This design comes from an exercise in tuning for small area, a short achievable clock period and few clock cycles on the open sky130 flow, not from production work.
Function was checked by simulation only, so behaviour that the tests miss may differ from the original.
Not every run is shown, and edits may drop behaviour that the tests do not exercise.

### Full-chip view from the flow's report step, run 1

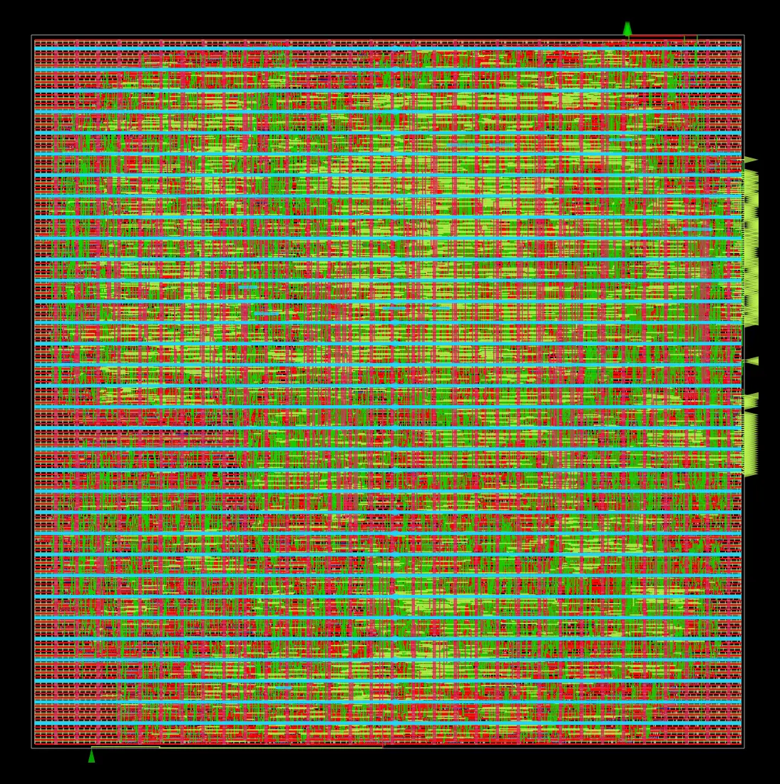
### Sequential cells grouped by signal name, run 1

Drawn at 1.5 px/um. Other sequential cells in the stronger gray, the rest of the logic in the fainter gray.
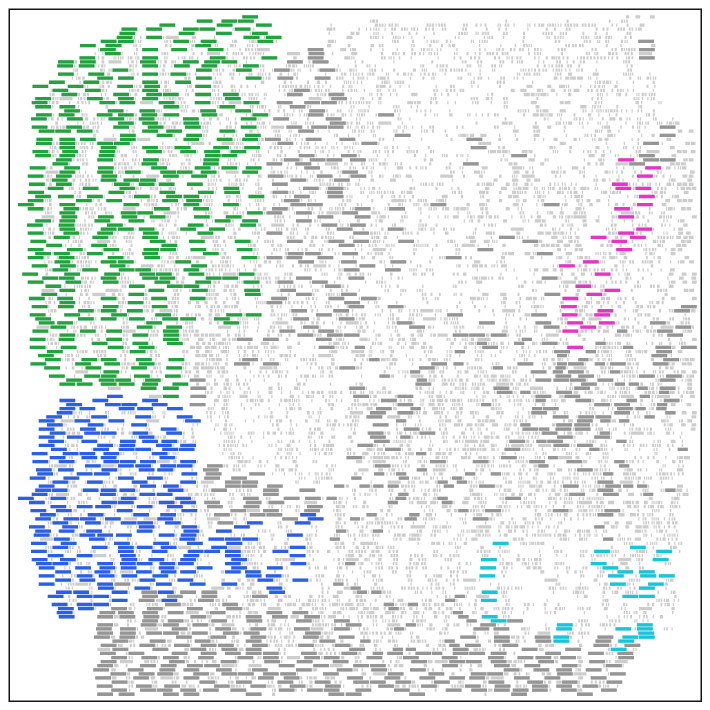
### Ports around the boundary, run 1

Pins as bars across the die edge, other pins in gray.
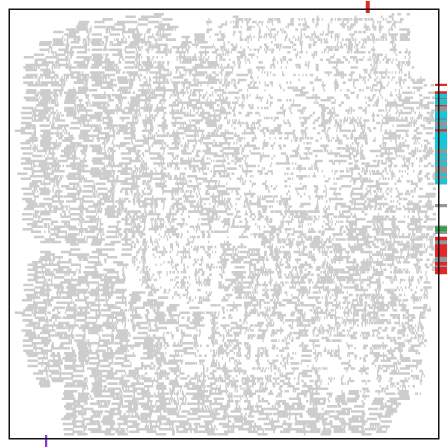
### Clock network drawn from the DEF, run 1

Drawn at 1 px/um.
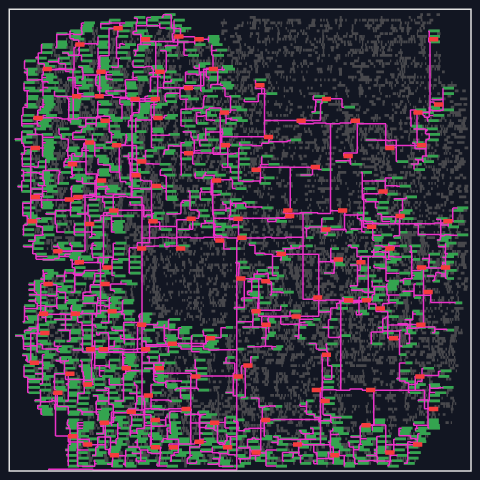
==> flow/design.v <==
module tinyqv_decoder #(parameter REG_ADDR_BITS=4) (
    input [31:0] instr,
    output reg [31:0] imm,
    output reg is_load,
    output reg is_alu_imm,
    output reg is_auipc,
    output reg is_store,
    output reg is_alu_reg,
    output reg is_lui,
    output reg is_branch,
    output reg is_jalr,
    output reg is_jal,
    output reg is_ret,
    output reg is_system,
    output [2:1] instr_len,
    output reg [3:0] alu_op,   
    output reg [2:0] mem_op,       
    output reg [REG_ADDR_BITS-1:0] rs1,
    output reg [REG_ADDR_BITS-1:0] rs2,
    output reg [REG_ADDR_BITS-1:0] rd,
    output reg [2:0] additional_mem_ops,
    output reg       mem_op_increment_reg
);
    wire [31:0] Uimm = {    instr[31],   instr[30:12], {12{1'b0}}};
    wire [31:0] Iimm = {{21{instr[31]}}, instr[30:20]};
    wire [31:0] Simm = {{21{instr[31]}}, instr[30:25],instr[11:7]};
    wire [31:0] Bimm = {{20{instr[31]}}, instr[7],instr[30:25],instr[11:8],1'b0};
    wire [31:0] Jimm = {{12{instr[31]}}, instr[19:12],instr[20],instr[30:21],1'b0};
    wire [31:0] CLWSPimm     = {24'b0, instr[3:2], instr[12], instr[6:4], 2'b00};
    wire [31:0] CSWSPimm     = {24'b0, instr[8:7], instr[12:9], 2'b00};
    wire [31:0] CLSWimm      = {25'b0, instr[5], instr[12:10], instr[6], 2'b00};   
    wire [31:0] CLSHimm      = {30'b0, instr[5], 1'b0};   
    wire [31:0] CLSBimm      = {30'b0, instr[5], instr[6]};   
    wire [31:0] CJimm        = {{21{instr[12]}}, instr[8], instr[10:9], instr[6], instr[7], instr[2], instr[11], instr[5:3], 1'b0};
    wire [31:0] CBimm        = {{24{instr[12]}}, instr[6:5], instr[2], instr[11:10], instr[4:3], 1'b0};
    wire [31:0] CALUimm      = {{27{instr[12]}}, instr[6:2]};           
    wire [31:0] CLUIimm      = {{15{instr[12]}}, instr[6:2], 12'b0};
    wire [31:0] CADDI16SPimm = {{23{instr[12]}}, instr[4:3], instr[5], instr[2], instr[6], 4'b0};
    wire [31:0] CADDI4SPimm  = {22'b0, instr[10:7], instr[12:11], instr[5], instr[6], 2'b0};
    wire [31:0] CSCXTimm     = {{23{instr[12]}}, instr[9:7], instr[10], instr[11], 4'b0};
    always @(*) begin
        additional_mem_ops = 3'b000;
        mem_op_increment_reg = 1;
        is_ret = 0;
        if (instr[1:0] == 2'b11) begin
            is_load    =  (instr[6:2] == 5'b00000);  
            is_alu_imm =  (instr[6:2] == 5'b00100);  
            is_auipc   =  (instr[6:2] == 5'b00101);  
            is_store   =  (instr[6:2] == 5'b01000);  
            is_alu_reg =  (instr[6:2] == 5'b01100);  
            is_lui     =  (instr[6:2] == 5'b01101);  
            is_branch  =  (instr[6:2] == 5'b11000);  
            is_jalr    =  (instr[6:2] == 5'b11001);  
            is_jal     =  (instr[6:2] == 5'b11011);  
            is_system  =  (instr[6:2] == 5'b11100);  
            if (is_auipc || is_lui) imm = Uimm;
            else if (is_store) imm = Simm;
            else if (is_branch) imm = Bimm;
            else if (is_jal) imm = Jimm;
            else imm = Iimm;
            if (is_load || is_auipc || is_store || is_jalr || is_jal) alu_op = 4'b0000;   
            else if (is_branch) alu_op = {1'b0, !instr[14], instr[14:13]};
            else if (instr[26] && is_alu_reg) alu_op = {1'b1, instr[27:26], instr[13]};   
            else alu_op = {instr[30] && (instr[5] || instr[13:12] == 2'b01),instr[14:12]};
            mem_op = instr[14:12];
            if ((is_load || is_store) && instr[13:12] == 2'b11) begin
                mem_op = 3'b010;
                additional_mem_ops = {1'b0, instr[14], 1'b1};
            end
            if (is_store && instr[14:12] == 3'b110) begin
                mem_op = 3'b010;
                additional_mem_ops = {1'b0, instr[14], 1'b1};
                mem_op_increment_reg = 0;
            end
            rs1 = instr[15+:REG_ADDR_BITS];
            rs2 = instr[20+:REG_ADDR_BITS];
            rd  = instr[ 7+:REG_ADDR_BITS];
        end else begin
            is_load    = 0;
            is_alu_imm = 0;
            is_auipc   = 0;
            is_store   = 0;
            is_alu_reg = 0;
            is_lui     = 0;
            is_branch  = 0;
            is_jalr    = 0;
            is_jal     = 0;
            is_system  = 0;
            imm = {32{1'bx}};
            alu_op = 4'b0000;
            mem_op = 3'bxxx;
            rs1 = {REG_ADDR_BITS{1'bx}};
            rs2 = {REG_ADDR_BITS{1'bx}};
            rd = {REG_ADDR_BITS{1'bx}};
            case ({instr[1:0], instr[15:13]})
                5'b00000: begin  
                    is_alu_imm = 1;
                    imm = CADDI4SPimm;
                    rs1 = 4'd2;
                    rd  = {1'b1, instr[4:2]};
                end
                5'b00010: begin  
                    is_load = 1;
                    mem_op = 3'b010;
                    imm = CLSWimm;
                    rs1 = {1'b1, instr[9:7]};
                    rd  = {1'b1, instr[4:2]};
                end 
                5'b00100: begin  
                    imm = instr[10] ? CLSHimm : CLSBimm;
                    rs1 = {1'b1, instr[9:7]};
                    if (instr[11]) begin
                        is_store = 1;
                        mem_op = {2'b00, instr[10]};
                        rs2 = {1'b1, instr[4:2]};
                    end else begin
                        is_load = 1;
                        mem_op = {~(instr[10] & instr[6]), 1'b0, instr[10]};
                        rd = {1'b1, instr[4:2]};
                    end
                end
                5'b00110: begin  
                    is_store = 1;
                    mem_op = 3'b010;
                    imm = CLSWimm;
                    rs1 = {1'b1, instr[9:7]};
                    rs2 = {1'b1, instr[4:2]};
                end
                5'b00111: begin  
                    is_store = 1;     
                    mem_op = 3'b010;
                    imm = CSCXTimm;
                    rs1 = 4'd3;
                    rs2 = {instr[5], 3'b001};
                    additional_mem_ops = instr[4:2];
                end
                5'b01000: begin  
                    is_alu_imm = 1;
                    imm = CALUimm;
                    rs1 = instr[10:7];
                    rd  = instr[10:7];
                end
                5'b01001: begin  
                    is_jal = 1;
                    imm = CJimm;
                    rd  = 4'd1;
                end
                5'b01010: begin  
                    is_alu_imm = 1;
                    imm = CALUimm;
                    rs1 = 4'd0;
                    rd  = instr[10:7];
                end
                5'b01011: begin  
                    rd  = instr[10:7];
                    if (instr[10:7] == 4'd2) begin
                        is_alu_imm = 1;
                        imm = CADDI16SPimm;
                        rs1 = 4'd2;
                    end else begin
                        is_lui = 1;
                        imm = CLUIimm;
                    end
                end
                5'b01100: begin  
                    rs1 = {1'b1, instr[9:7]};
                    rs2 = {1'b1, instr[4:2]};
                    rd  = {1'b1, instr[9:7]};
                    imm = CALUimm;
                    if (instr[11:10] != 2'b11) begin
                        is_alu_imm = 1;
                        if (instr[11] == 1'b0) begin  
                            alu_op = {instr[10], 3'b101};
                        end else begin
                            alu_op = 4'b0111;
                        end
                    end else if (instr[12]) begin
                        is_alu_imm = 1;
                        case (instr[4:2])
                            3'b101: begin   
                                    alu_op = 4'b0100;  
                                    imm = 32'hffffffff;
                            end
                            default: begin  
                                    alu_op = 4'b0111;  
                                    imm = {16'h0000, {8{instr[3]}}, 8'hff};
                            end
                        endcase
                    end else begin
                        is_alu_reg = 1;
                        case (instr[6:5])
                            2'b00: alu_op = 4'b1000;   
                            2'b01: alu_op = 4'b0100;   
                            2'b10: alu_op = 4'b0110;   
                            2'b11: alu_op = 4'b0111;   
                        endcase
                    end
                end
                5'b01101: begin  
                    is_jal = 1;
                    imm = CJimm;
                    rd  = 4'd0;
                end                
                5'b01110: begin  
                    is_branch = 1;
                    imm = CBimm;
                    rs1 = {1'b1, instr[9:7]};
                    rs2 = 4'd0;
                    alu_op = 4'b0100;
                    mem_op = 3'b000;
                end    
                5'b01111: begin  
                    is_branch = 1;
                    imm = CBimm;
                    rs1 = {1'b1, instr[9:7]};
                    rs2 = 4'd0;
                    alu_op = 4'b0100;
                    mem_op = 3'b001;
                end
                5'b10000: begin  
                    is_alu_imm = 1;
                    imm = CALUimm;
                    rs1 = instr[10:7];
                    rd  = instr[10:7];
                    alu_op = 4'b0001;
                end
                5'b10001: begin  
                    is_load = 1;      
                    mem_op = 3'b010;
                    imm = CADDI16SPimm;
                    rs1 = 4'd3;
                    rd  = {instr[10], 3'b001};
                    additional_mem_ops = instr[9:7];
                end
                5'b10010: begin  
                    is_load = 1;
                    mem_op = 3'b010;
                    imm = CLWSPimm;
                    rs1 = 4'd2;
                    rd  = instr[10:7];
                end
                5'b10011: begin  
                    is_load = 1;
                    mem_op = 3'b010;
                    imm = CLWSPimm;
                    rs1 = 4'd4;
                    rd  = instr[10:7];
                end
                5'b10100: begin 
                    if (instr[6:2] == 0) begin
                        if (instr[11:7] == 0) begin   
                            is_system = 1;
                            imm = 1;
                        end else begin  
                            if (instr[10:7] == 4'd1 && !instr[12]) is_ret = 1;
                            is_jalr = 1;
                            imm = 0;
                            rs1 = instr[10:7];
                            rd = {3'b000, instr[12]};
                        end
                    end else begin   
                        is_alu_reg = 1;
                        rs1 = instr[12] ? instr[10:7] : 4'd0;
                        rs2 = instr[5:2];
                        rd  = instr[10:7];
                    end
                end
                5'b10101: begin  
                    is_alu_reg = 1;
                    alu_op = 4'b1010;
                    rs1 = instr[10:7];
                    rs2 = instr[5:2];
                    rd  = instr[10:7];                    
                end
                5'b10110: begin  
                    is_store = 1;
                    mem_op = 3'b010;
                    imm = CSWSPimm;
                    rs1 = 4'd2;
                    rs2 = instr[5:2];
                end
                5'b10111: begin  
                    is_store = 1;
                    mem_op = 3'b010;
                    imm = CSWSPimm;
                    rs1 = 4'd4;
                    rs2 = instr[5:2];
                end
                default: begin
                    is_system = 1;
                    imm = 32'd2;
                end
            endcase
        end
    end
    assign instr_len = (instr[1:0] == 2'b11) ? 2'b10 : 2'b01;
endmodule
module tinyqv_cpu #(parameter NUM_REGS=16, parameter REG_ADDR_BITS=4) (
    input clk,
    input rstn,
    output [23:1] instr_addr,
    output        instr_fetch_restart,
    output        instr_fetch_stall,
    input         instr_fetch_started,
    input         instr_fetch_stopped,
    input  [15:0] instr_data_in,
    input         instr_ready,
    input  [15:0] interrupt_req,
    output reg [27:0] data_addr,
    output reg [1:0]  data_write_n,  
    output reg [1:0]  data_read_n,   
    output            data_read_complete,
    output reg [31:0] data_out,
    output reg    data_continue,
    input         data_ready,   
    input  [31:0] data_in,
    input         time_pulse,
    output        debug_instr_complete,
    output        debug_instr_valid,
    output        debug_interrupt_pending,
    output        debug_branch,
    output        debug_early_branch,
    output        debug_ret,
    output        debug_reg_wen,
    output        debug_counter_0,
    output [3:0] debug_rd
);
    localparam CB = 6;                   
    localparam NE = 1 << (CB - 2);       
    localparam LB = 4;                   
    localparam NL = 1 << (CB - LB);      
    localparam LIM = 8;                  
    reg  [15:0] cache_e [0:NE-1];        
    reg  [15:0] cache_o [0:NE-1];        
    reg  [2*NE-1:0] cache_v;             
    reg  [14:CB] cache_tag [0:NL-1];     
    reg  [23:1] pc_d;                    
    reg  [31:0] ibuf;                    
    reg         ibuf_valid;
    wire [31:0] imm_de;
    wire is_load_de, is_alu_imm_de, is_auipc_de, is_store_de, is_alu_reg_de, is_lui_de;
    wire is_branch_de, is_jalr_de, is_jal_de, is_ret_de, is_system_de;
    wire [2:1] instr_len_de;
    wire [3:0] alu_op_de;
    wire [2:0] mem_op_de;
    wire [3:0] rs1_de, rs2_de, rd_de;
    wire [2:0] additional_mem_ops_de;
    wire mem_op_increment_reg_de;
    tinyqv_decoder i_decoder(
        .instr(ibuf),
        .imm(imm_de),
        .is_load(is_load_de),
        .is_alu_imm(is_alu_imm_de),
        .is_auipc(is_auipc_de),
        .is_store(is_store_de),
        .is_alu_reg(is_alu_reg_de),
        .is_lui(is_lui_de),
        .is_branch(is_branch_de),
        .is_jalr(is_jalr_de),
        .is_jal(is_jal_de),
        .is_ret(is_ret_de),
        .is_system(is_system_de),
        .instr_len(instr_len_de),
        .alu_op(alu_op_de),
        .mem_op(mem_op_de),
        .rs1(rs1_de),
        .rs2(rs2_de),
        .rd(rd_de),
        .additional_mem_ops(additional_mem_ops_de),
        .mem_op_increment_reg(mem_op_increment_reg_de)
    );
    wire accept;                         
    wire [23:1] offset_de = (ibuf[1:0] == 2'b11) ?
        (ibuf[3] ? {{4{ibuf[31]}}, ibuf[19:12], ibuf[20], ibuf[30:21]} :                       
                   {{12{ibuf[31]}}, ibuf[7], ibuf[30:25], ibuf[11:8]}) :                       
        (ibuf[14] ? {{16{ibuf[12]}}, ibuf[6:5], ibuf[2], ibuf[11:10], ibuf[4:3]} :             
                    {{13{ibuf[12]}}, ibuf[8], ibuf[10:9], ibuf[6], ibuf[7], ibuf[2], ibuf[11], ibuf[5:3]});  
    wire [23:1] target_de = pc_d + offset_de;
    wire predict_de = is_jal_de || (is_branch_de && offset_de[23]);
    wire redirect;                       
    wire [23:1] redirect_target;
    wire [23:1] pc_next  = pc_d + {21'd0, instr_len_de};
    wire [CB-1:1] h_d   = pc_d[CB-1:1];
    wire [14:CB]  tag_d = pc_d[14:CB];
    wire [14:CB]  tag_d1 = tag_d + 1'b1;
    reg  [CB-1:0] hf0;
    wire [CB-1:0] hf1   = hf0 + 1'b1;
    wire [14:CB]  tag_f0 = hf0[CB-1] ? tag_d1 : tag_d;
    wire [14:CB]  tag_f1 = hf1[CB-1] ? tag_d1 : tag_d;
    wire [CB-1:2] idx_o = hf0[CB-2:1];
    wire [CB-1:2] idx_e = hf1[CB-2:1];
    wire          swap  = hf0[0];
    wire [15:0] hw_e = cache_e[idx_e];
    wire [15:0] hw_o = cache_o[idx_o];
    wire [31:0] instr_f = swap ? {hw_e, hw_o} : {hw_o, hw_e};
    wire hit0 = cache_v[hf0[CB-2:0]] && cache_tag[hf0[CB-2:LB-1]] == tag_f0;
    wire hit1 = cache_v[hf1[CB-2:0]] && cache_tag[hf1[CB-2:LB-1]] == tag_f1;
    wire [CB-1:0] hd1    = {1'b0, h_d} + 1'b1;
    wire [14:CB]  tag_dd1 = hd1[CB-1] ? tag_d1 : tag_d;
    wire hit0_d = cache_v[h_d] && cache_tag[h_d[CB-1:LB]] == tag_d;
    wire hit1_d = cache_v[hd1[CB-2:0]] && cache_tag[hd1[CB-2:LB-1]] == tag_dd1;
    wire [23:1] pc_d2 = pc_d + 23'd1;
    wire valid_f = hit0 && (instr_f[1:0] != 2'b11 || hit1);
    always @(posedge clk) begin
        if (!rstn) begin
            pc_d <= 23'd0;
            ibuf_valid <= 1'b0;
        end else begin
            if (redirect)    pc_d <= redirect_target;
            else if (accept) pc_d <= predict_de ? target_de : pc_next;
            if (redirect || (accept && predict_de)) ibuf_valid <= 1'b0;
            else if (accept || !ibuf_valid)         ibuf_valid <= valid_f;
        end
    end
    wire [CB-1:0] hf0_fill = {1'b0, hf0[CB-2:0]} + {{(CB-2){1'b0}}, valid_f ? (instr_f[1:0] == 2'b11 ? 2'd2 : 2'd1) : 2'd0};
    always @(posedge clk) begin
        if (!rstn)                        hf0 <= {CB{1'b0}};
        else if (redirect)                hf0 <= {1'b0, redirect_target[CB-1:1]};
        else if (accept && predict_de)    hf0 <= {1'b0, target_de[CB-1:1]};
        else if (accept || !ibuf_valid)   hf0 <= hf0_fill;
    end
    always @(posedge clk)
        if (accept || !ibuf_valid) ibuf <= instr_f;
    localparam F_IDLE = 2'd0;    
    localparam F_REQ  = 2'd1;    
    localparam F_RUN  = 2'd2;    
    reg [1:0]  fstate;
    reg [14:1] stream_addr;              
    wire [15:0] hw_d = pc_d[1] ? cache_o[pc_d[CB-1:2]] : cache_e[pc_d[CB-1:2]];
    wire fetch_miss = !ibuf_valid && !(hit0_d && (hw_d[1:0] != 2'b11 || hit1_d));
    wire [14:1] miss_addr = hit0_d ? pc_d2[14:1] : pc_d[14:1];
    wire [14:1] stream_ahead = stream_addr[14:1] - pc_d[14:1];
    always @(posedge clk) begin
        if (!rstn) begin
            fstate <= F_IDLE;
        end else begin
            case (fstate)
                F_IDLE: if (fetch_miss) begin
                            fstate <= F_REQ;
                            stream_addr <= miss_addr;
                        end
                F_REQ:  if (instr_fetch_started) fstate <= F_RUN;
                default: begin
                    if (fetch_miss && stream_addr != miss_addr) begin
                        fstate <= F_REQ;
                        stream_addr <= miss_addr;
                    end else if (instr_fetch_stopped) begin
                        fstate <= F_IDLE;
                    end else if (instr_ready) begin
                        stream_addr <= stream_addr + 14'd1;
                    end
                end
            endcase
        end
    end
    wire cache_write = fstate == F_RUN && instr_ready;
    always @(posedge clk) begin
        if (cache_write) begin
            if (stream_addr[1]) cache_o[stream_addr[CB-1:2]] <= instr_data_in;
            else                cache_e[stream_addr[CB-1:2]] <= instr_data_in;
        end
    end
    always @(posedge clk) begin
        if (!rstn) begin
            cache_v <= {(2*NE){1'b0}};
        end else if (cache_write) begin
            if (cache_tag[stream_addr[CB-1:LB]] != stream_addr[14:CB]) begin
                cache_tag[stream_addr[CB-1:LB]] <= stream_addr[14:CB];
                cache_v[{stream_addr[CB-1:LB], {(LB-1){1'b0}}} +: (1 << (LB-1))] <= {{((1 << (LB-1))-1){1'b0}}, 1'b1} << stream_addr[LB-1:1];
            end else begin
                cache_v[stream_addr[CB-1:1]] <= 1'b1;
            end
        end
    end
    assign instr_addr = {9'd0, stream_addr};
    assign instr_fetch_restart = fstate == F_REQ;
    assign instr_fetch_stall = fstate == F_RUN && stream_ahead >= LIM;
    reg        e_valid;
    reg is_load, is_store, is_alu, is_lui, is_branch, is_jalr, is_jal, is_mul, is_czero, e_sub;
    reg [3:0] alu_op;
    reg [2:0] mem_op;
    reg [3:0] rs2, rd;
    reg [2:0] additional_mem_ops;
    reg       mem_op_increment_reg;
    reg [31:0] a;                
    reg [31:0] b;                
    reg [31:0] r2;               
    reg [23:1] target;           
    reg        e_predict;
    localparam X_EXEC = 3'd0;    
    localparam X_MEM  = 3'd1;    
    localparam X_WB   = 3'd2;    
    localparam X_NEXT = 3'd3;    
    localparam X_MUL  = 3'd4;    
    reg [2:0]  xstate;
    reg [3:0]  mul_count;        
    reg [31:0] regs [0:15];
    reg        wr_en;
    reg [31:0] wr_data;
    wire       wr_reg = wr_en && rd != 4'd0 && rd != 4'd3 && rd != 4'd4;
    genvar i;
    generate
        for (i = 1; i < 16; i = i + 1) begin : gen_regs
            if (i != 3 && i != 4) begin : gen_reg
                always @(posedge clk)
                    if (wr_reg && rd == i) regs[i] <= wr_data;
            end
        end
    endgenerate
    function [31:0] read_reg(input [3:0] r);
        case (r)
            4'd0: read_reg = 32'd0;
            4'd3: read_reg = 32'h01000400;   
            4'd4: read_reg = 32'h08000000;   
            default: read_reg = regs[r];
        endcase
    endfunction
    wire [3:0]  rb = xstate == X_NEXT ? rs2 : rs2_de;
    wire [31:0] rf_a = (wr_reg && rd == rs1_de) ? wr_data : read_reg(rs1_de);
    wire [31:0] rf_b = (wr_reg && rd == rb) ? wr_data : read_reg(rb);
    wire is_mul_de = (is_alu_imm_de || is_alu_reg_de) && alu_op_de[3:1] == 3'b101;
    always @(posedge clk) begin
        if (accept) begin
            is_load <= is_load_de;
            is_store <= is_store_de;
            is_alu <= is_alu_imm_de || is_alu_reg_de || is_auipc_de;
            is_lui <= is_lui_de;
            is_branch <= is_branch_de;
            is_jalr <= is_jalr_de;
            is_jal <= is_jal_de;
            is_mul <= is_mul_de;
            is_czero <= is_alu_reg_de && alu_op_de[3:1] == 3'b111;
            e_sub <= (alu_op_de[1] || alu_op_de[3]) && !is_mul_de && !is_auipc_de;
            alu_op <= is_auipc_de ? 4'b0000 : alu_op_de;
            mem_op <= mem_op_de;
            rs2 <= rs2_de;
            rd <= rd_de;
            additional_mem_ops <= additional_mem_ops_de;
            mem_op_increment_reg <= mem_op_increment_reg_de;
            a <= is_auipc_de ? {8'h00, pc_d, 1'b0} : rf_a;
            b <= (is_alu_reg_de || is_branch_de) ? rf_b : imm_de;
            r2 <= rf_b;
            target <= predict_de ? pc_next : target_de;
            e_predict <= predict_de;
        end else if (xstate == X_MUL && mul_count != 4'd0) begin
            a <= {sum[30:0], 1'b0};
            b <= r2[15] ? data_out : 32'd0;
            r2 <= {r2[30:0], 1'b0};
        end else if (e_valid && xstate == X_EXEC && is_mul) begin
            a <= 32'd0;
            b <= r2[15] ? a : 32'd0;
            r2 <= {r2[30:0], 1'b0};
        end else if (xstate == X_MEM && data_ready) begin
            b <= data_in;
        end else if (xstate == X_WB && additional_mem_ops != 3'b000) begin
            additional_mem_ops <= additional_mem_ops - 3'd1;
            rd <= rd + 4'd1;
            rs2 <= rs2 + {3'd0, mem_op_increment_reg};
        end
    end
    wire [32:0] sum = {1'b0, a} + {1'b0, b ^ {32{e_sub}}} + {32'd0, e_sub};
    wire eq  = a == b;
    wire ltu = !sum[32];
    wire lt  = (a[31] != b[31]) ? a[31] : sum[31];
    wire cmp = alu_op[0] ? ltu : alu_op[1] ? lt : eq;
    function [31:0] reverse(input [31:0] x);
        integer k;
        for (k = 0; k < 32; k = k + 1) reverse[k] = x[31-k];
    endfunction
    wire        shift_left = !alu_op[2];
    wire [31:0] shift_in = shift_left ? reverse(a) : a;
    wire        shift_fill = alu_op[3] && alu_op[2] && a[31];
    wire [63:0] shift_ext = {{32{shift_fill}}, shift_in} >> b[4:0];
    wire [31:0] shift_out = shift_left ? reverse(shift_ext[31:0]) : shift_ext[31:0];
    reg [31:0] alu_out;
    always @(*) begin
        if (is_czero)
            alu_out = ((r2 == 32'd0) ^ alu_op[0]) ? 32'd0 : a;
        else case (alu_op[2:0])
            3'b000:  alu_out = sum[31:0];
            3'b010,
            3'b011:  alu_out = {31'd0, cmp};
            3'b100:  alu_out = a ^ b;
            3'b110:  alu_out = a | b;
            3'b111:  alu_out = a & b;
            default: alu_out = shift_out;
        endcase
    end
    wire in_exec = e_valid && xstate == X_EXEC;
    wire in_mul = xstate == X_MUL;
    wire is_mem_op = is_load || is_store;
    assign redirect = in_exec && (is_jalr || (is_branch && (cmp ^ mem_op[0] ^ e_predict)));
    assign redirect_target = is_jalr ? sum[23:1] : target;
    wire exec_done = (in_exec && !is_mem_op && !is_mul) ||
                     (xstate == X_WB && additional_mem_ops == 3'b000) ||
                     (in_mul && mul_count == 4'd0);
    assign accept = (!e_valid || exec_done) && ibuf_valid;
    wire [31:0] load_ext = mem_op[1] ? b :
                           mem_op[0] ? {{16{!mem_op[2] && b[15]}}, b[15:0]} :
                                       {{24{!mem_op[2] && b[7]}}, b[7:0]};
    always @(*) begin
        wr_en = 1'b0;
        wr_data = alu_out;
        if (in_exec) begin
            if (is_alu) begin
                wr_en = !is_mul;
            end else if (is_lui) begin
                wr_en = 1'b1;
                wr_data = b;
            end else if (is_jal || is_jalr) begin
                wr_en = 1'b1;
                wr_data = {8'h00, is_jal ? target : pc_d, 1'b0};
            end
        end else if (xstate == X_WB) begin
            wr_en = is_load;
            wr_data = load_ext;
        end else if (in_mul) begin
            wr_en = mul_count == 4'd0;
            wr_data = sum[31:0];
        end
    end
    always @(posedge clk) begin
        if (!rstn) begin
            e_valid <= 1'b0;
            xstate <= X_EXEC;
            data_read_n <= 2'b11;
            data_write_n <= 2'b11;
            data_continue <= 1'b0;
        end else begin
            if (redirect)       e_valid <= 1'b0;
            else if (accept)    e_valid <= 1'b1;
            else if (exec_done) e_valid <= 1'b0;
            case (xstate)
                X_EXEC: if (e_valid) begin
                    if (is_mem_op) begin
                        data_addr <= sum[27:0];
                        data_read_n <= is_load ? mem_op[1:0] : 2'b11;
                        data_write_n <= is_store ? mem_op[1:0] : 2'b11;
                        data_out <= r2;
                        data_continue <= additional_mem_ops != 3'b000;
                        xstate <= X_MEM;
                    end else if (is_mul) begin
                        data_out <= a;
                        mul_count <= 4'd15;
                        xstate <= X_MUL;
                    end
                end
                X_MEM: if (data_ready) begin
                    data_read_n <= 2'b11;
                    data_write_n <= 2'b11;
                    xstate <= X_WB;
                end
                X_WB: begin
                    if (additional_mem_ops != 3'b000) begin
                        data_addr[3:2] <= data_addr[3:2] + 2'd1;
                        xstate <= X_NEXT;
                    end else begin
                        xstate <= X_EXEC;
                    end
                end
                X_NEXT: begin
                    data_read_n <= is_load ? mem_op[1:0] : 2'b11;
                    data_write_n <= is_store ? mem_op[1:0] : 2'b11;
                    data_out <= rf_b;
                    data_continue <= additional_mem_ops != 3'b000;
                    xstate <= X_MEM;
                end
                default: begin
                    mul_count <= mul_count - 4'd1;
                    if (mul_count == 4'd0) xstate <= X_EXEC;
                end
            endcase
        end
    end
    assign data_read_complete = 1'b0;
    assign debug_instr_complete = exec_done;
    assign debug_instr_valid = e_valid;
    assign debug_interrupt_pending = 1'b0;
    assign debug_branch = redirect;
    assign debug_early_branch = 1'b0;
    assign debug_ret = 1'b0;
    assign debug_reg_wen = wr_en;
    assign debug_counter_0 = 1'b0;
    assign debug_rd = wr_data[3:0];
    wire _unused = &{interrupt_req, time_pulse, is_ret_de, is_system_de, 1'b0};
endmodule
module qspi_controller (
    input clk,
    input rstn,
    input      [3:0] spi_data_in,
    output reg [3:0] spi_data_out,
    output reg [3:0] spi_data_oe,
    output           spi_clk_out,
    output reg       spi_flash_select,
    output reg       spi_ram_a_select,
    output reg       spi_ram_b_select,
    input [24:0] addr_in,
    input  [7:0] data_in,
    input        start_read,
    input        start_write,
    input        stall_txn,
    input        stop_txn,
    output [7:0] data_out,
    output reg   data_req,
    output reg   data_ready,
    output       busy
);
    localparam ADDR_BITS = 24;
    localparam DATA_WIDTH_BITS = 8;   
    localparam FSM_IDLE = 0;
    localparam FSM_CMD  = 1;
    localparam FSM_ADDR = 2;
    localparam FSM_DUMMY1 = 3;
    localparam FSM_DUMMY2 = 4;
    localparam FSM_DATA = 5;
    localparam FSM_STALLED = 6;
    localparam FSM_STALL_RECOVER = 7;
    reg [2:0] fsm_state;
    reg       is_writing;
    reg [ADDR_BITS-1:0]       addr;
    reg [DATA_WIDTH_BITS-1:0] data;
    reg [2:0] nibbles_remaining;
    wire [1:0] delay_cycles_cfg = 2'b01;   
    reg       spi_clk_pos;
    reg [3:0] spi_in_buffer;
    assign data_out = data;
    assign busy = fsm_state != FSM_IDLE;
    reg stop_txn_reg;
    wire stop_txn_now = stop_txn_reg || (stop_txn && (!is_writing || spi_clk_pos));
    always @(posedge clk) begin
        if (!rstn) 
            stop_txn_reg <= 0;
        else
            stop_txn_reg <= stop_txn && !stop_txn_now;
    end
    reg [1:0] read_cycles_count;
    reg last_ram_a_sel;
    reg last_ram_b_sel;
    wire ram_a_block = (last_ram_a_sel == 0) && addr_in[24:23] == 2'b10;
    wire ram_b_block = (last_ram_b_sel == 0) && addr_in[24:23] == 2'b11;
/*verilator lint_off WIDTH*/
    always @(posedge clk) begin
        if (!rstn || stop_txn_now) begin
            fsm_state <= FSM_IDLE;
            is_writing <= 0;
            nibbles_remaining <= 0;
            data_ready <= 0;
            spi_clk_pos <= 0;
            spi_data_oe <= 4'b0000;
            spi_flash_select <= 1;
            spi_ram_a_select <= 1;
            spi_ram_b_select <= 1;
            data_req <= 0;
            read_cycles_count <= 0;
        end else begin
            data_ready <= 0;
            data_req <= 0;
            if (fsm_state == FSM_IDLE) begin
                if ((start_read || start_write) && !ram_a_block && !ram_b_block) begin
                    fsm_state <= addr_in[24] ? FSM_CMD : FSM_ADDR;
                    is_writing <= !start_read && addr_in[24];   
                    nibbles_remaining <= addr_in[24] ? 2-1 : 6-1;
                    spi_data_oe <= 4'b1111;
                    spi_clk_pos <= 0;
                    spi_flash_select <= addr_in[24];
                    spi_ram_a_select <= addr_in[24:23] != 2'b10;
                    spi_ram_b_select <= addr_in[24:23] != 2'b11;
                end
            end else begin
                if (read_cycles_count == 0) read_cycles_count <= 2'b01;
                else read_cycles_count <= read_cycles_count - 2'b01;
                if (fsm_state == FSM_STALLED) begin
                    spi_clk_pos <= 0;
                    if (!stall_txn && !read_cycles_count[1]) begin
                        data_ready <= !is_writing;
                        if (is_writing) begin
                            fsm_state <= FSM_DATA;
                            read_cycles_count <= 2'b00;
                        end else begin
                            fsm_state <= (delay_cycles_cfg[1] == 0) ? FSM_DATA : FSM_STALL_RECOVER;
                            read_cycles_count <= {1'b0, delay_cycles_cfg[0]};
                        end
                    end
                end else begin
                    spi_clk_pos <= !spi_clk_pos;
                    if (((fsm_state == FSM_DATA && !is_writing) || fsm_state == FSM_STALL_RECOVER) ? (read_cycles_count == 0) : spi_clk_pos) begin
                        if (nibbles_remaining == 0) begin
                            if (fsm_state == FSM_DATA || fsm_state == FSM_STALL_RECOVER) begin
                                data_ready <= !is_writing && !stall_txn;
                                nibbles_remaining <= (DATA_WIDTH_BITS >> 2)-1;
                                if (stall_txn) begin
                                    fsm_state <= FSM_STALLED;
                                    read_cycles_count <= delay_cycles_cfg | 2'b01;
                                end else begin
                                    fsm_state <= FSM_DATA;
                                end
                            end else begin
                                fsm_state <= fsm_state + 1;
                                if (fsm_state == FSM_CMD) begin
                                    nibbles_remaining <= (ADDR_BITS >> 2)-1;
                                end
                                else if (fsm_state == FSM_ADDR) begin
                                    if (is_writing) begin
                                        fsm_state <= FSM_DATA;
                                        nibbles_remaining <= (DATA_WIDTH_BITS >> 2)-1;
                                    end else if (spi_flash_select) begin
                                        fsm_state <= FSM_DUMMY2;
                                        spi_data_oe <= 4'b0000;
                                        nibbles_remaining <= 4-1;
                                    end else begin
                                        nibbles_remaining <= 2-1;
                                    end
                                end
                                else if (fsm_state == FSM_DUMMY1) begin
                                    spi_data_oe <= 4'b0000;
                                    nibbles_remaining <= 4-1;
                                end
                                else if (fsm_state == FSM_DUMMY2) begin
                                    nibbles_remaining <= (DATA_WIDTH_BITS >> 2)-1;
                                    read_cycles_count <= delay_cycles_cfg;
                                end
                            end
                        end else begin
                            if (fsm_state == FSM_STALL_RECOVER) fsm_state <= FSM_DATA;
                            nibbles_remaining <= nibbles_remaining - 1;
                        end
                    end else begin
                        data_req <= is_writing && (fsm_state == FSM_DATA) && nibbles_remaining == 0;
                    end
                end
            end
        end
    end
/*verilator lint_on WIDTH*/
    always @(posedge clk) begin
        if (fsm_state == FSM_IDLE && (start_read || start_write)) begin
            addr <= addr_in[23:0];
        end else if (fsm_state == FSM_ADDR && spi_clk_pos) begin
            addr <= {addr[ADDR_BITS-5:0], 4'b0000};
        end
    end
    always @(posedge clk) begin
        if (is_writing) begin
            if (fsm_state == FSM_STALLED) begin
                data <= data_in;
            end else if (spi_clk_pos) begin
                if (nibbles_remaining == 0) begin
                    data <= data_in;
                end else if (fsm_state == FSM_DATA) begin
                    data <= {data[DATA_WIDTH_BITS-5:0], spi_data_in};
                end
            end
        end else if (read_cycles_count == 0 && fsm_state == FSM_DATA) begin
            data <= {data[DATA_WIDTH_BITS-5:0], spi_data_in};
        end else if (read_cycles_count == 0 && fsm_state == FSM_STALL_RECOVER) begin
            data <= {data[DATA_WIDTH_BITS-5:0], spi_in_buffer};
        end else if (read_cycles_count == 2'b10 && fsm_state == FSM_STALLED) begin
            spi_in_buffer <= spi_data_in;
        end
    end
    always @(*) begin
        case (fsm_state)
            FSM_CMD: begin  
                if (is_writing) begin
                    if (nibbles_remaining[0])
                        spi_data_out = 4'b0000;
                    else
                        spi_data_out = 4'b0010;
                end else begin
                    if (nibbles_remaining[0])
                        spi_data_out = 4'b0000;
                    else
                        spi_data_out = 4'b1011;
                end
            end
            FSM_ADDR:   spi_data_out = addr[ADDR_BITS-1:ADDR_BITS-4];
            FSM_DUMMY1: spi_data_out = 4'b1010;
            FSM_DATA:   spi_data_out = is_writing ? data[DATA_WIDTH_BITS-1:DATA_WIDTH_BITS-4] : 4'b1111;
            default:    spi_data_out = 4'b1010;
        endcase
    end
    always @(posedge clk) begin
        if (!rstn) begin
            last_ram_a_sel <= 1;
            last_ram_b_sel <= 1;
        end else begin
            last_ram_a_sel <= spi_ram_a_select;
            last_ram_b_sel <= spi_ram_b_select;
        end
    end
    assign spi_clk_out = spi_clk_pos;
endmodule
module tinyqv_mem_ctrl (
    input clk,
    input rstn,
    input [23:1] instr_addr,
    input        instr_fetch_restart,
    input        instr_fetch_stall,
    output reg     instr_fetch_started,
    output reg     instr_fetch_stopped,
    output  [15:0] instr_data,
    output         instr_ready,
    input [24:0] data_addr,
    input [1:0]  data_write_n,  
    input [1:0]  data_read_n,   
    input [31:0] data_to_write,
    input        data_continue,  
    output         data_ready,   
    output  [31:0] data_from_read,
    input      [3:0] spi_data_in,
    output     [3:0] spi_data_out,
    output     [3:0] spi_data_oe,
    output           spi_clk_out,
    output           spi_flash_select,
    output           spi_ram_a_select,
    output           spi_ram_b_select,
    output        debug_stall_txn,
    output        debug_stop_txn
);
    reg start_instr;
    reg start_read;
    reg start_write;
    reg stop_txn;
    reg continue_txn;
    reg [1:0] data_txn_n;
    reg [1:0] data_txn_len;
    reg qspi_write_done;
    wire qspi_busy;
    reg instr_active;
    wire is_instr = instr_active || start_instr;
    wire [1:0] txn_len = is_instr ? 2'b01 : data_txn_len;
    wire [24:0] addr_in = is_instr ? {1'b0, instr_addr, 1'b0} : data_addr[24:0];
    reg [31:0] qspi_data_buf;
    reg [1:0] qspi_data_byte_idx;
    wire qspi_data_req;
    wire qspi_data_ready;
    wire [7:0] qspi_data_out;
    wire stall_txn = instr_active && instr_fetch_stall && !instr_ready && qspi_data_byte_idx == 2'b01;
    reg data_stall;
    always @(*) begin
        start_instr = 0;
        start_read = 0;
        start_write = 0;
        stop_txn = 0;
        data_txn_n = data_write_n & data_read_n;
        if (qspi_busy || qspi_write_done) begin
            if (instr_active) begin
                if (instr_fetch_restart && (!instr_fetch_started || stall_txn)) begin
                    stop_txn = 1;
                end else if ((qspi_data_ready && qspi_data_byte_idx == 2'b01) || instr_fetch_stall) begin
                    if (data_txn_n != 2'b11) begin
                        stop_txn = 1;
                    end
                end
            end else if ((qspi_data_ready || qspi_data_req) && qspi_data_byte_idx == data_txn_len && !continue_txn) begin
                stop_txn = 1;
            end
        end else begin
            if (data_read_n != 2'b11)
                start_read = 1;
            else if (data_write_n != 2'b11)
                start_write = 1;
            else if (instr_fetch_restart)
                start_instr = 1;
        end
    end
    always @(posedge clk) begin
        if (!rstn || stop_txn) begin
            instr_active <= 0;
        end else begin
            instr_active <= qspi_busy ? instr_active : start_instr;
        end
    end
    wire [1:0] write_qspi_data_byte_idx = qspi_data_byte_idx + (qspi_data_req ? 2'b01 : 2'b00);
    qspi_controller q_ctrl(
        .clk(clk),
        .rstn(rstn),
        .spi_data_in(spi_data_in),
        .spi_data_out(spi_data_out),
        .spi_data_oe(spi_data_oe),
        .spi_clk_out(spi_clk_out),
        .spi_flash_select(spi_flash_select),
        .spi_ram_a_select(spi_ram_a_select),
        .spi_ram_b_select(spi_ram_b_select),
        .addr_in(addr_in),
        .data_in(qspi_data_buf[{write_qspi_data_byte_idx,3'b000} +:8]),
        .start_read(start_read || start_instr),
        .start_write(start_write),
        .stall_txn(stall_txn || data_stall),
        .stop_txn(stop_txn),
        .data_out(qspi_data_out),
        .data_req(qspi_data_req),
        .data_ready(qspi_data_ready),
        .busy(qspi_busy)
    );
    always @(posedge clk) begin
        if (!rstn) begin
            instr_fetch_started <= 1'b0;
            instr_fetch_stopped <= 1'b0;
        end else begin
            instr_fetch_started <= start_instr;
            instr_fetch_stopped <= stop_txn;
        end
    end
    always @(posedge clk) begin
        if (!rstn || start_instr || start_read || start_write) begin
            qspi_data_byte_idx <= 2'b00;
        end else begin
            if (qspi_data_ready || qspi_data_req) begin
                qspi_data_byte_idx <= qspi_data_byte_idx + 2'b01;
                if (qspi_data_byte_idx == txn_len) begin
                    qspi_data_byte_idx <= 0;
                end
            end
        end
    end
    always @(posedge clk) begin
        if (qspi_data_ready) begin
            qspi_data_buf[{qspi_data_byte_idx,3'b000} +:8] <= qspi_data_out;
        end else if (data_write_n != 2'b11 && (data_stall || start_write)) begin
            qspi_data_buf <= data_to_write;
        end
    end
    assign instr_data = {qspi_data_out, qspi_data_buf[7:0]};
    assign instr_ready = instr_active && qspi_data_ready && qspi_data_byte_idx == 2'b01;
    always @(posedge clk) begin
        qspi_write_done <= qspi_data_req && qspi_data_byte_idx == data_txn_len;
    end
    always @(posedge clk) begin
        if (!rstn)
            data_txn_len <= 2'b11;
        else if (start_read || start_write) begin
            data_txn_len <= {data_txn_n[1], data_txn_n[1] | data_txn_n[0]};   
        end
    end
    always @(posedge clk) begin
        if (!rstn) begin
            continue_txn <= 0;
        end else begin
            if (continue_txn) begin
                if ((qspi_data_req && qspi_data_byte_idx + 2'b01 == data_txn_len) ||
                    (qspi_data_ready && qspi_data_byte_idx == data_txn_len))
                begin
                    data_stall <= 1;
                end else if (data_stall && qspi_data_byte_idx == 2'b00 && ((data_read_n != 2'b11 && !data_ready) || data_write_n != 2'b11)) begin
                    data_stall <= 0;
                    continue_txn <= data_continue;
                end
            end else begin
                data_stall <= 0;
                if (start_write || start_read) begin
                    continue_txn <= data_continue;
                end
            end
        end
    end
    assign data_ready = !instr_active && ((qspi_data_ready && qspi_data_byte_idx == data_txn_len) || (data_write_n != 2'b11 && ((data_stall && qspi_data_byte_idx == 2'b00) || start_write)));
    assign data_from_read = data_ready ? ({qspi_data_out, qspi_data_buf[23:16],
        data_txn_len == 2'b01 ? qspi_data_out : qspi_data_buf[15:8],
        data_txn_len == 2'b00 ? qspi_data_out : qspi_data_buf[7:0]}) : qspi_data_buf;
    assign debug_stall_txn = stall_txn;
    assign debug_stop_txn = stop_txn;
endmodule
`default_nettype none
module tinyQV (
    input clk,
    input rstn,
    output [27:0] data_addr,
    output  [1:0] data_write_n,  
    output  [1:0] data_read_n,   
    output        data_read_complete,
    output [31:0] data_out,    
    input         data_ready,   
    input  [31:0] data_in,
    input  [15:0] interrupt_req,
    input         time_pulse,
    input   [3:0] spi_data_in,
    output  [3:0] spi_data_out,
    output  [3:0] spi_data_oe,
    output        spi_clk_out,
    output        spi_flash_select,
    output        spi_ram_a_select,
    output        spi_ram_b_select,
    output        debug_instr_complete,
    output        debug_instr_ready,
    output        debug_instr_valid,
    output        debug_fetch_restart,
    output        debug_data_ready,
    output        debug_interrupt_pending,
    output        debug_branch,
    output        debug_early_branch,
    output        debug_ret,
    output        debug_reg_wen,
    output        debug_counter_0,
    output        debug_data_continue,
    output        debug_stall_txn,
    output        debug_stop_txn,
    output  [3:0] debug_rd
);
  wire [23:1] instr_addr;
  wire        instr_fetch_restart;
  wire        instr_fetch_stall;
  wire        instr_fetch_started;
  wire        instr_fetch_stopped;
  wire [15:0] instr_data;
  wire        instr_ready;
  wire [27:0] qv_data_addr;
  wire  [1:0] qv_data_write_n;
  wire  [1:0] qv_data_read_n;
  wire        qv_data_read_complete;
  wire [31:0] qv_data_to_write;
  wire        qv_data_ready;
  wire [31:0] qv_data_from_read;
  wire        qv_data_continue;
  wire  [1:0] mem_data_write_n;
  wire  [1:0] mem_data_read_n;
  wire        mem_data_ready;
  wire [31:0] mem_data_from_read;
  wire is_mem = qv_data_addr[27:25] == 0;
  assign qv_data_ready = is_mem ? mem_data_ready : data_ready;
  assign qv_data_from_read = is_mem ? mem_data_from_read : data_in;
  assign mem_data_write_n = is_mem ? qv_data_write_n : 2'b11;
  assign mem_data_read_n =  is_mem ? qv_data_read_n  : 2'b11;
  assign data_addr = qv_data_addr;
  assign data_write_n =       !is_mem ? qv_data_write_n       : 2'b11;
  assign data_read_n =        !is_mem ? qv_data_read_n        : 2'b11;
  assign data_read_complete = !is_mem ? qv_data_read_complete : 0;
  assign data_out = qv_data_to_write;
  reg rst_reg_n;
  always @(posedge clk) rst_reg_n <= rstn;
  tinyqv_cpu cpu(
        .clk(clk),
        .rstn(rst_reg_n),
        .instr_addr(instr_addr),
        .instr_fetch_restart(instr_fetch_restart),
        .instr_fetch_stall(instr_fetch_stall),
        .instr_fetch_started(instr_fetch_started),
        .instr_fetch_stopped(instr_fetch_stopped),
        .instr_data_in(instr_data),
        .instr_ready(instr_ready),
        .interrupt_req(interrupt_req),
        .data_addr(qv_data_addr),
        .data_write_n(qv_data_write_n),
        .data_read_n(qv_data_read_n),
        .data_read_complete(qv_data_read_complete),
        .data_out(qv_data_to_write),
        .data_continue(qv_data_continue),
        .data_ready(qv_data_ready),
        .data_in(qv_data_from_read),
        .time_pulse(time_pulse),
        .debug_instr_complete(debug_instr_complete),
        .debug_instr_valid(debug_instr_valid),
        .debug_interrupt_pending(debug_interrupt_pending),
        .debug_branch(debug_branch),
        .debug_early_branch(debug_early_branch),
        .debug_ret(debug_ret),
        .debug_reg_wen(debug_reg_wen),
        .debug_counter_0(debug_counter_0),
        .debug_rd(debug_rd)
    );
  tinyqv_mem_ctrl mem(
        .clk(clk),
        .rstn(rstn),
        .instr_addr(instr_addr),
        .instr_fetch_restart(instr_fetch_restart),
        .instr_fetch_stall(instr_fetch_stall),
        .instr_fetch_started(instr_fetch_started),
        .instr_fetch_stopped(instr_fetch_stopped),
        .instr_data(instr_data),
        .instr_ready(instr_ready),
        .data_addr(qv_data_addr[24:0]),
        .data_write_n(mem_data_write_n),
        .data_read_n(mem_data_read_n),
        .data_to_write(qv_data_to_write),
        .data_continue(qv_data_continue),
        .data_ready(mem_data_ready),
        .data_from_read(mem_data_from_read),
        .spi_data_in(spi_data_in),
        .spi_data_out(spi_data_out),
        .spi_data_oe(spi_data_oe),
        .spi_flash_select(spi_flash_select),
        .spi_ram_a_select(spi_ram_a_select),
        .spi_ram_b_select(spi_ram_b_select),
        .spi_clk_out(spi_clk_out),
        .debug_stall_txn(debug_stall_txn),
        .debug_stop_txn(debug_stop_txn)
    );
    assign debug_instr_ready = instr_ready;
    assign debug_fetch_restart = instr_fetch_restart;
    assign debug_data_ready = qv_data_ready;
    assign debug_data_continue = qv_data_continue;
endmodule
`default_nettype none
module tinyqv_top (
    input         clk,
    input         rst_n,
    output [27:0] data_addr,
    output  [1:0] data_write_n,
    output  [1:0] data_read_n,
    output [31:0] data_out,
    input         data_ready,
    input  [31:0] data_in,
    input   [3:0] spi_data_in,
    output  [3:0] spi_data_out,
    output  [3:0] spi_data_oe,
    output        spi_clk_out,
    output        spi_flash_select,
    output        spi_ram_a_select,
    output        spi_ram_b_select
);
    wire        data_read_complete;
    wire [15:0] debug_unused;
    wire  [3:0] debug_rd;
    tinyQV i_tinyqv (
        .clk(clk),
        .rstn(rst_n),
        .data_addr(data_addr),
        .data_write_n(data_write_n),
        .data_read_n(data_read_n),
        .data_read_complete(data_read_complete),
        .data_out(data_out),
        .data_ready(data_ready),
        .data_in(data_in),
        .interrupt_req(16'd0),
        .time_pulse(1'b0),
        .spi_data_in(spi_data_in),
        .spi_data_out(spi_data_out),
        .spi_data_oe(spi_data_oe),
        .spi_clk_out(spi_clk_out),
        .spi_flash_select(spi_flash_select),
        .spi_ram_a_select(spi_ram_a_select),
        .spi_ram_b_select(spi_ram_b_select),
        .debug_instr_complete(debug_unused[0]),
        .debug_instr_ready(debug_unused[1]),
        .debug_instr_valid(debug_unused[2]),
        .debug_fetch_restart(debug_unused[3]),
        .debug_data_ready(debug_unused[4]),
        .debug_interrupt_pending(debug_unused[5]),
        .debug_branch(debug_unused[6]),
        .debug_early_branch(debug_unused[7]),
        .debug_ret(debug_unused[8]),
        .debug_reg_wen(debug_unused[9]),
        .debug_counter_0(debug_unused[10]),
        .debug_data_continue(debug_unused[11]),
        .debug_stall_txn(debug_unused[12]),
        .debug_stop_txn(debug_unused[13]),
        .debug_rd(debug_rd)
    );
    assign debug_unused[15:14] = 2'b00;
    wire _unused = &{data_read_complete, debug_unused, debug_rd, 1'b0};
endmodule
==> flow/flow/run.sh <==
#!/bin/bash
# The standard layout (standard.sh: standard synthesis, then ORFS to
# finish at the design's clock period and constraints), with clock tree
# synthesis told not to add dummy loads for balancing, and timing repair
# aiming for 9 ns of setup slack.
set -e
export CTS_ARGS="-sink_clustering_enable -repair_clock_nets -sink_clustering_size 25 -sink_clustering_max_diameter 60 -dont_use_dummy_load"
export SETUP_SLACK_MARGIN=9
bash standard.sh > standard.log 2>&1
==> flow/standard.sh <==
#!/bin/bash
# synth_recipe.tcl (not shown) runs the flow's synth.tcl, then flattens the netlist and writes it again
# the make line also repeats each setting of config.mk as NAME=value (left out here)
make -C /OpenROAD-flow-scripts/flow DESIGN_CONFIG=/design/flow/config.mk WORK_HOME=/design/flow/orfs CLKGATE_MAP_FILE= SYNTH_SCRIPT=/design/flow/synth_recipe.tcl "${@:-finish}"
==> flow/config.mk <==
export PLATFORM = sky130hd
export DESIGN_NAME = tinyqv_top
export DESIGN_NICKNAME = tinyqv_top
export VERILOG_FILES = /design/flow/design.v
export SDC_FILE = /design/flow/constraint.sdc
export NUM_CORES = 4
export LEC_CHECK = 0
export ABC_AREA = 1
export CAP_MARGIN = 20
export CORE_MARGIN = 2
export CORE_UTILIZATION = 40
export CTS_CLUSTER_DIAMETER = 60
export CTS_CLUSTER_SIZE = 25
export SLEW_MARGIN = 20
==> flow/constraint.sdc <==
create_clock -name core_clock -period 15.0 [get_ports {clk}]
set_input_delay 3.0000 -clock core_clock [delete_from_list [all_inputs] [get_ports {clk}]]
set_output_delay 3.0000 -clock core_clock [all_outputs]
set_load 0.01 [all_outputs]
==> flow_metrics.env, run 1 <==
export IMPL_grt_overflow=0
export IMPL_mostFrequentLayoutCell="nand2_1"
export IMPL_place_inst=12670
export IMPL_wirelength_um=376600
export IMPL_cts_tree="done"
export IMPL_grt_pass1_vias=70200
export IMPL_fin_setup_tns_ps=0
export IMPL_path_buf_inv=2
export IMPL_rr_worst_depth=18
export IMPL_slew_viol_final=0
export IMPL_synth_top_area_frac=0.4659
export IMPL_status="timing/DRC/antenna clean"
export IMPL_drt_iter0_drc=12120
export IMPL_ys_flop_type="edfxtp_1"
export IMPL_synth_cells=10110
export IMPL_met3_length_um=46390
export IMPL_clkLatencyLatePin_ps=840
export IMPL_syn_area_per_cell_um2=8.236
export IMPL_max_freq_mhz=173.5
export IMPL_start_kind="register"
export IMPL_synth_fa_ha_area_frac=0.02741
export IMPL_drcViolationCount=0
export IMPL_synth_xor_area_frac=0.01693
export IMPL_grt_max_degree=137
export IMPL_largest_reg_flops=416
Testbench counts for the RTL of run 1, summed over its fixed seeds: cycles 547,246.
Back to the opening pictures, 'Full-chip view from the flow's report step':
die width: 460.3 um
Non-Filler Instances: 12810
Die H: 460.3 um

Back to the opening pictures, 'Sequential cells grouped by signal name':
legend:
  i_tinyqv.cpu.cache_e:
    color: blue
    placed_flops: 256
    where: lower left
  i_tinyqv.cpu.regs:
    color: green
    placed_flops: 416
  i_tinyqv.mem.qspi_data_buf:
    color: magenta
    placed_flops: 32
  i_tinyqv.cpu.cache_tag:
    color: cyan
    placed_flops: 36
    where: lower right
not colored: 664
Final Util: 0.4384
sequential cell area share: 0.4522

Back to the opening pictures, 'Ports around the boundary':
legend:
  clk:
    color: purple
    pins: 1
    direction: input
    edge: bottom
  data_out:
    color: cyan
    pins: 32
    direction: output
    edge: right
  data_read_n:
    color: green
    pins: 2
    direction: output
    edge: right
  data_addr:
    color: red
    pins: 28
    direction: output
    edge: 25 right, 3 top
all pins by edge: 111 right, 3 top, 1 bottom
port bufs: 114

Back to the opening pictures, 'Clock network drawn from the DEF':
legend:
  clock wires:
    color: magenta
    length: 18200 um
  clock drivers:
    color: red
    count: 131
  flip-flops:
    color: green
    count: 1404
routed clock nets: 132
flops lie: widely spread

[run 1: layout make-up]
type                            instances  area (um^2)
Fill cell                           20620       116300
Sequential cell                      1404        41050
Multi-Input combinational cell       7038        36060
Inverter                             1128         4238
Tap cell                             2788         3488
Clock buffer                          131         3278
Timing Repair Buffer                  314         2663
Antenna cell                            3        7.507
[run 1: worst max-delay path by stage]
stage	slack, ps	depth (start not counted)	start	end
finish	9240	4	i_tinyqv.mem.q_ctrl.is_writing	spi_data_out[1]
global route	9060	6	i_tinyqv.cpu.data_addr[26]	data_read_n[1]
CTS	9140	6	i_tinyqv.cpu.data_addr[26]	data_read_n[1]
detailed placement	9700	18	i_tinyqv.cpu.ibuf[1]	i_tinyqv.cpu.b[2]
global placement	9670	24	i_tinyqv.cpu.hf0[0]	register
floorplan	9080	4	data_ready	i_tinyqv.cpu.b[0]
[run 1: per-stage QoR]
step	hold WS (ps)	area (um^2)
2_1_floorplan	441.1	83270
3_3_place_gp	451.6	87450
3_5_place_dp	462.2	87490
4_1_cts	470.3	90770
5_1_grt	506.5	90770
6_report	469.8	90780
==> inputs of run 2 (changes only) <==
==> flow/flow/run.sh (replaced) <==
#!/bin/bash
# The standard layout (standard.sh: standard synthesis, then ORFS to
# finish at the design's clock period and constraints), with clock tree
# synthesis told not to add dummy loads for balancing, and timing repair
# aiming for 9.5 ns of setup slack.
set -e
export CTS_ARGS="-sink_clustering_enable -repair_clock_nets -sink_clustering_size 25 -sink_clustering_max_diameter 60 -dont_use_dummy_load"
export SETUP_SLACK_MARGIN=9.5
bash standard.sh > standard.log 2>&1
### Ports around the boundary, run 2

Pins as bars across the die edge, other pins in gray.
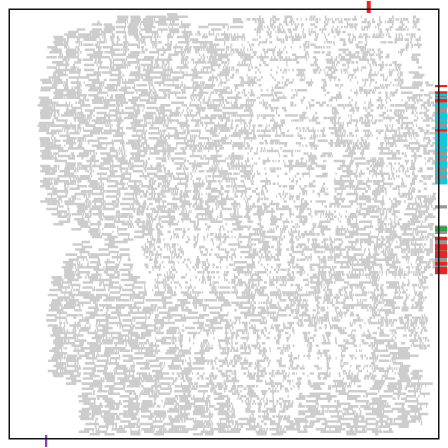
legend:
  data_read_n:
    color: green
    pins: 2
    direction: output
    edge: right
  data_addr:
    color: red
    pins: 28
    direction: output
    edge: 25 right, 3 top
  data_out:
    color: cyan
    pins: 32
    direction: output
    edge: right
  clk:
    color: purple
    pins: 1
    direction: input
    edge: bottom
all pins by edge: 111 right, 3 top, 1 bottom

==> run 2 against run 1 <==
Compared with the run above:
- clock-buffer cell count is 12 lower
- non-clock buffer count is 17 higher
- die area stayed put
- via count hardly changed
- cell area hardly changed
- register-to-register slack better by 140 ps
- flip-flop and latch count stayed put
- critical endpoint is now spi_data_out[3]
==> flow_metrics.env, run 2 <==
export IMPL_synth_fa_ha_area_frac=0.02741
export IMPL_wl_per_cell_um=28.59
export IMPL_largestClassByArea="registers"
export IMPL_grt_pass1_vias=71030
export IMPL_hold_ws_ps=463.2
export IMPL_num_nonclk_buffers=331
export IMPL_register_area_mm2=0.04105
export IMPL_relSlewSlack=0.2074
export IMPL_synth_commonest_cells="2327 x nand2_1, 1292 x edfxtp_1, 1067 x inv_1"
export IMPL_cts_tree="done"
export IMPL_synth_xor_area_frac=0.01693
export IMPL_ys_seq_elements=1404
export IMPL_synth_edf_count=1292
export IMPL_slew_viol_final=0
export IMPL_nFillCells=20400
export IMPL_place_inst=12680
export IMPL_synth_cells=10110
export IMPL_clkLatencyLatePin_ps=840
export IMPL_io_buffers=114
export IMPL_clk_share=0.03282
export IMPL_max_freq_mhz=186.7
export IMPL_start_kind="register"
export IMPL_clock_buffers=119
export IMPL_htree_levels=3
export IMPL_placed_cell_area_mm2=0.08752
export IMPL_diodes=10
export IMPL_multi_input_area_mm2=0.03611
export IMPL_use_met2=0.4866
export IMPL_wirelength_um=366500
export IMPL_seq_share=0.4524
export IMPL_required_ps=12000
export IMPL_buf_share=0.03114
export IMPL_synth_top_area_frac=0.4659
export IMPL_post_route_cell_area_mm2=0.09073
export IMPL_syn_area_per_cell_um2=8.236
export IMPL_largest_reg_flops=416
export IMPL_status="timing/DRC/antenna clean"
export IMPL_fp_dieW_um=460.3
export IMPL_fin_setup_tns_ps=0
export IMPL_nMultiInputCombCells=7038
export IMPL_grt_overflow=0
export IMPL_ys_flop_type="edfxtp_1"
export IMPL_grt_max_degree=87
export IMPL_inverters_excl_clock=1128
export IMPL_mostFrequentLayoutCell="nand2_1"
export IMPL_fin_cells=12820
export IMPL_drt_iter0_drc=12350
export IMPL_synth_compound_gate_area_share=0.1598
export IMPL_taps=2788
export IMPL_drcViolationCount=0
export IMPL_path_class="register to output pin"
export IMPL_final_core_util=0.4382
export IMPL_met3_length_um=46920
### Sequential cells grouped by signal name, run 2

Drawn at 1.5 px/um. Other sequential cells in the stronger gray, the rest of the logic in the fainter gray.
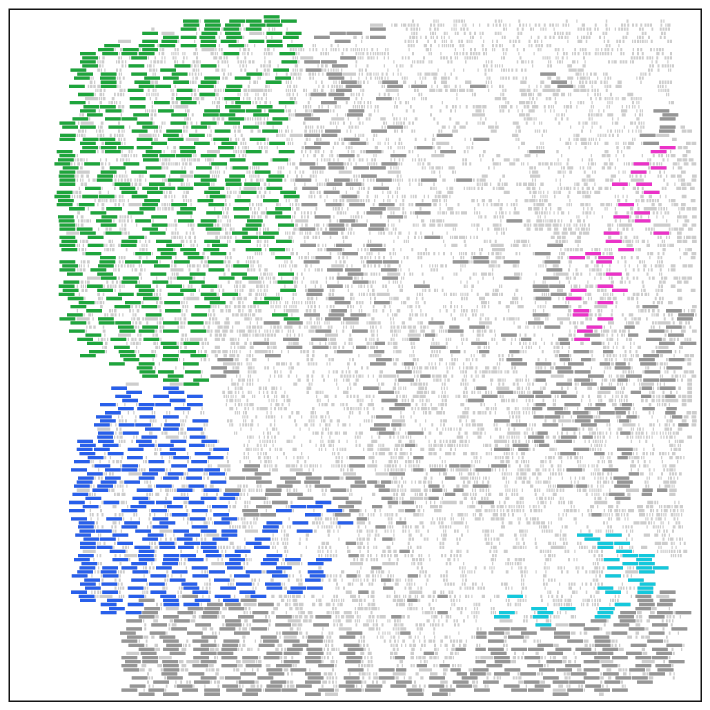
legend:
  i_tinyqv.cpu.cache_e:
    color: blue
    placed_flops: 256
    where: lower left
  i_tinyqv.mem.qspi_data_buf:
    color: magenta
    placed_flops: 32
  i_tinyqv.cpu.regs:
    color: green
    placed_flops: 416
  i_tinyqv.cpu.cache_tag:
    color: cyan
    placed_flops: 36
    where: lower right

==> run 2: critical path, stage by stage, from the launching register on <==
cell	delay (ps)
dfxtp_1	390
inv_1	100
ha_1	250
nand2_2	140
nand2_1	120
nand4_1	110
clkdlybuf4s50_1	540
==> run 2: logic make-up (layout without fill, tap and decap cells) <==
kind of cell	count (synthesis)	in the layout
AOI/OAI and AO/OA	2317	2317
xor gates and xnor gates	161	161
adders and majority gates	180	180
buffers and inverters	1668	1578
DFF	1404	1404
muxes	61	61
other	0	10
and+or+nand+nor	4319	4319
==> run 2: path summary, 6_finish.rpt <==
| path | start | end | slack [ps] | cells after the start |
|---|---|---|---|---|
| worst min-delay path | i_tinyqv.mem.q_ctrl.nibbles_remaining[1] | i_tinyqv.mem.q_ctrl.nibbles_remaining[1] | 460 | 2 |
| worst max-delay path | i_tinyqv.mem.q_ctrl.fsm_state[0] | spi_data_out[3] | 9640 | 6 |
| worst min register to register | i_tinyqv.mem.q_ctrl.nibbles_remaining[1] | i_tinyqv.mem.q_ctrl.nibbles_remaining[1] | 460 | 2 |
| worst max register to register | i_tinyqv.cpu.b[0] | i_tinyqv.cpu.pc_d[3] | 9670 | 28 |
### Full-chip view from the flow's report step, run 2

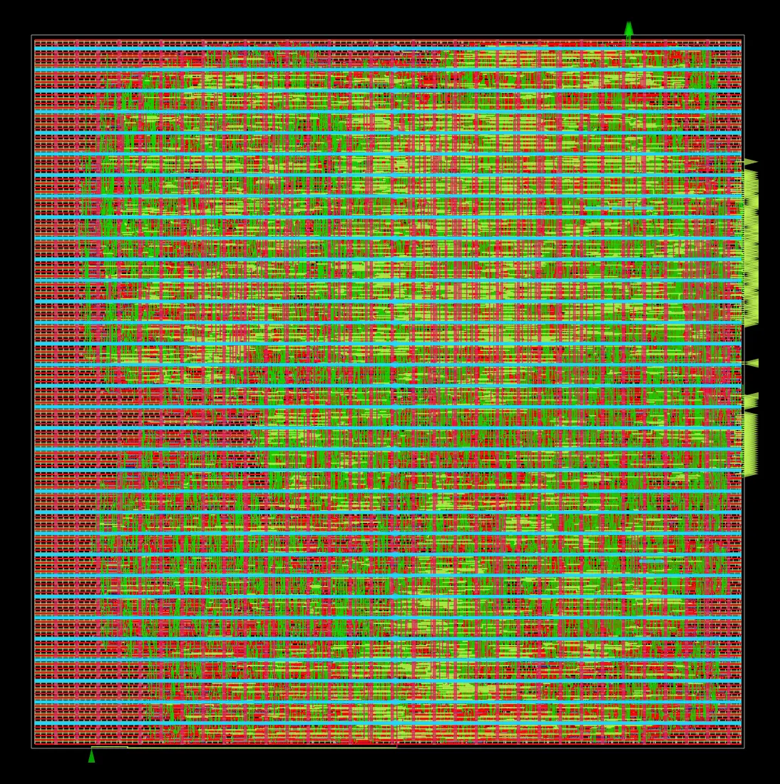

==> inputs of run 3 (changes only) <==
==> flow/flow/run.sh (replaced) <==
#!/bin/bash
# The standard layout (standard.sh: standard synthesis, then ORFS to
# finish at the design's clock period and constraints), with clock tree
# synthesis told not to add dummy loads for balancing, and timing repair
# aiming for 10.5 ns of setup slack.
set -e
export CTS_ARGS="-sink_clustering_enable -repair_clock_nets -sink_clustering_size 25 -sink_clustering_max_diameter 60 -dont_use_dummy_load"
export SETUP_SLACK_MARGIN=10.5
bash standard.sh > standard.log 2>&1
### Full-chip view from the flow's report step, run 3

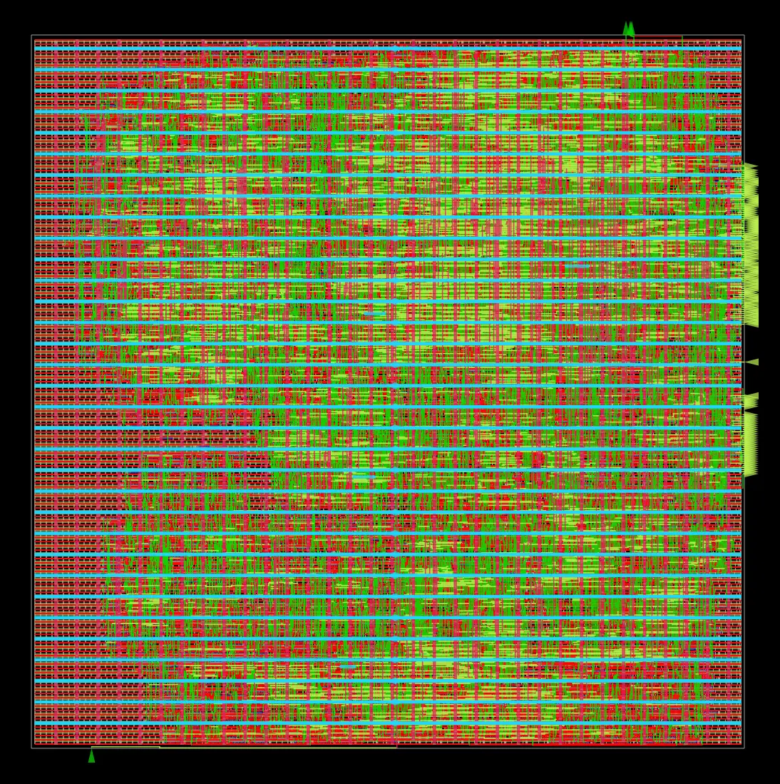
Final Util: 0.4489
WL final: 373300 um
FP Rows: 167
area of the die: 0.2118 mm^2
Non-Filler Instances: 12940

==> run 3 against run 2 <==
Compared with the run above:
- largest cell class unchanged
- still clean on timing, DRC and antenna
- hold slack better by 21 ps
- highest routed layer unchanged
- global-route usage rose by 0.41 points
- critical path type unchanged
- synthesized area is the same
==> flow_metrics.env, run 3 <==
export IMPL_multi_input_area_mm2=0.03648
export IMPL_place_inst=12690
export IMPL_ys_flop_type="edfxtp_1"
export IMPL_path_class="register to output pin"
export IMPL_startpoint="i_tinyqv.cpu.data_addr[27]"
export IMPL_fp_dieW_um=460.3
export IMPL_met3_length_um=47310
export IMPL_critPathTopFamily="buffers and inverters"
export IMPL_cp_max_fo=5
export IMPL_grt_max_degree=95
export IMPL_slew_viol_final=0
export IMPL_register_area_mm2=0.04108
export IMPL_synth_top_area_frac=0.4659
export IMPL_placed_cell_area_mm2=0.08757
export IMPL_status="timing/DRC/antenna clean"
export IMPL_cp_depth=6
export IMPL_hold_end="i_tinyqv.mem.q_ctrl.read_cycles_count[1]"
export IMPL_required_ps=12000
export IMPL_synth_compound_gate_area_share=0.1598
export IMPL_synth_edf_count=1292
export IMPL_cpMaxStageDelayCell="edfxtp_1"
export IMPL_start_kind="register"
export IMPL_reg2reg_from="i_tinyqv.cpu.a[11]"
export IMPL_relSlewSlack=0.2220
export IMPL_cp_endpoint="data_read_n[1]"
export IMPL_hold_depth=2
export IMPL_syn_area_per_cell_um2=8.236
export IMPL_ys_seq_elements=1404
export IMPL_mostFrequentLayoutCell="nand2_1"
export IMPL_nFillCells=20370
export IMPL_wl_per_cell_um=28.86
export IMPL_synth_cells=10110
export IMPL_grt_overflow=0
export IMPL_reg2reg_slack_ps=10540
export IMPL_drcViolationCount=0
export IMPL_rr_worst_depth=15
export IMPL_post_route_cell_area_mm2=0.09295
export IMPL_synth_fa_ha_area_frac=0.02741
export IMPL_drt_iter0_drc=12840
export IMPL_path_common_cell="buf_6"
export IMPL_r2r_end="i_tinyqv.cpu.regs[7][13]"
export IMPL_cts_tree="done"
export IMPL_io_buffers=114
export IMPL_path_buf_inv=4
export IMPL_grt_pass1_vias=71670
### Sequential cells grouped by signal name, run 3

Drawn at 1.5 px/um. Other sequential cells in the stronger gray, the rest of the logic in the fainter gray.
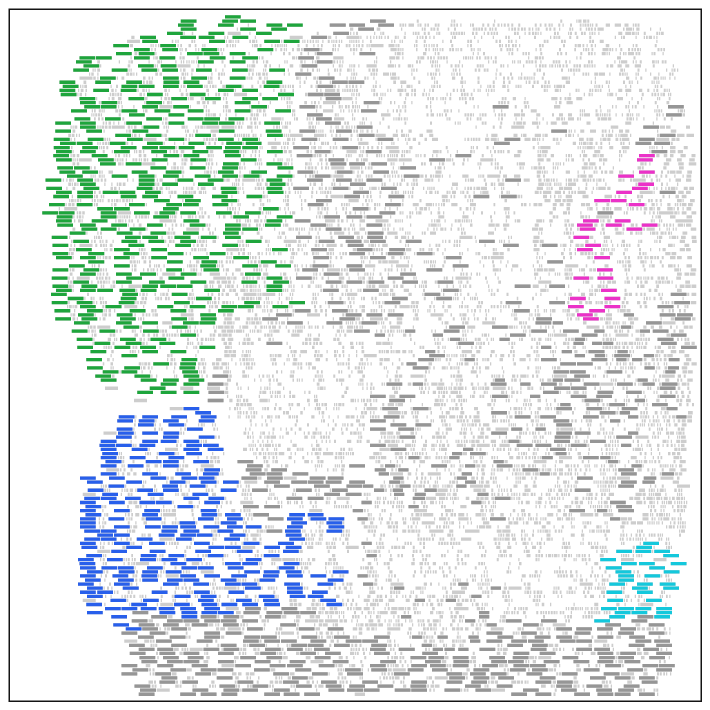
legend:
  i_tinyqv.cpu.cache_e:
    color: blue
    placed_flops: 256
    where: lower left
  i_tinyqv.mem.qspi_data_buf:
    color: magenta
    placed_flops: 32
  i_tinyqv.cpu.cache_tag:
    color: cyan
    placed_flops: 36
    where: lower right
  i_tinyqv.cpu.regs:
    color: green
    placed_flops: 416
not colored: 664

[run 3: cell counts after synthesis]
Identical to the previous run, type by type.
[run 3: cell type report]
cell class | instances | area share
inverters | 1128 | 0.04714
repair inverters | 3 | 0.0002558
clock buffers | 131 | 0.03527
repair buffers | 439 | 0.04532
diodes | 5 | 0.0001346
multi-input cells | 7038 | 0.3924
flip-flops and latches | 1404 | 0.4419
well taps | 2788 | 0.03753
[run 3: cells by family after synthesis]
logic type,after synthesis
buffers and inverters,1668
multiplexers,61
AO/OA/AOI/OAI,2317
flip-flops,1404
AND/OR/NAND/NOR,4319
XOR/XNOR,161
adder cells (fa/ha/maj),180
[run 3: timing repair]
action / CTS / global route
setup endpoints to repair: 410 / 565
buffers inserted: 82 / 25
gates resized for setup: 430 / 163
gates cloned: 2 / 5
hold buffers: 0 / 0
pin swaps: 6 / 7
hold endpoints to repair: 0 / 0
### Ports around the boundary, run 3

Pins as bars across the die edge, other pins in gray.
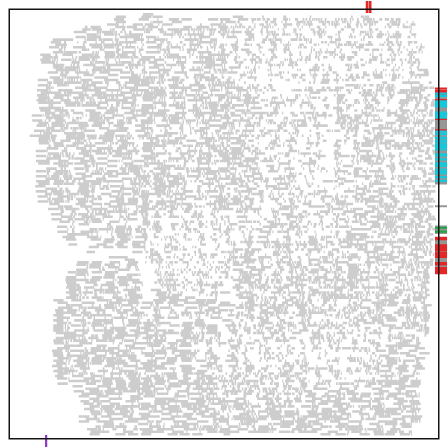

==> inputs of run 4 (changes only) <==
==> flow/run.sh (new file) <==
#!/bin/bash
# synth_recipe.tcl (not shown) runs the flow's synth.tcl, then flattens the netlist and writes it again
# the make line also repeats each setting of config.mk as NAME=value (left out here)
make -C /OpenROAD-flow-scripts/flow DESIGN_CONFIG=/design/flow/config.mk WORK_HOME=/design/flow/orfs CLKGATE_MAP_FILE= SYNTH_SCRIPT=/design/flow/synth_recipe.tcl finish
removed: flow/flow/run.sh
removed: flow/standard.sh
### Ports around the boundary, run 4

Pins as bars across the die edge, other pins in gray.
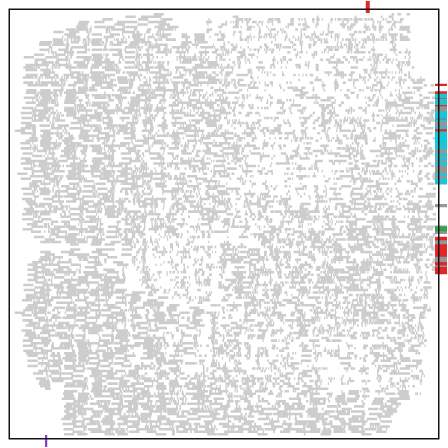
legend:
  data_addr:
    color: red
    pins: 28
    direction: output
    edge: 25 right, 3 top
  clk:
    color: purple
    pins: 1
    direction: input
    edge: bottom
  data_out:
    color: cyan
    pins: 32
    direction: output
    edge: right
  data_read_n:
    color: green
    pins: 2
    direction: output
    edge: right

==> run 4 against run 3 <==
Compared with the run above:
- highest routed layer unchanged
- still clean on timing, DRC and antenna
- cell area decreased by 0.76%
- routed wire length increased by 1.2%
- largest cell class unchanged
- clock-buffer cell count increased by 15
==> flow_metrics.env, run 4 <==
export IMPL_status="timing/DRC/antenna clean"
export IMPL_synth_area_mm2=0.08327
export IMPL_synth_edf_count=1292
export IMPL_largest_reg_flops=416
export IMPL_placed_cell_area_mm2=0.08749
export IMPL_cp_max_fo=61
export IMPL_reg2reg_slack_ps=9510
export IMPL_place_inst=12670
export IMPL_grt_max_degree=137
export IMPL_synth_cells=10110
export IMPL_relSlewSlack=0.2191
export IMPL_path_class="register to output pin"
export IMPL_start_kind="register"
export IMPL_fp_dieW_um=460.3
export IMPL_grt_pass1_vias=70440
export IMPL_core_rowCount=167
export IMPL_path_common_cell="buf_4"
export IMPL_reg2reg_from="i_tinyqv.cpu.ibuf[1]"
export IMPL_slew_viol_final=0
export IMPL_ys_flop_type="edfxtp_1"
export IMPL_grt_overflow=0
export IMPL_drcViolationCount=0
export IMPL_drive_gt1_frac=0.05914
export IMPL_drt_iter0_drc=12340
export IMPL_max_freq_mhz=171.1
export IMPL_cts_setup_buffers=0
export IMPL_path_buf_inv=4
export IMPL_cpMaxStageDelayCell="clkdlybuf4s50_1"
export IMPL_io_buffers=114
export IMPL_synth_top_area_frac=0.4659
export IMPL_postCtsHoldBufs=0
export IMPL_syn_nets=10330
export IMPL_fin_setup_tns_ps=0
export IMPL_ys_seq_elements=1404
export IMPL_finalCritPeriodShare=0.3896
export IMPL_required_ps=12000
export IMPL_cts_tree="done"
export IMPL_clkLatencyLatePin_ps=860
export IMPL_syn_area_per_cell_um2=8.236
export IMPL_drv_cap=0
export IMPL_critPathTopFamily="buffers and inverters"
export IMPL_mostFrequentLayoutCell="nand2_1"
export IMPL_wl_per_cell_um=29.20
export IMPL_grt_pass1_wl_um=527800
export IMPL_met3_length_um=45970
export IMPL_post_cts_resized=0
export IMPL_startpoint="i_tinyqv.cpu.data_addr[26]"
export IMPL_hold_ws_ps=471.3
export IMPL_syn_to_final_growth_pct=10.79
export IMPL_dieArea_mm2=0.2118
### Full-chip view from the flow's report step, run 4

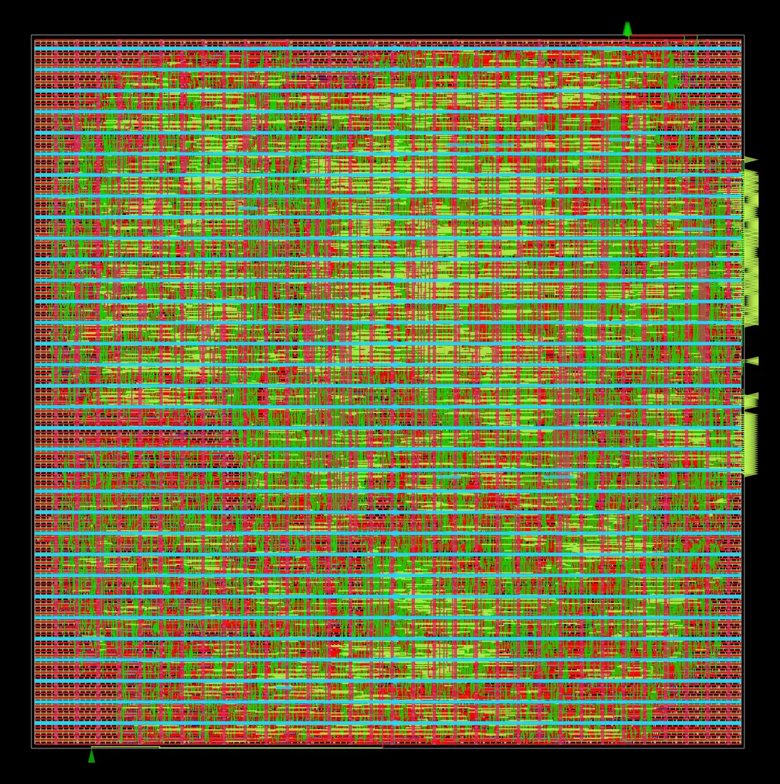
post-route cell area: 0.09225 mm^2
WL final: 377700 um
Final Util: 0.4455
Non-Filler Instances: 12930
io pins: 115

[run 4: routing by layer]
layer,vias to the layer above,global-route usage
met5,-,0
met4,16,0.1274
met3,664,0.08687
met2,4948,0.4865
met1,37710,0.5109
li1,34800,-
[run 4: layout make-up]
class,count,area [um^2]
clock buffer,146,3408
timing repair buffer,314,2663
clock inverter,98,1308
multi-input combinational,7038,36060
sequential,1404,41050
antenna,16,40.04
fill,20490,114800
tap,2788,3488
inverter,1128,4238
[run 4: kinds of logic after synthesis]
family / Yosys count / share of synthesized area
AND/OR/NAND/NOR: 4319 / 0.2177
AO/OA/AOI/OAI: 2317 / 0.1598
buffers and inverters: 1668 / 0.07791
flip-flops: 1404 / 0.4929
adder cells (fa/ha/maj): 180 / 0.02741
XOR/XNOR: 161 / 0.01693
multiplexers: 61 / 0.007348
[run 4: worst paths after layout]
check,to,depth (start not counted)
max reg2reg,i_tinyqv.cpu.data_out[18],18
max,data_read_n[1],6
min reg2reg,i_tinyqv.mem.q_ctrl.nibbles_remaining[1],2
min,i_tinyqv.mem.q_ctrl.nibbles_remaining[1],2
### Clock network drawn from the DEF, run 4

Drawn at 1 px/um.
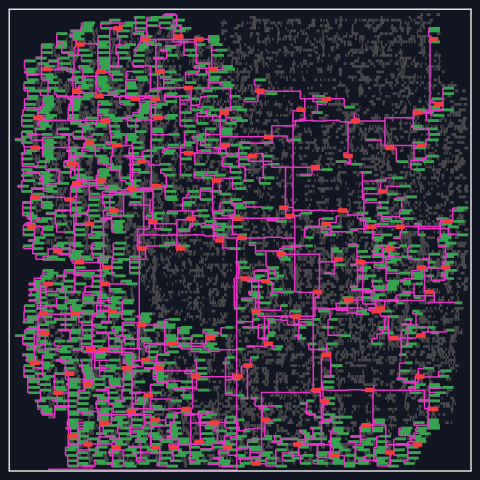

==> inputs of run 5 (changes only) <==
--- a/flow/design.v
+++ b/flow/design.v
@@ -312,6 +312,8 @@
     output            data_read_complete,
     output reg [31:0] data_out,
     output reg    data_continue,
+    output reg [1:0] per_write_n,    
+    output reg [1:0] per_read_n,
     input         data_ready,   
     input  [31:0] data_in,
     input         time_pulse,
@@ -625,6 +627,8 @@
             xstate <= X_EXEC;
             data_read_n <= 2'b11;
             data_write_n <= 2'b11;
+            per_read_n <= 2'b11;
+            per_write_n <= 2'b11;
             data_continue <= 1'b0;
         end else begin
             if (redirect)       e_valid <= 1'b0;
@@ -636,6 +640,8 @@
                         data_addr <= sum[27:0];
                         data_read_n <= is_load ? mem_op[1:0] : 2'b11;
                         data_write_n <= is_store ? mem_op[1:0] : 2'b11;
+                        per_read_n <= (is_load && sum[27:25] != 3'b000) ? mem_op[1:0] : 2'b11;
+                        per_write_n <= (is_store && sum[27:25] != 3'b000) ? mem_op[1:0] : 2'b11;
                         data_out <= r2;
                         data_continue <= additional_mem_ops != 3'b000;
                         xstate <= X_MEM;
@@ -648,6 +654,8 @@
                 X_MEM: if (data_ready) begin
                     data_read_n <= 2'b11;
                     data_write_n <= 2'b11;
+                    per_read_n <= 2'b11;
+                    per_write_n <= 2'b11;
                     xstate <= X_WB;
                 end
                 X_WB: begin
@@ -661,6 +669,8 @@
                 X_NEXT: begin
                     data_read_n <= is_load ? mem_op[1:0] : 2'b11;
                     data_write_n <= is_store ? mem_op[1:0] : 2'b11;
+                    per_read_n <= (is_load && data_addr[27:25] != 3'b000) ? mem_op[1:0] : 2'b11;
+                    per_write_n <= (is_store && data_addr[27:25] != 3'b000) ? mem_op[1:0] : 2'b11;
                     data_out <= rf_b;
                     data_continue <= additional_mem_ops != 3'b000;
                     xstate <= X_MEM;
@@ -858,25 +868,108 @@
             spi_in_buffer <= spi_data_in;
         end
     end
+    reg [2:0] fsm_state_n;
+    reg       is_writing_n;
+    reg [2:0] nibbles_remaining_n;
+    reg [ADDR_BITS-1:0] addr_n;
+    reg [DATA_WIDTH_BITS-1:0] data_n;
+/*verilator lint_off WIDTH*/
     always @(*) begin
-        case (fsm_state)
+        fsm_state_n = fsm_state;
+        is_writing_n = is_writing;
+        nibbles_remaining_n = nibbles_remaining;
+        if (!rstn || stop_txn_now) begin
+            fsm_state_n = FSM_IDLE;
+            is_writing_n = 0;
+            nibbles_remaining_n = 0;
+        end else if (fsm_state == FSM_IDLE) begin
+            if ((start_read || start_write) && !ram_a_block && !ram_b_block) begin
+                fsm_state_n = addr_in[24] ? FSM_CMD : FSM_ADDR;
+                is_writing_n = !start_read && addr_in[24];
+                nibbles_remaining_n = addr_in[24] ? 2-1 : 6-1;
+            end
+        end else if (fsm_state == FSM_STALLED) begin
+            if (!stall_txn && !read_cycles_count[1]) begin
+                if (is_writing) fsm_state_n = FSM_DATA;
+                else            fsm_state_n = (delay_cycles_cfg[1] == 0) ? FSM_DATA : FSM_STALL_RECOVER;
+            end
+        end else if (((fsm_state == FSM_DATA && !is_writing) || fsm_state == FSM_STALL_RECOVER) ? (read_cycles_count == 0) : spi_clk_pos) begin
+            if (nibbles_remaining == 0) begin
+                if (fsm_state == FSM_DATA || fsm_state == FSM_STALL_RECOVER) begin
+                    nibbles_remaining_n = (DATA_WIDTH_BITS >> 2)-1;
+                    fsm_state_n = stall_txn ? FSM_STALLED : FSM_DATA;
+                end else begin
+                    fsm_state_n = fsm_state + 1;
+                    if (fsm_state == FSM_CMD) begin
+                        nibbles_remaining_n = (ADDR_BITS >> 2)-1;
+                    end else if (fsm_state == FSM_ADDR) begin
+                        if (is_writing) begin
+                            fsm_state_n = FSM_DATA;
+                            nibbles_remaining_n = (DATA_WIDTH_BITS >> 2)-1;
+                        end else if (spi_flash_select) begin
+                            fsm_state_n = FSM_DUMMY2;
+                            nibbles_remaining_n = 4-1;
+                        end else begin
+                            nibbles_remaining_n = 2-1;
+                        end
+                    end else if (fsm_state == FSM_DUMMY1) begin
+                        nibbles_remaining_n = 4-1;
+                    end else if (fsm_state == FSM_DUMMY2) begin
+                        nibbles_remaining_n = (DATA_WIDTH_BITS >> 2)-1;
+                    end
+                end
+            end else begin
+                if (fsm_state == FSM_STALL_RECOVER) fsm_state_n = FSM_DATA;
+                nibbles_remaining_n = nibbles_remaining - 1;
+            end
+        end
+    end
+/*verilator lint_on WIDTH*/
+    always @(*) begin
+        addr_n = addr;
+        if (fsm_state == FSM_IDLE && (start_read || start_write)) begin
+            addr_n = addr_in[23:0];
+        end else if (fsm_state == FSM_ADDR && spi_clk_pos) begin
+            addr_n = {addr[ADDR_BITS-5:0], 4'b0000};
+        end
+    end
+    always @(*) begin
+        data_n = data;
+        if (is_writing) begin
+            if (fsm_state == FSM_STALLED) begin
+                data_n = data_in;
+            end else if (spi_clk_pos) begin
+                if (nibbles_remaining == 0) begin
+                    data_n = data_in;
+                end else if (fsm_state == FSM_DATA) begin
+                    data_n = {data[DATA_WIDTH_BITS-5:0], spi_data_in};
+                end
+            end
+        end else if (read_cycles_count == 0 && fsm_state == FSM_DATA) begin
+            data_n = {data[DATA_WIDTH_BITS-5:0], spi_data_in};
+        end else if (read_cycles_count == 0 && fsm_state == FSM_STALL_RECOVER) begin
+            data_n = {data[DATA_WIDTH_BITS-5:0], spi_in_buffer};
+        end
+    end
+    always @(posedge clk) begin
+        case (fsm_state_n)
             FSM_CMD: begin  
-                if (is_writing) begin
-                    if (nibbles_remaining[0])
-                        spi_data_out = 4'b0000;
+                if (is_writing_n) begin
+                    if (nibbles_remaining_n[0])
+                        spi_data_out <= 4'b0000;
                     else
-                        spi_data_out = 4'b0010;
+                        spi_data_out <= 4'b0010;
                 end else begin
-                    if (nibbles_remaining[0])
-                        spi_data_out = 4'b0000;
+                    if (nibbles_remaining_n[0])
+                        spi_data_out <= 4'b0000;
                     else
-                        spi_data_out = 4'b1011;
+                        spi_data_out <= 4'b1011;
                 end
             end
-            FSM_ADDR:   spi_data_out = addr[ADDR_BITS-1:ADDR_BITS-4];
-            FSM_DUMMY1: spi_data_out = 4'b1010;
-            FSM_DATA:   spi_data_out = is_writing ? data[DATA_WIDTH_BITS-1:DATA_WIDTH_BITS-4] : 4'b1111;
-            default:    spi_data_out = 4'b1010;
+            FSM_ADDR:   spi_data_out <= addr_n[ADDR_BITS-1:ADDR_BITS-4];
+            FSM_DUMMY1: spi_data_out <= 4'b1010;
+            FSM_DATA:   spi_data_out <= is_writing_n ? data_n[DATA_WIDTH_BITS-1:DATA_WIDTH_BITS-4] : 4'b1111;
+            default:    spi_data_out <= 4'b1010;
         endcase
     end
     always @(posedge clk) begin
@@ -1122,8 +1215,10 @@
   assign mem_data_write_n = is_mem ? qv_data_write_n : 2'b11;
   assign mem_data_read_n =  is_mem ? qv_data_read_n  : 2'b11;
   assign data_addr = qv_data_addr;
-  assign data_write_n =       !is_mem ? qv_data_write_n       : 2'b11;
-  assign data_read_n =        !is_mem ? qv_data_read_n        : 2'b11;
+  wire  [1:0] per_write_n;
+  wire  [1:0] per_read_n;
+  assign data_write_n = per_write_n;
+  assign data_read_n = per_read_n;
   assign data_read_complete = !is_mem ? qv_data_read_complete : 0;
   assign data_out = qv_data_to_write;
   reg rst_reg_n;
@@ -1145,6 +1240,8 @@
         .data_read_complete(qv_data_read_complete),
         .data_out(qv_data_to_write),
         .data_continue(qv_data_continue),
+        .per_write_n(per_write_n),
+        .per_read_n(per_read_n),
         .data_ready(qv_data_ready),
         .data_in(qv_data_from_read),
         .time_pulse(time_pulse),
==> flow/flow/run.sh (new file) <==
#!/bin/bash
# The standard layout (standard.sh: standard synthesis, then ORFS to
# finish at the design's clock period and constraints), with clock tree
# synthesis told not to add dummy loads for balancing, and timing repair
# aiming for 9.5 ns of setup slack.
set -e
export CTS_ARGS="-sink_clustering_enable -repair_clock_nets -sink_clustering_size 25 -sink_clustering_max_diameter 60 -dont_use_dummy_load"
export SETUP_SLACK_MARGIN=9.5
bash standard.sh > standard.log 2>&1
==> flow/standard.sh (new file) <==
#!/bin/bash
# synth_recipe.tcl (not shown) runs the flow's synth.tcl, then flattens the netlist and writes it again
# the make line also repeats each setting of config.mk as NAME=value (left out here)
make -C /OpenROAD-flow-scripts/flow DESIGN_CONFIG=/design/flow/config.mk WORK_HOME=/design/flow/orfs CLKGATE_MAP_FILE= SYNTH_SCRIPT=/design/flow/synth_recipe.tcl "${@:-finish}"
removed: flow/run.sh
### Clock network drawn from the DEF, run 5

Drawn at 1 px/um.
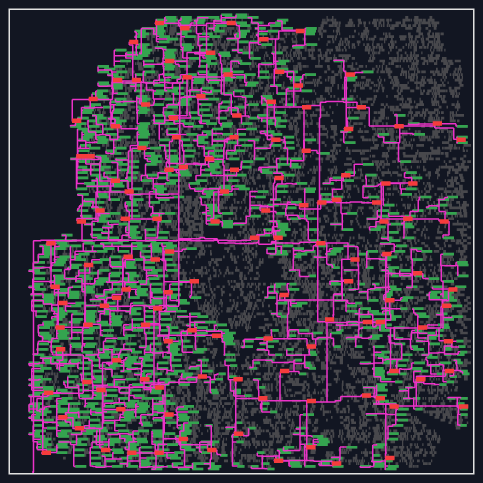
legend:
  clock drivers:
    color: red
    count: 131
  flip-flops:
    color: green
    count: 1412
  clock wires:
    color: magenta
    length: 18400 um
flops lie: widely spread
Final Skew: 124.6 ps

==> run 5 against run 4 <==
Compared with the run above:
- still clean
- cell count down 0.25%
- utilization fell by 0.76 points
==> flow_metrics.env, run 5 <==
export IMPL_hold_depth=2
export IMPL_grt_busiest_layer="met2"
export IMPL_diodes=7
export IMPL_dieArea_mm2=0.2144
export IMPL_taps=2805
export IMPL_finalCritPeriodShare=0.3658
export IMPL_num_nonclk_buffers=314
export IMPL_cts_setup_buffers=1
export IMPL_seq_cells=1412
export IMPL_path_common_cell="nand2_1"
export IMPL_clkLatencyLatePin_ps=850
export IMPL_start_kind="register"
export IMPL_met1_usage=0.4569
export IMPL_io_buffers=114
export IMPL_largest_reg_flops=416
export IMPL_drt_iter0_drc=12650
export IMPL_synth_top_area_frac=0.4574
export IMPL_nMultiInputCombCells=7104
export IMPL_met3_length_um=46100
export IMPL_synth_top_family_by_area="simple AND/OR/NAND/NOR gates"
export IMPL_clk_share=0.03572
export IMPL_synth_compound_gate_area_share=0.1719
export IMPL_syn_nets=10430
export IMPL_relSlewSlack=0.1187
export IMPL_largestClassByArea="registers"
export IMPL_fin_setup_tns_ps=0
export IMPL_synth_cells=10210
export IMPL_synth_xor_area_frac=0.01772
export IMPL_path_buf_inv=2
export IMPL_hold_end="i_tinyqv.cpu.cache_v[12]"
export IMPL_fin_cells=12900
export IMPL_status="timing/DRC/antenna clean"
Testbench counts for the RTL of run 5, summed over its fixed seeds: cycles 547,246.
### Sequential cells grouped by signal name, run 5

Drawn at 1.5 px/um. Other sequential cells in the stronger gray, the rest of the logic in the fainter gray.
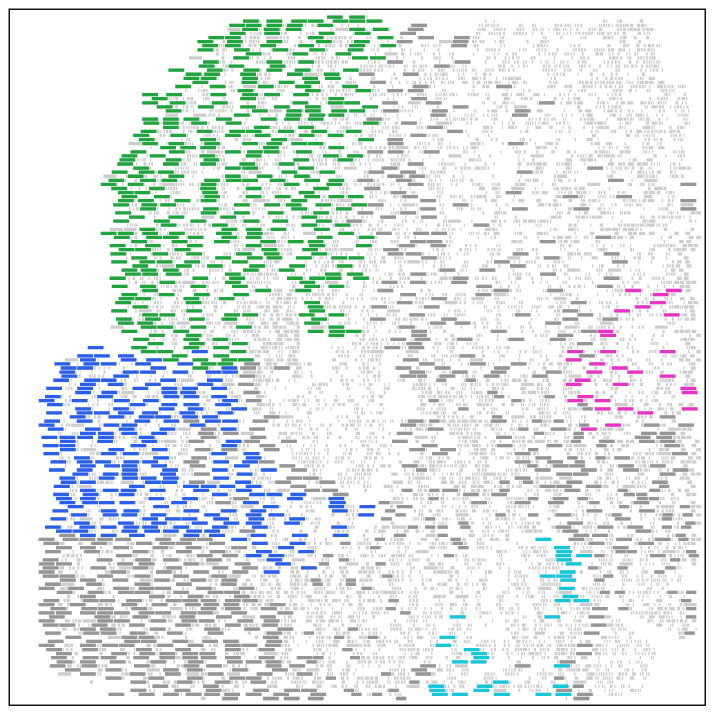
legend:
  i_tinyqv.cpu.cache_e:
    color: blue
    placed_flops: 256
  i_tinyqv.cpu.regs:
    color: green
    placed_flops: 416
  i_tinyqv.cpu.cache_tag:
    color: cyan
    placed_flops: 36
    where: lower right
  i_tinyqv.mem.qspi_data_buf:
    color: magenta
    placed_flops: 32
    where: middle right
not colored: 672

run 5: cell count changes after synthesis, sizes merged, moves of 22 or more:
cell	change
nand3	-145
a21oi	+101
o21ai	+88
nor2	-64
o211ai	+36
o22ai	-29
buf	+22
nor3	+22
run 5: metrics by stage:
stage,area (um^2),hold WS [ps],util,worst slack [ps]
6_report,91760,465.9,0.4379,9513
5_1_grt,91750,500.0,0.4378,9408
4_1_cts,91700,464.4,0.4376,9538
3_5_place_dp,88410,455.6,0.4219,9427
3_3_place_gp,88390,452.2,0.4218,9402
2_1_floorplan,84300,444.0,-,9875
run 5: worst max path at each step:
stage | start | end | slack (ps) | depth (start not counted)
after floorplan | data_ready | i_tinyqv.cpu.b[0] | 9870 | 4
after global placement | i_tinyqv.cpu.b[0] | register | 9400 | 28
after detailed placement | i_tinyqv.cpu.b[0] | register | 9430 | 28
after CTS | i_tinyqv.cpu.hf0[0] | register | 9540 | 21
after global routing | i_tinyqv.cpu.ibuf[14] | i_tinyqv.cpu.b[1] | 9410 | 21
final | i_tinyqv.cpu.e_sub | i_tinyqv.cpu.b[3] | 9510 | 18
### Ports around the boundary, run 5

Pins as bars across the die edge, other pins in gray.
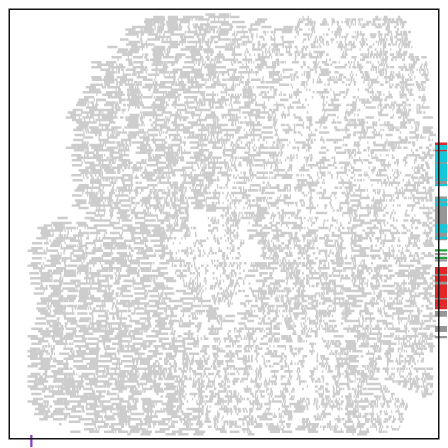

==> inputs of run 6 (changes only) <==
==> flow/flow/run.sh (replaced) <==
#!/bin/bash
# The standard layout (standard.sh: standard synthesis, then ORFS to
# finish at the design's clock period and constraints), with clock tree
# synthesis told not to add dummy loads for balancing, and timing repair
# aiming for 10.5 ns of setup slack.
set -e
export CTS_ARGS="-sink_clustering_enable -repair_clock_nets -sink_clustering_size 25 -sink_clustering_max_diameter 60 -dont_use_dummy_load"
export SETUP_SLACK_MARGIN=10.5
bash standard.sh > standard.log 2>&1
### Ports around the boundary, run 6

Pins as bars across the die edge, other pins in gray.
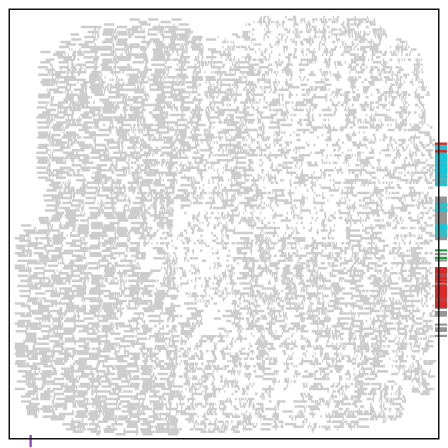
legend:
  clk:
    color: purple
    pins: 1
    direction: input
    edge: bottom
  data_out:
    color: cyan
    pins: 32
    direction: output
    edge: right
  data_read_n:
    color: green
    pins: 2
    direction: output
    edge: right
  data_addr:
    color: red
    pins: 28
    direction: output
    edge: right
all pins by edge: 114 right, 1 bottom
die width: 463.1 um
Die H: 463.1 um

### Clock network drawn from the DEF, run 6

Drawn at 1 px/um.
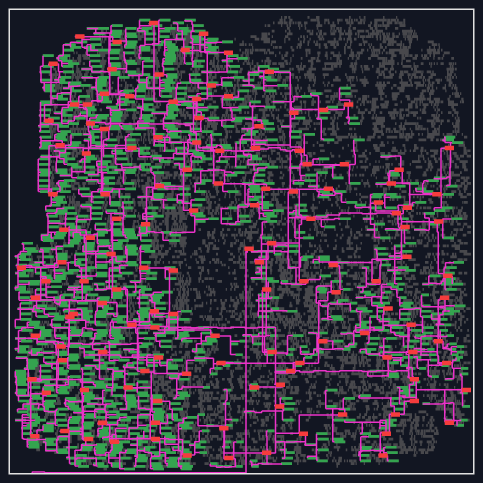
legend:
  flip-flops:
    color: green
    count: 1412
  clock wires:
    color: magenta
    length: 18700 um
  clock drivers:
    color: red
    count: 135
flops lie: widely spread
routed clock nets: 136
Final Skew: 114.6 ps

==> run 6 against run 5 <==
Compared with the run above:
- still clean on timing, DRC and antenna
- via count grew 0.80%
- first-iteration DRC count shrank 3.2%
- clock skew shrank 10 ps
- non-clock buffer count grew 101
- synthesized area is the same
- critical path depth shrank 17
- clock-buffer cell count grew 4
- register-to-register slack gained 1000 ps
- largest cell class unchanged
==> flow_metrics.env, run 6 <==
export IMPL_status="timing/DRC/antenna clean"
export IMPL_cp_depth=1
export IMPL_relSlewSlack=0.1106
export IMPL_hold_ws_ps=461.9
export IMPL_fin_cells=13010
export IMPL_nMultiInputCombCells=7104
export IMPL_seq_cells=1412
export IMPL_worst_slack_ps=10430
export IMPL_largestClassByArea="registers"
export IMPL_clkLatencyLatePin_ps=820
export IMPL_place_ws_ps=9307
export IMPL_clk_share=0.03607
export IMPL_taps=2805
export IMPL_drt_iter0_drc=12250
export IMPL_synth_xor_area_frac=0.01772
export IMPL_largest_reg_flops=416
export IMPL_synth_cells=10210
export IMPL_synth_top_area_frac=0.4574
export IMPL_diodes=9
export IMPL_synth_compound_gate_area_share=0.1719
export IMPL_num_nonclk_buffers=415
export IMPL_finalCritPeriodShare=0.3048
-- run 6: cell counts after synthesis --
Identical to the previous run, type by type.
-- run 6: final timing paths --
check / start / slack, ps / to
worst max-delay path: i_tinyqv.cpu.data_out[9] / 10430 / data_out[9]
worst min-delay path: i_tinyqv.cpu.cache_v[16] / 460 / i_tinyqv.cpu.cache_v[16]
worst max register to register: i_tinyqv.cpu.ibuf[0] / 10530 / i_tinyqv.cpu.a[7]
worst min register to register: i_tinyqv.cpu.cache_v[16] / 460 / i_tinyqv.cpu.cache_v[16]
-- run 6: repair_timing --
item,in CTS,in global routing
buffers inserted,64,33
pin swaps,2,6
cloned,0,5
resized for setup,381,152
endpoints found under the hold margin,0,0
setup endpoints to repair,1027,566
-- run 6: routing by layer --
layer  vias to the layer above  GRT usage  wire, um
met5                         -          0        92
met4                        14     0.1477     18980
met3                       832    0.07993     45850
met2                      5038     0.5075    162700
met1                     38570     0.4895    159200
li1                      35170          -         -
### Full-chip view from the flow's report step, run 6

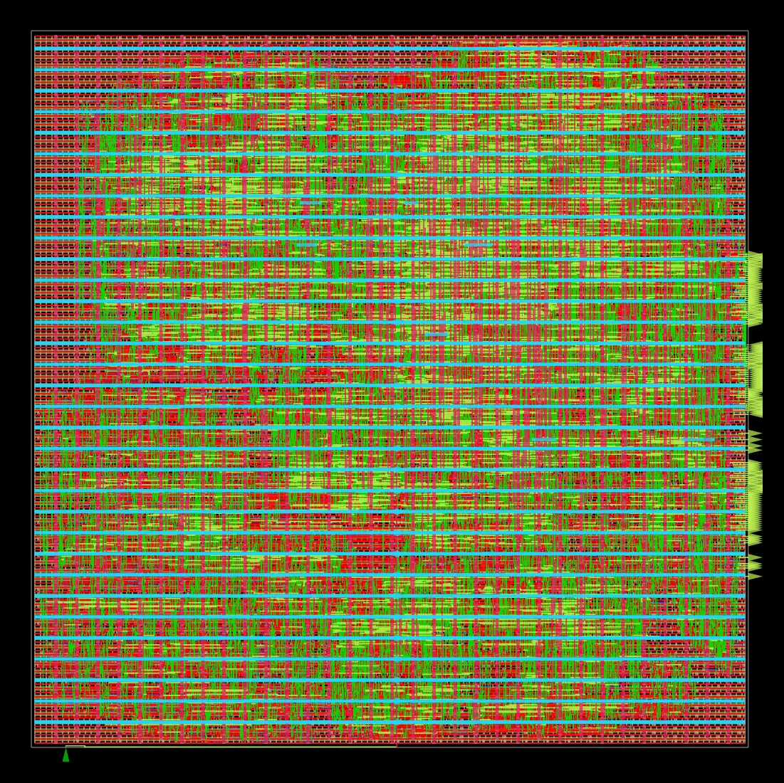

==> inputs of run 7 (changes only) <==
==> flow/run.sh (new file) <==
#!/bin/bash
# synth_recipe.tcl (not shown) runs the flow's synth.tcl, then flattens the netlist and writes it again
# the make line also repeats each setting of config.mk as NAME=value (left out here)
make -C /OpenROAD-flow-scripts/flow DESIGN_CONFIG=/design/flow/config.mk WORK_HOME=/design/flow/orfs CLKGATE_MAP_FILE= SYNTH_SCRIPT=/design/flow/synth_recipe.tcl finish
removed: flow/flow/run.sh
removed: flow/standard.sh
### Full-chip view from the flow's report step, run 7

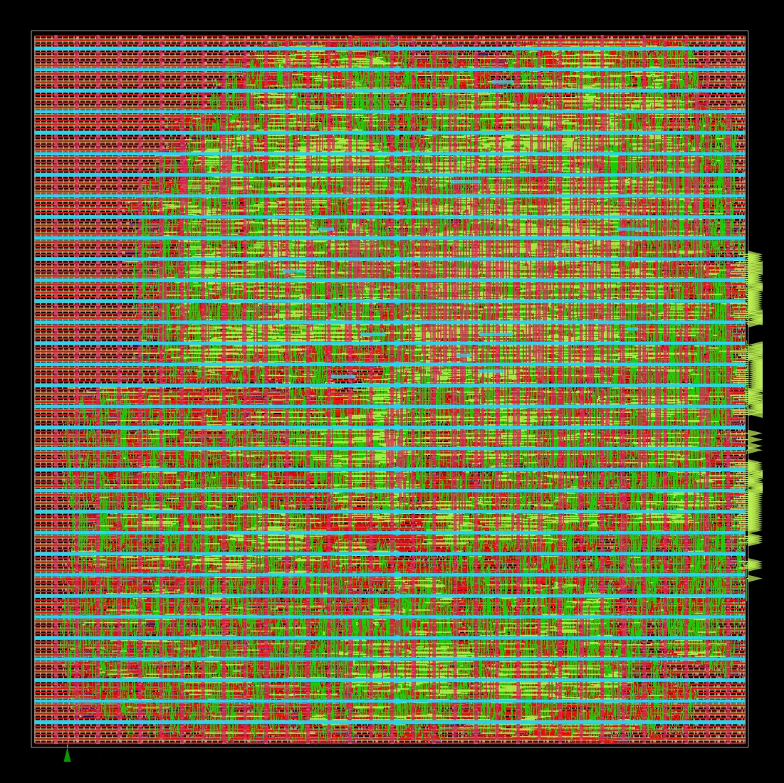
WL final: 376500 um
post-route cell area: 0.09295 mm^2
FP Rows: 168
area of the die: 0.2144 mm^2

==> run 7 against run 6 <==
Compared with the run above:
- first-iteration DRC count increased by 2.1%
- via count shrank 0.48%
- critical endpoint is now i_tinyqv.cpu.b[0]
==> flow_metrics.env, run 7 <==
export IMPL_dr_max_layer_used="met5"
export IMPL_relSlewSlack=0.1025
export IMPL_hold_end="i_tinyqv.cpu.cache_v[12]"
export IMPL_ys_seq_elements=1412
export IMPL_worstHoldStart="i_tinyqv.cpu.cache_v[12]"
export IMPL_synth_top_area_frac=0.4574
export IMPL_reg2reg_from="i_tinyqv.cpu.is_lui"
export IMPL_taps=2805
export IMPL_dr_wl_met2_um=158200
export IMPL_tightest_slew_ps=1345
export IMPL_largestClassByArea="registers"
export IMPL_met1_usage=0.4614
export IMPL_drt_iter0_drc=12510
export IMPL_grt_busiest_layer="met2"
export IMPL_synth_cells=10210
export IMPL_num_nonclk_buffers=313
export IMPL_diodes=12
export IMPL_clk_share=0.04849
export IMPL_nMultiInputCombCells=7104
export IMPL_cts_setup_buffers=0
export IMPL_post_cts_resized=0
export IMPL_reg2reg_slack_ps=9080
export IMPL_slew_viol_final=0
export IMPL_die_y_um=463.1
export IMPL_place_ws_ps=9427
export IMPL_fp_dieW_um=463.1
export IMPL_grt_use_met3=0.07955
export IMPL_seq_cells=1412
export IMPL_largest_reg_flops=416
export IMPL_finalCritPeriodShare=0.3949
export IMPL_r2r_end="i_tinyqv.cpu.b[0]"
export IMPL_fin_cells=13010
export IMPL_status="timing/DRC/antenna clean"
export IMPL_wl_met1_um=150600
### Clock network drawn from the DEF, run 7

Drawn at 1 px/um.
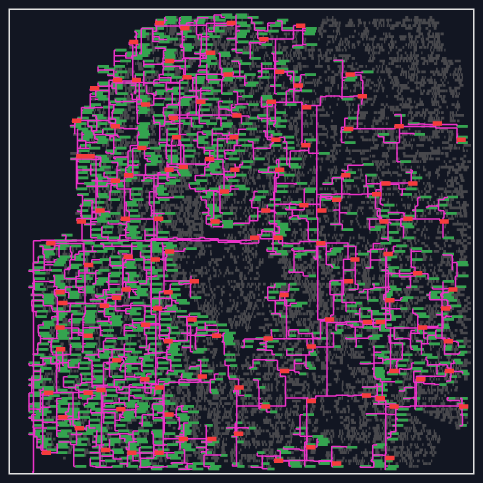
legend:
  clock wires:
    color: magenta
    length: 18600 um
  clock drivers:
    color: red
    count: 131
  flip-flops:
    color: green
    count: 1412
flops lie: widely spread
routed clock nets: 132
worst skew pair latency: 850 ps
Final Skew: 61.14 ps

run 7: changes by cell type in the layout (fill, tap and decap cells not counted), moves of 16 or more:
cell	change
buf_2	-27
clkdlybuf4s50_1	+76
clkinvlp_4	-19
buf_12	-34
clkinv_8	+18
buf_4	-37
buf_6	-51
o21ai_0	+19
inv_1	+25
inv_6	+26
nand2_1	+16
run 7: how the worst max path moves through the flow:
stage	start	end	slack (ps)	depth (start not counted)
floorplan	data_ready	i_tinyqv.cpu.b[0]	9870	4
global placement	i_tinyqv.cpu.b[0]	register	9400	28
detailed placement	i_tinyqv.cpu.b[0]	register	9430	28
CTS	i_tinyqv.cpu.is_lui	i_tinyqv.cpu.b[0]	9420	16
global route	i_tinyqv.cpu.b[0]	register	9000	28
finish	i_tinyqv.cpu.is_lui	i_tinyqv.cpu.b[0]	9080	16
run 7: cell families after synthesis:
family	count (synthesis)	synth area share
DFF	1412	0.4878
xor gates and xnor gates	168	0.01772
and+or+nand+nor	4158	0.2086
AOI/OAI and AO/OA	2531	0.1719
muxes	66	0.007837
buffers and inverters	1689	0.07889
adders and majority gates	181	0.02722

## afterwards: timing with drivers on the ports
No port has a modelled driver above. Below, the same layouts with a new extraction and two added sets of constraints.
Step 1 (the two cells are an assumption about what drives the block):
set clk [get_ports {clk}]
set_driving_cell -lib_cell sky130_fd_sc_hd__clkbuf_16 $clk
set_driving_cell -lib_cell sky130_fd_sc_hd__buf_2 [delete_from_list [all_inputs] $clk]
Step 2, shift: input delay + t, output delay - t, t = (earliest + latest rising clock arrival at the registers) / 2. This alone moves slack from input paths to output paths.
a / b / c = ideal ports / drivers / drivers and shift; a / b = the first two.
| run | t (ns) | setup slack, ns | hold WS [ns] | worst slew at a driven data input, ns |
|---|---|---|---|---|
| run 1 | 0.870 | 9.236 / 9.154 / 9.534 | 0.470 / 0.470 / 0.470 | 0.07 |
| run 2 | 0.865 | 9.644 / 9.560 / 9.670 | 0.463 / 0.463 / 0.463 | 0.10 |
| run 3 | 0.871 | 10.089 / 10.002 / 9.787 | 0.484 / 0.484 / 0.484 | 0.08 |
| run 4 | 0.914 | 9.156 / 9.075 / 9.512 | 0.471 / 0.471 / 0.471 | 0.07 |
| run 5 | 0.891 | 9.513 / 9.513 / 9.513 | 0.466 / 0.466 / 0.466 | 0.08 |
| run 6 | 0.864 | 10.429 / 10.344 / 9.863 | 0.462 / 0.462 / 0.462 | 0.06 |
| run 7 | 0.916 | 9.076 / 9.076 / 9.076 | 0.469 / 0.469 / 0.469 | 0.07 |
After both steps setup and hold are still met in every run listed. The setup slack of run 6, which loses most, moves by -0.085 ns with the drivers and by -0.566 ns with both steps.
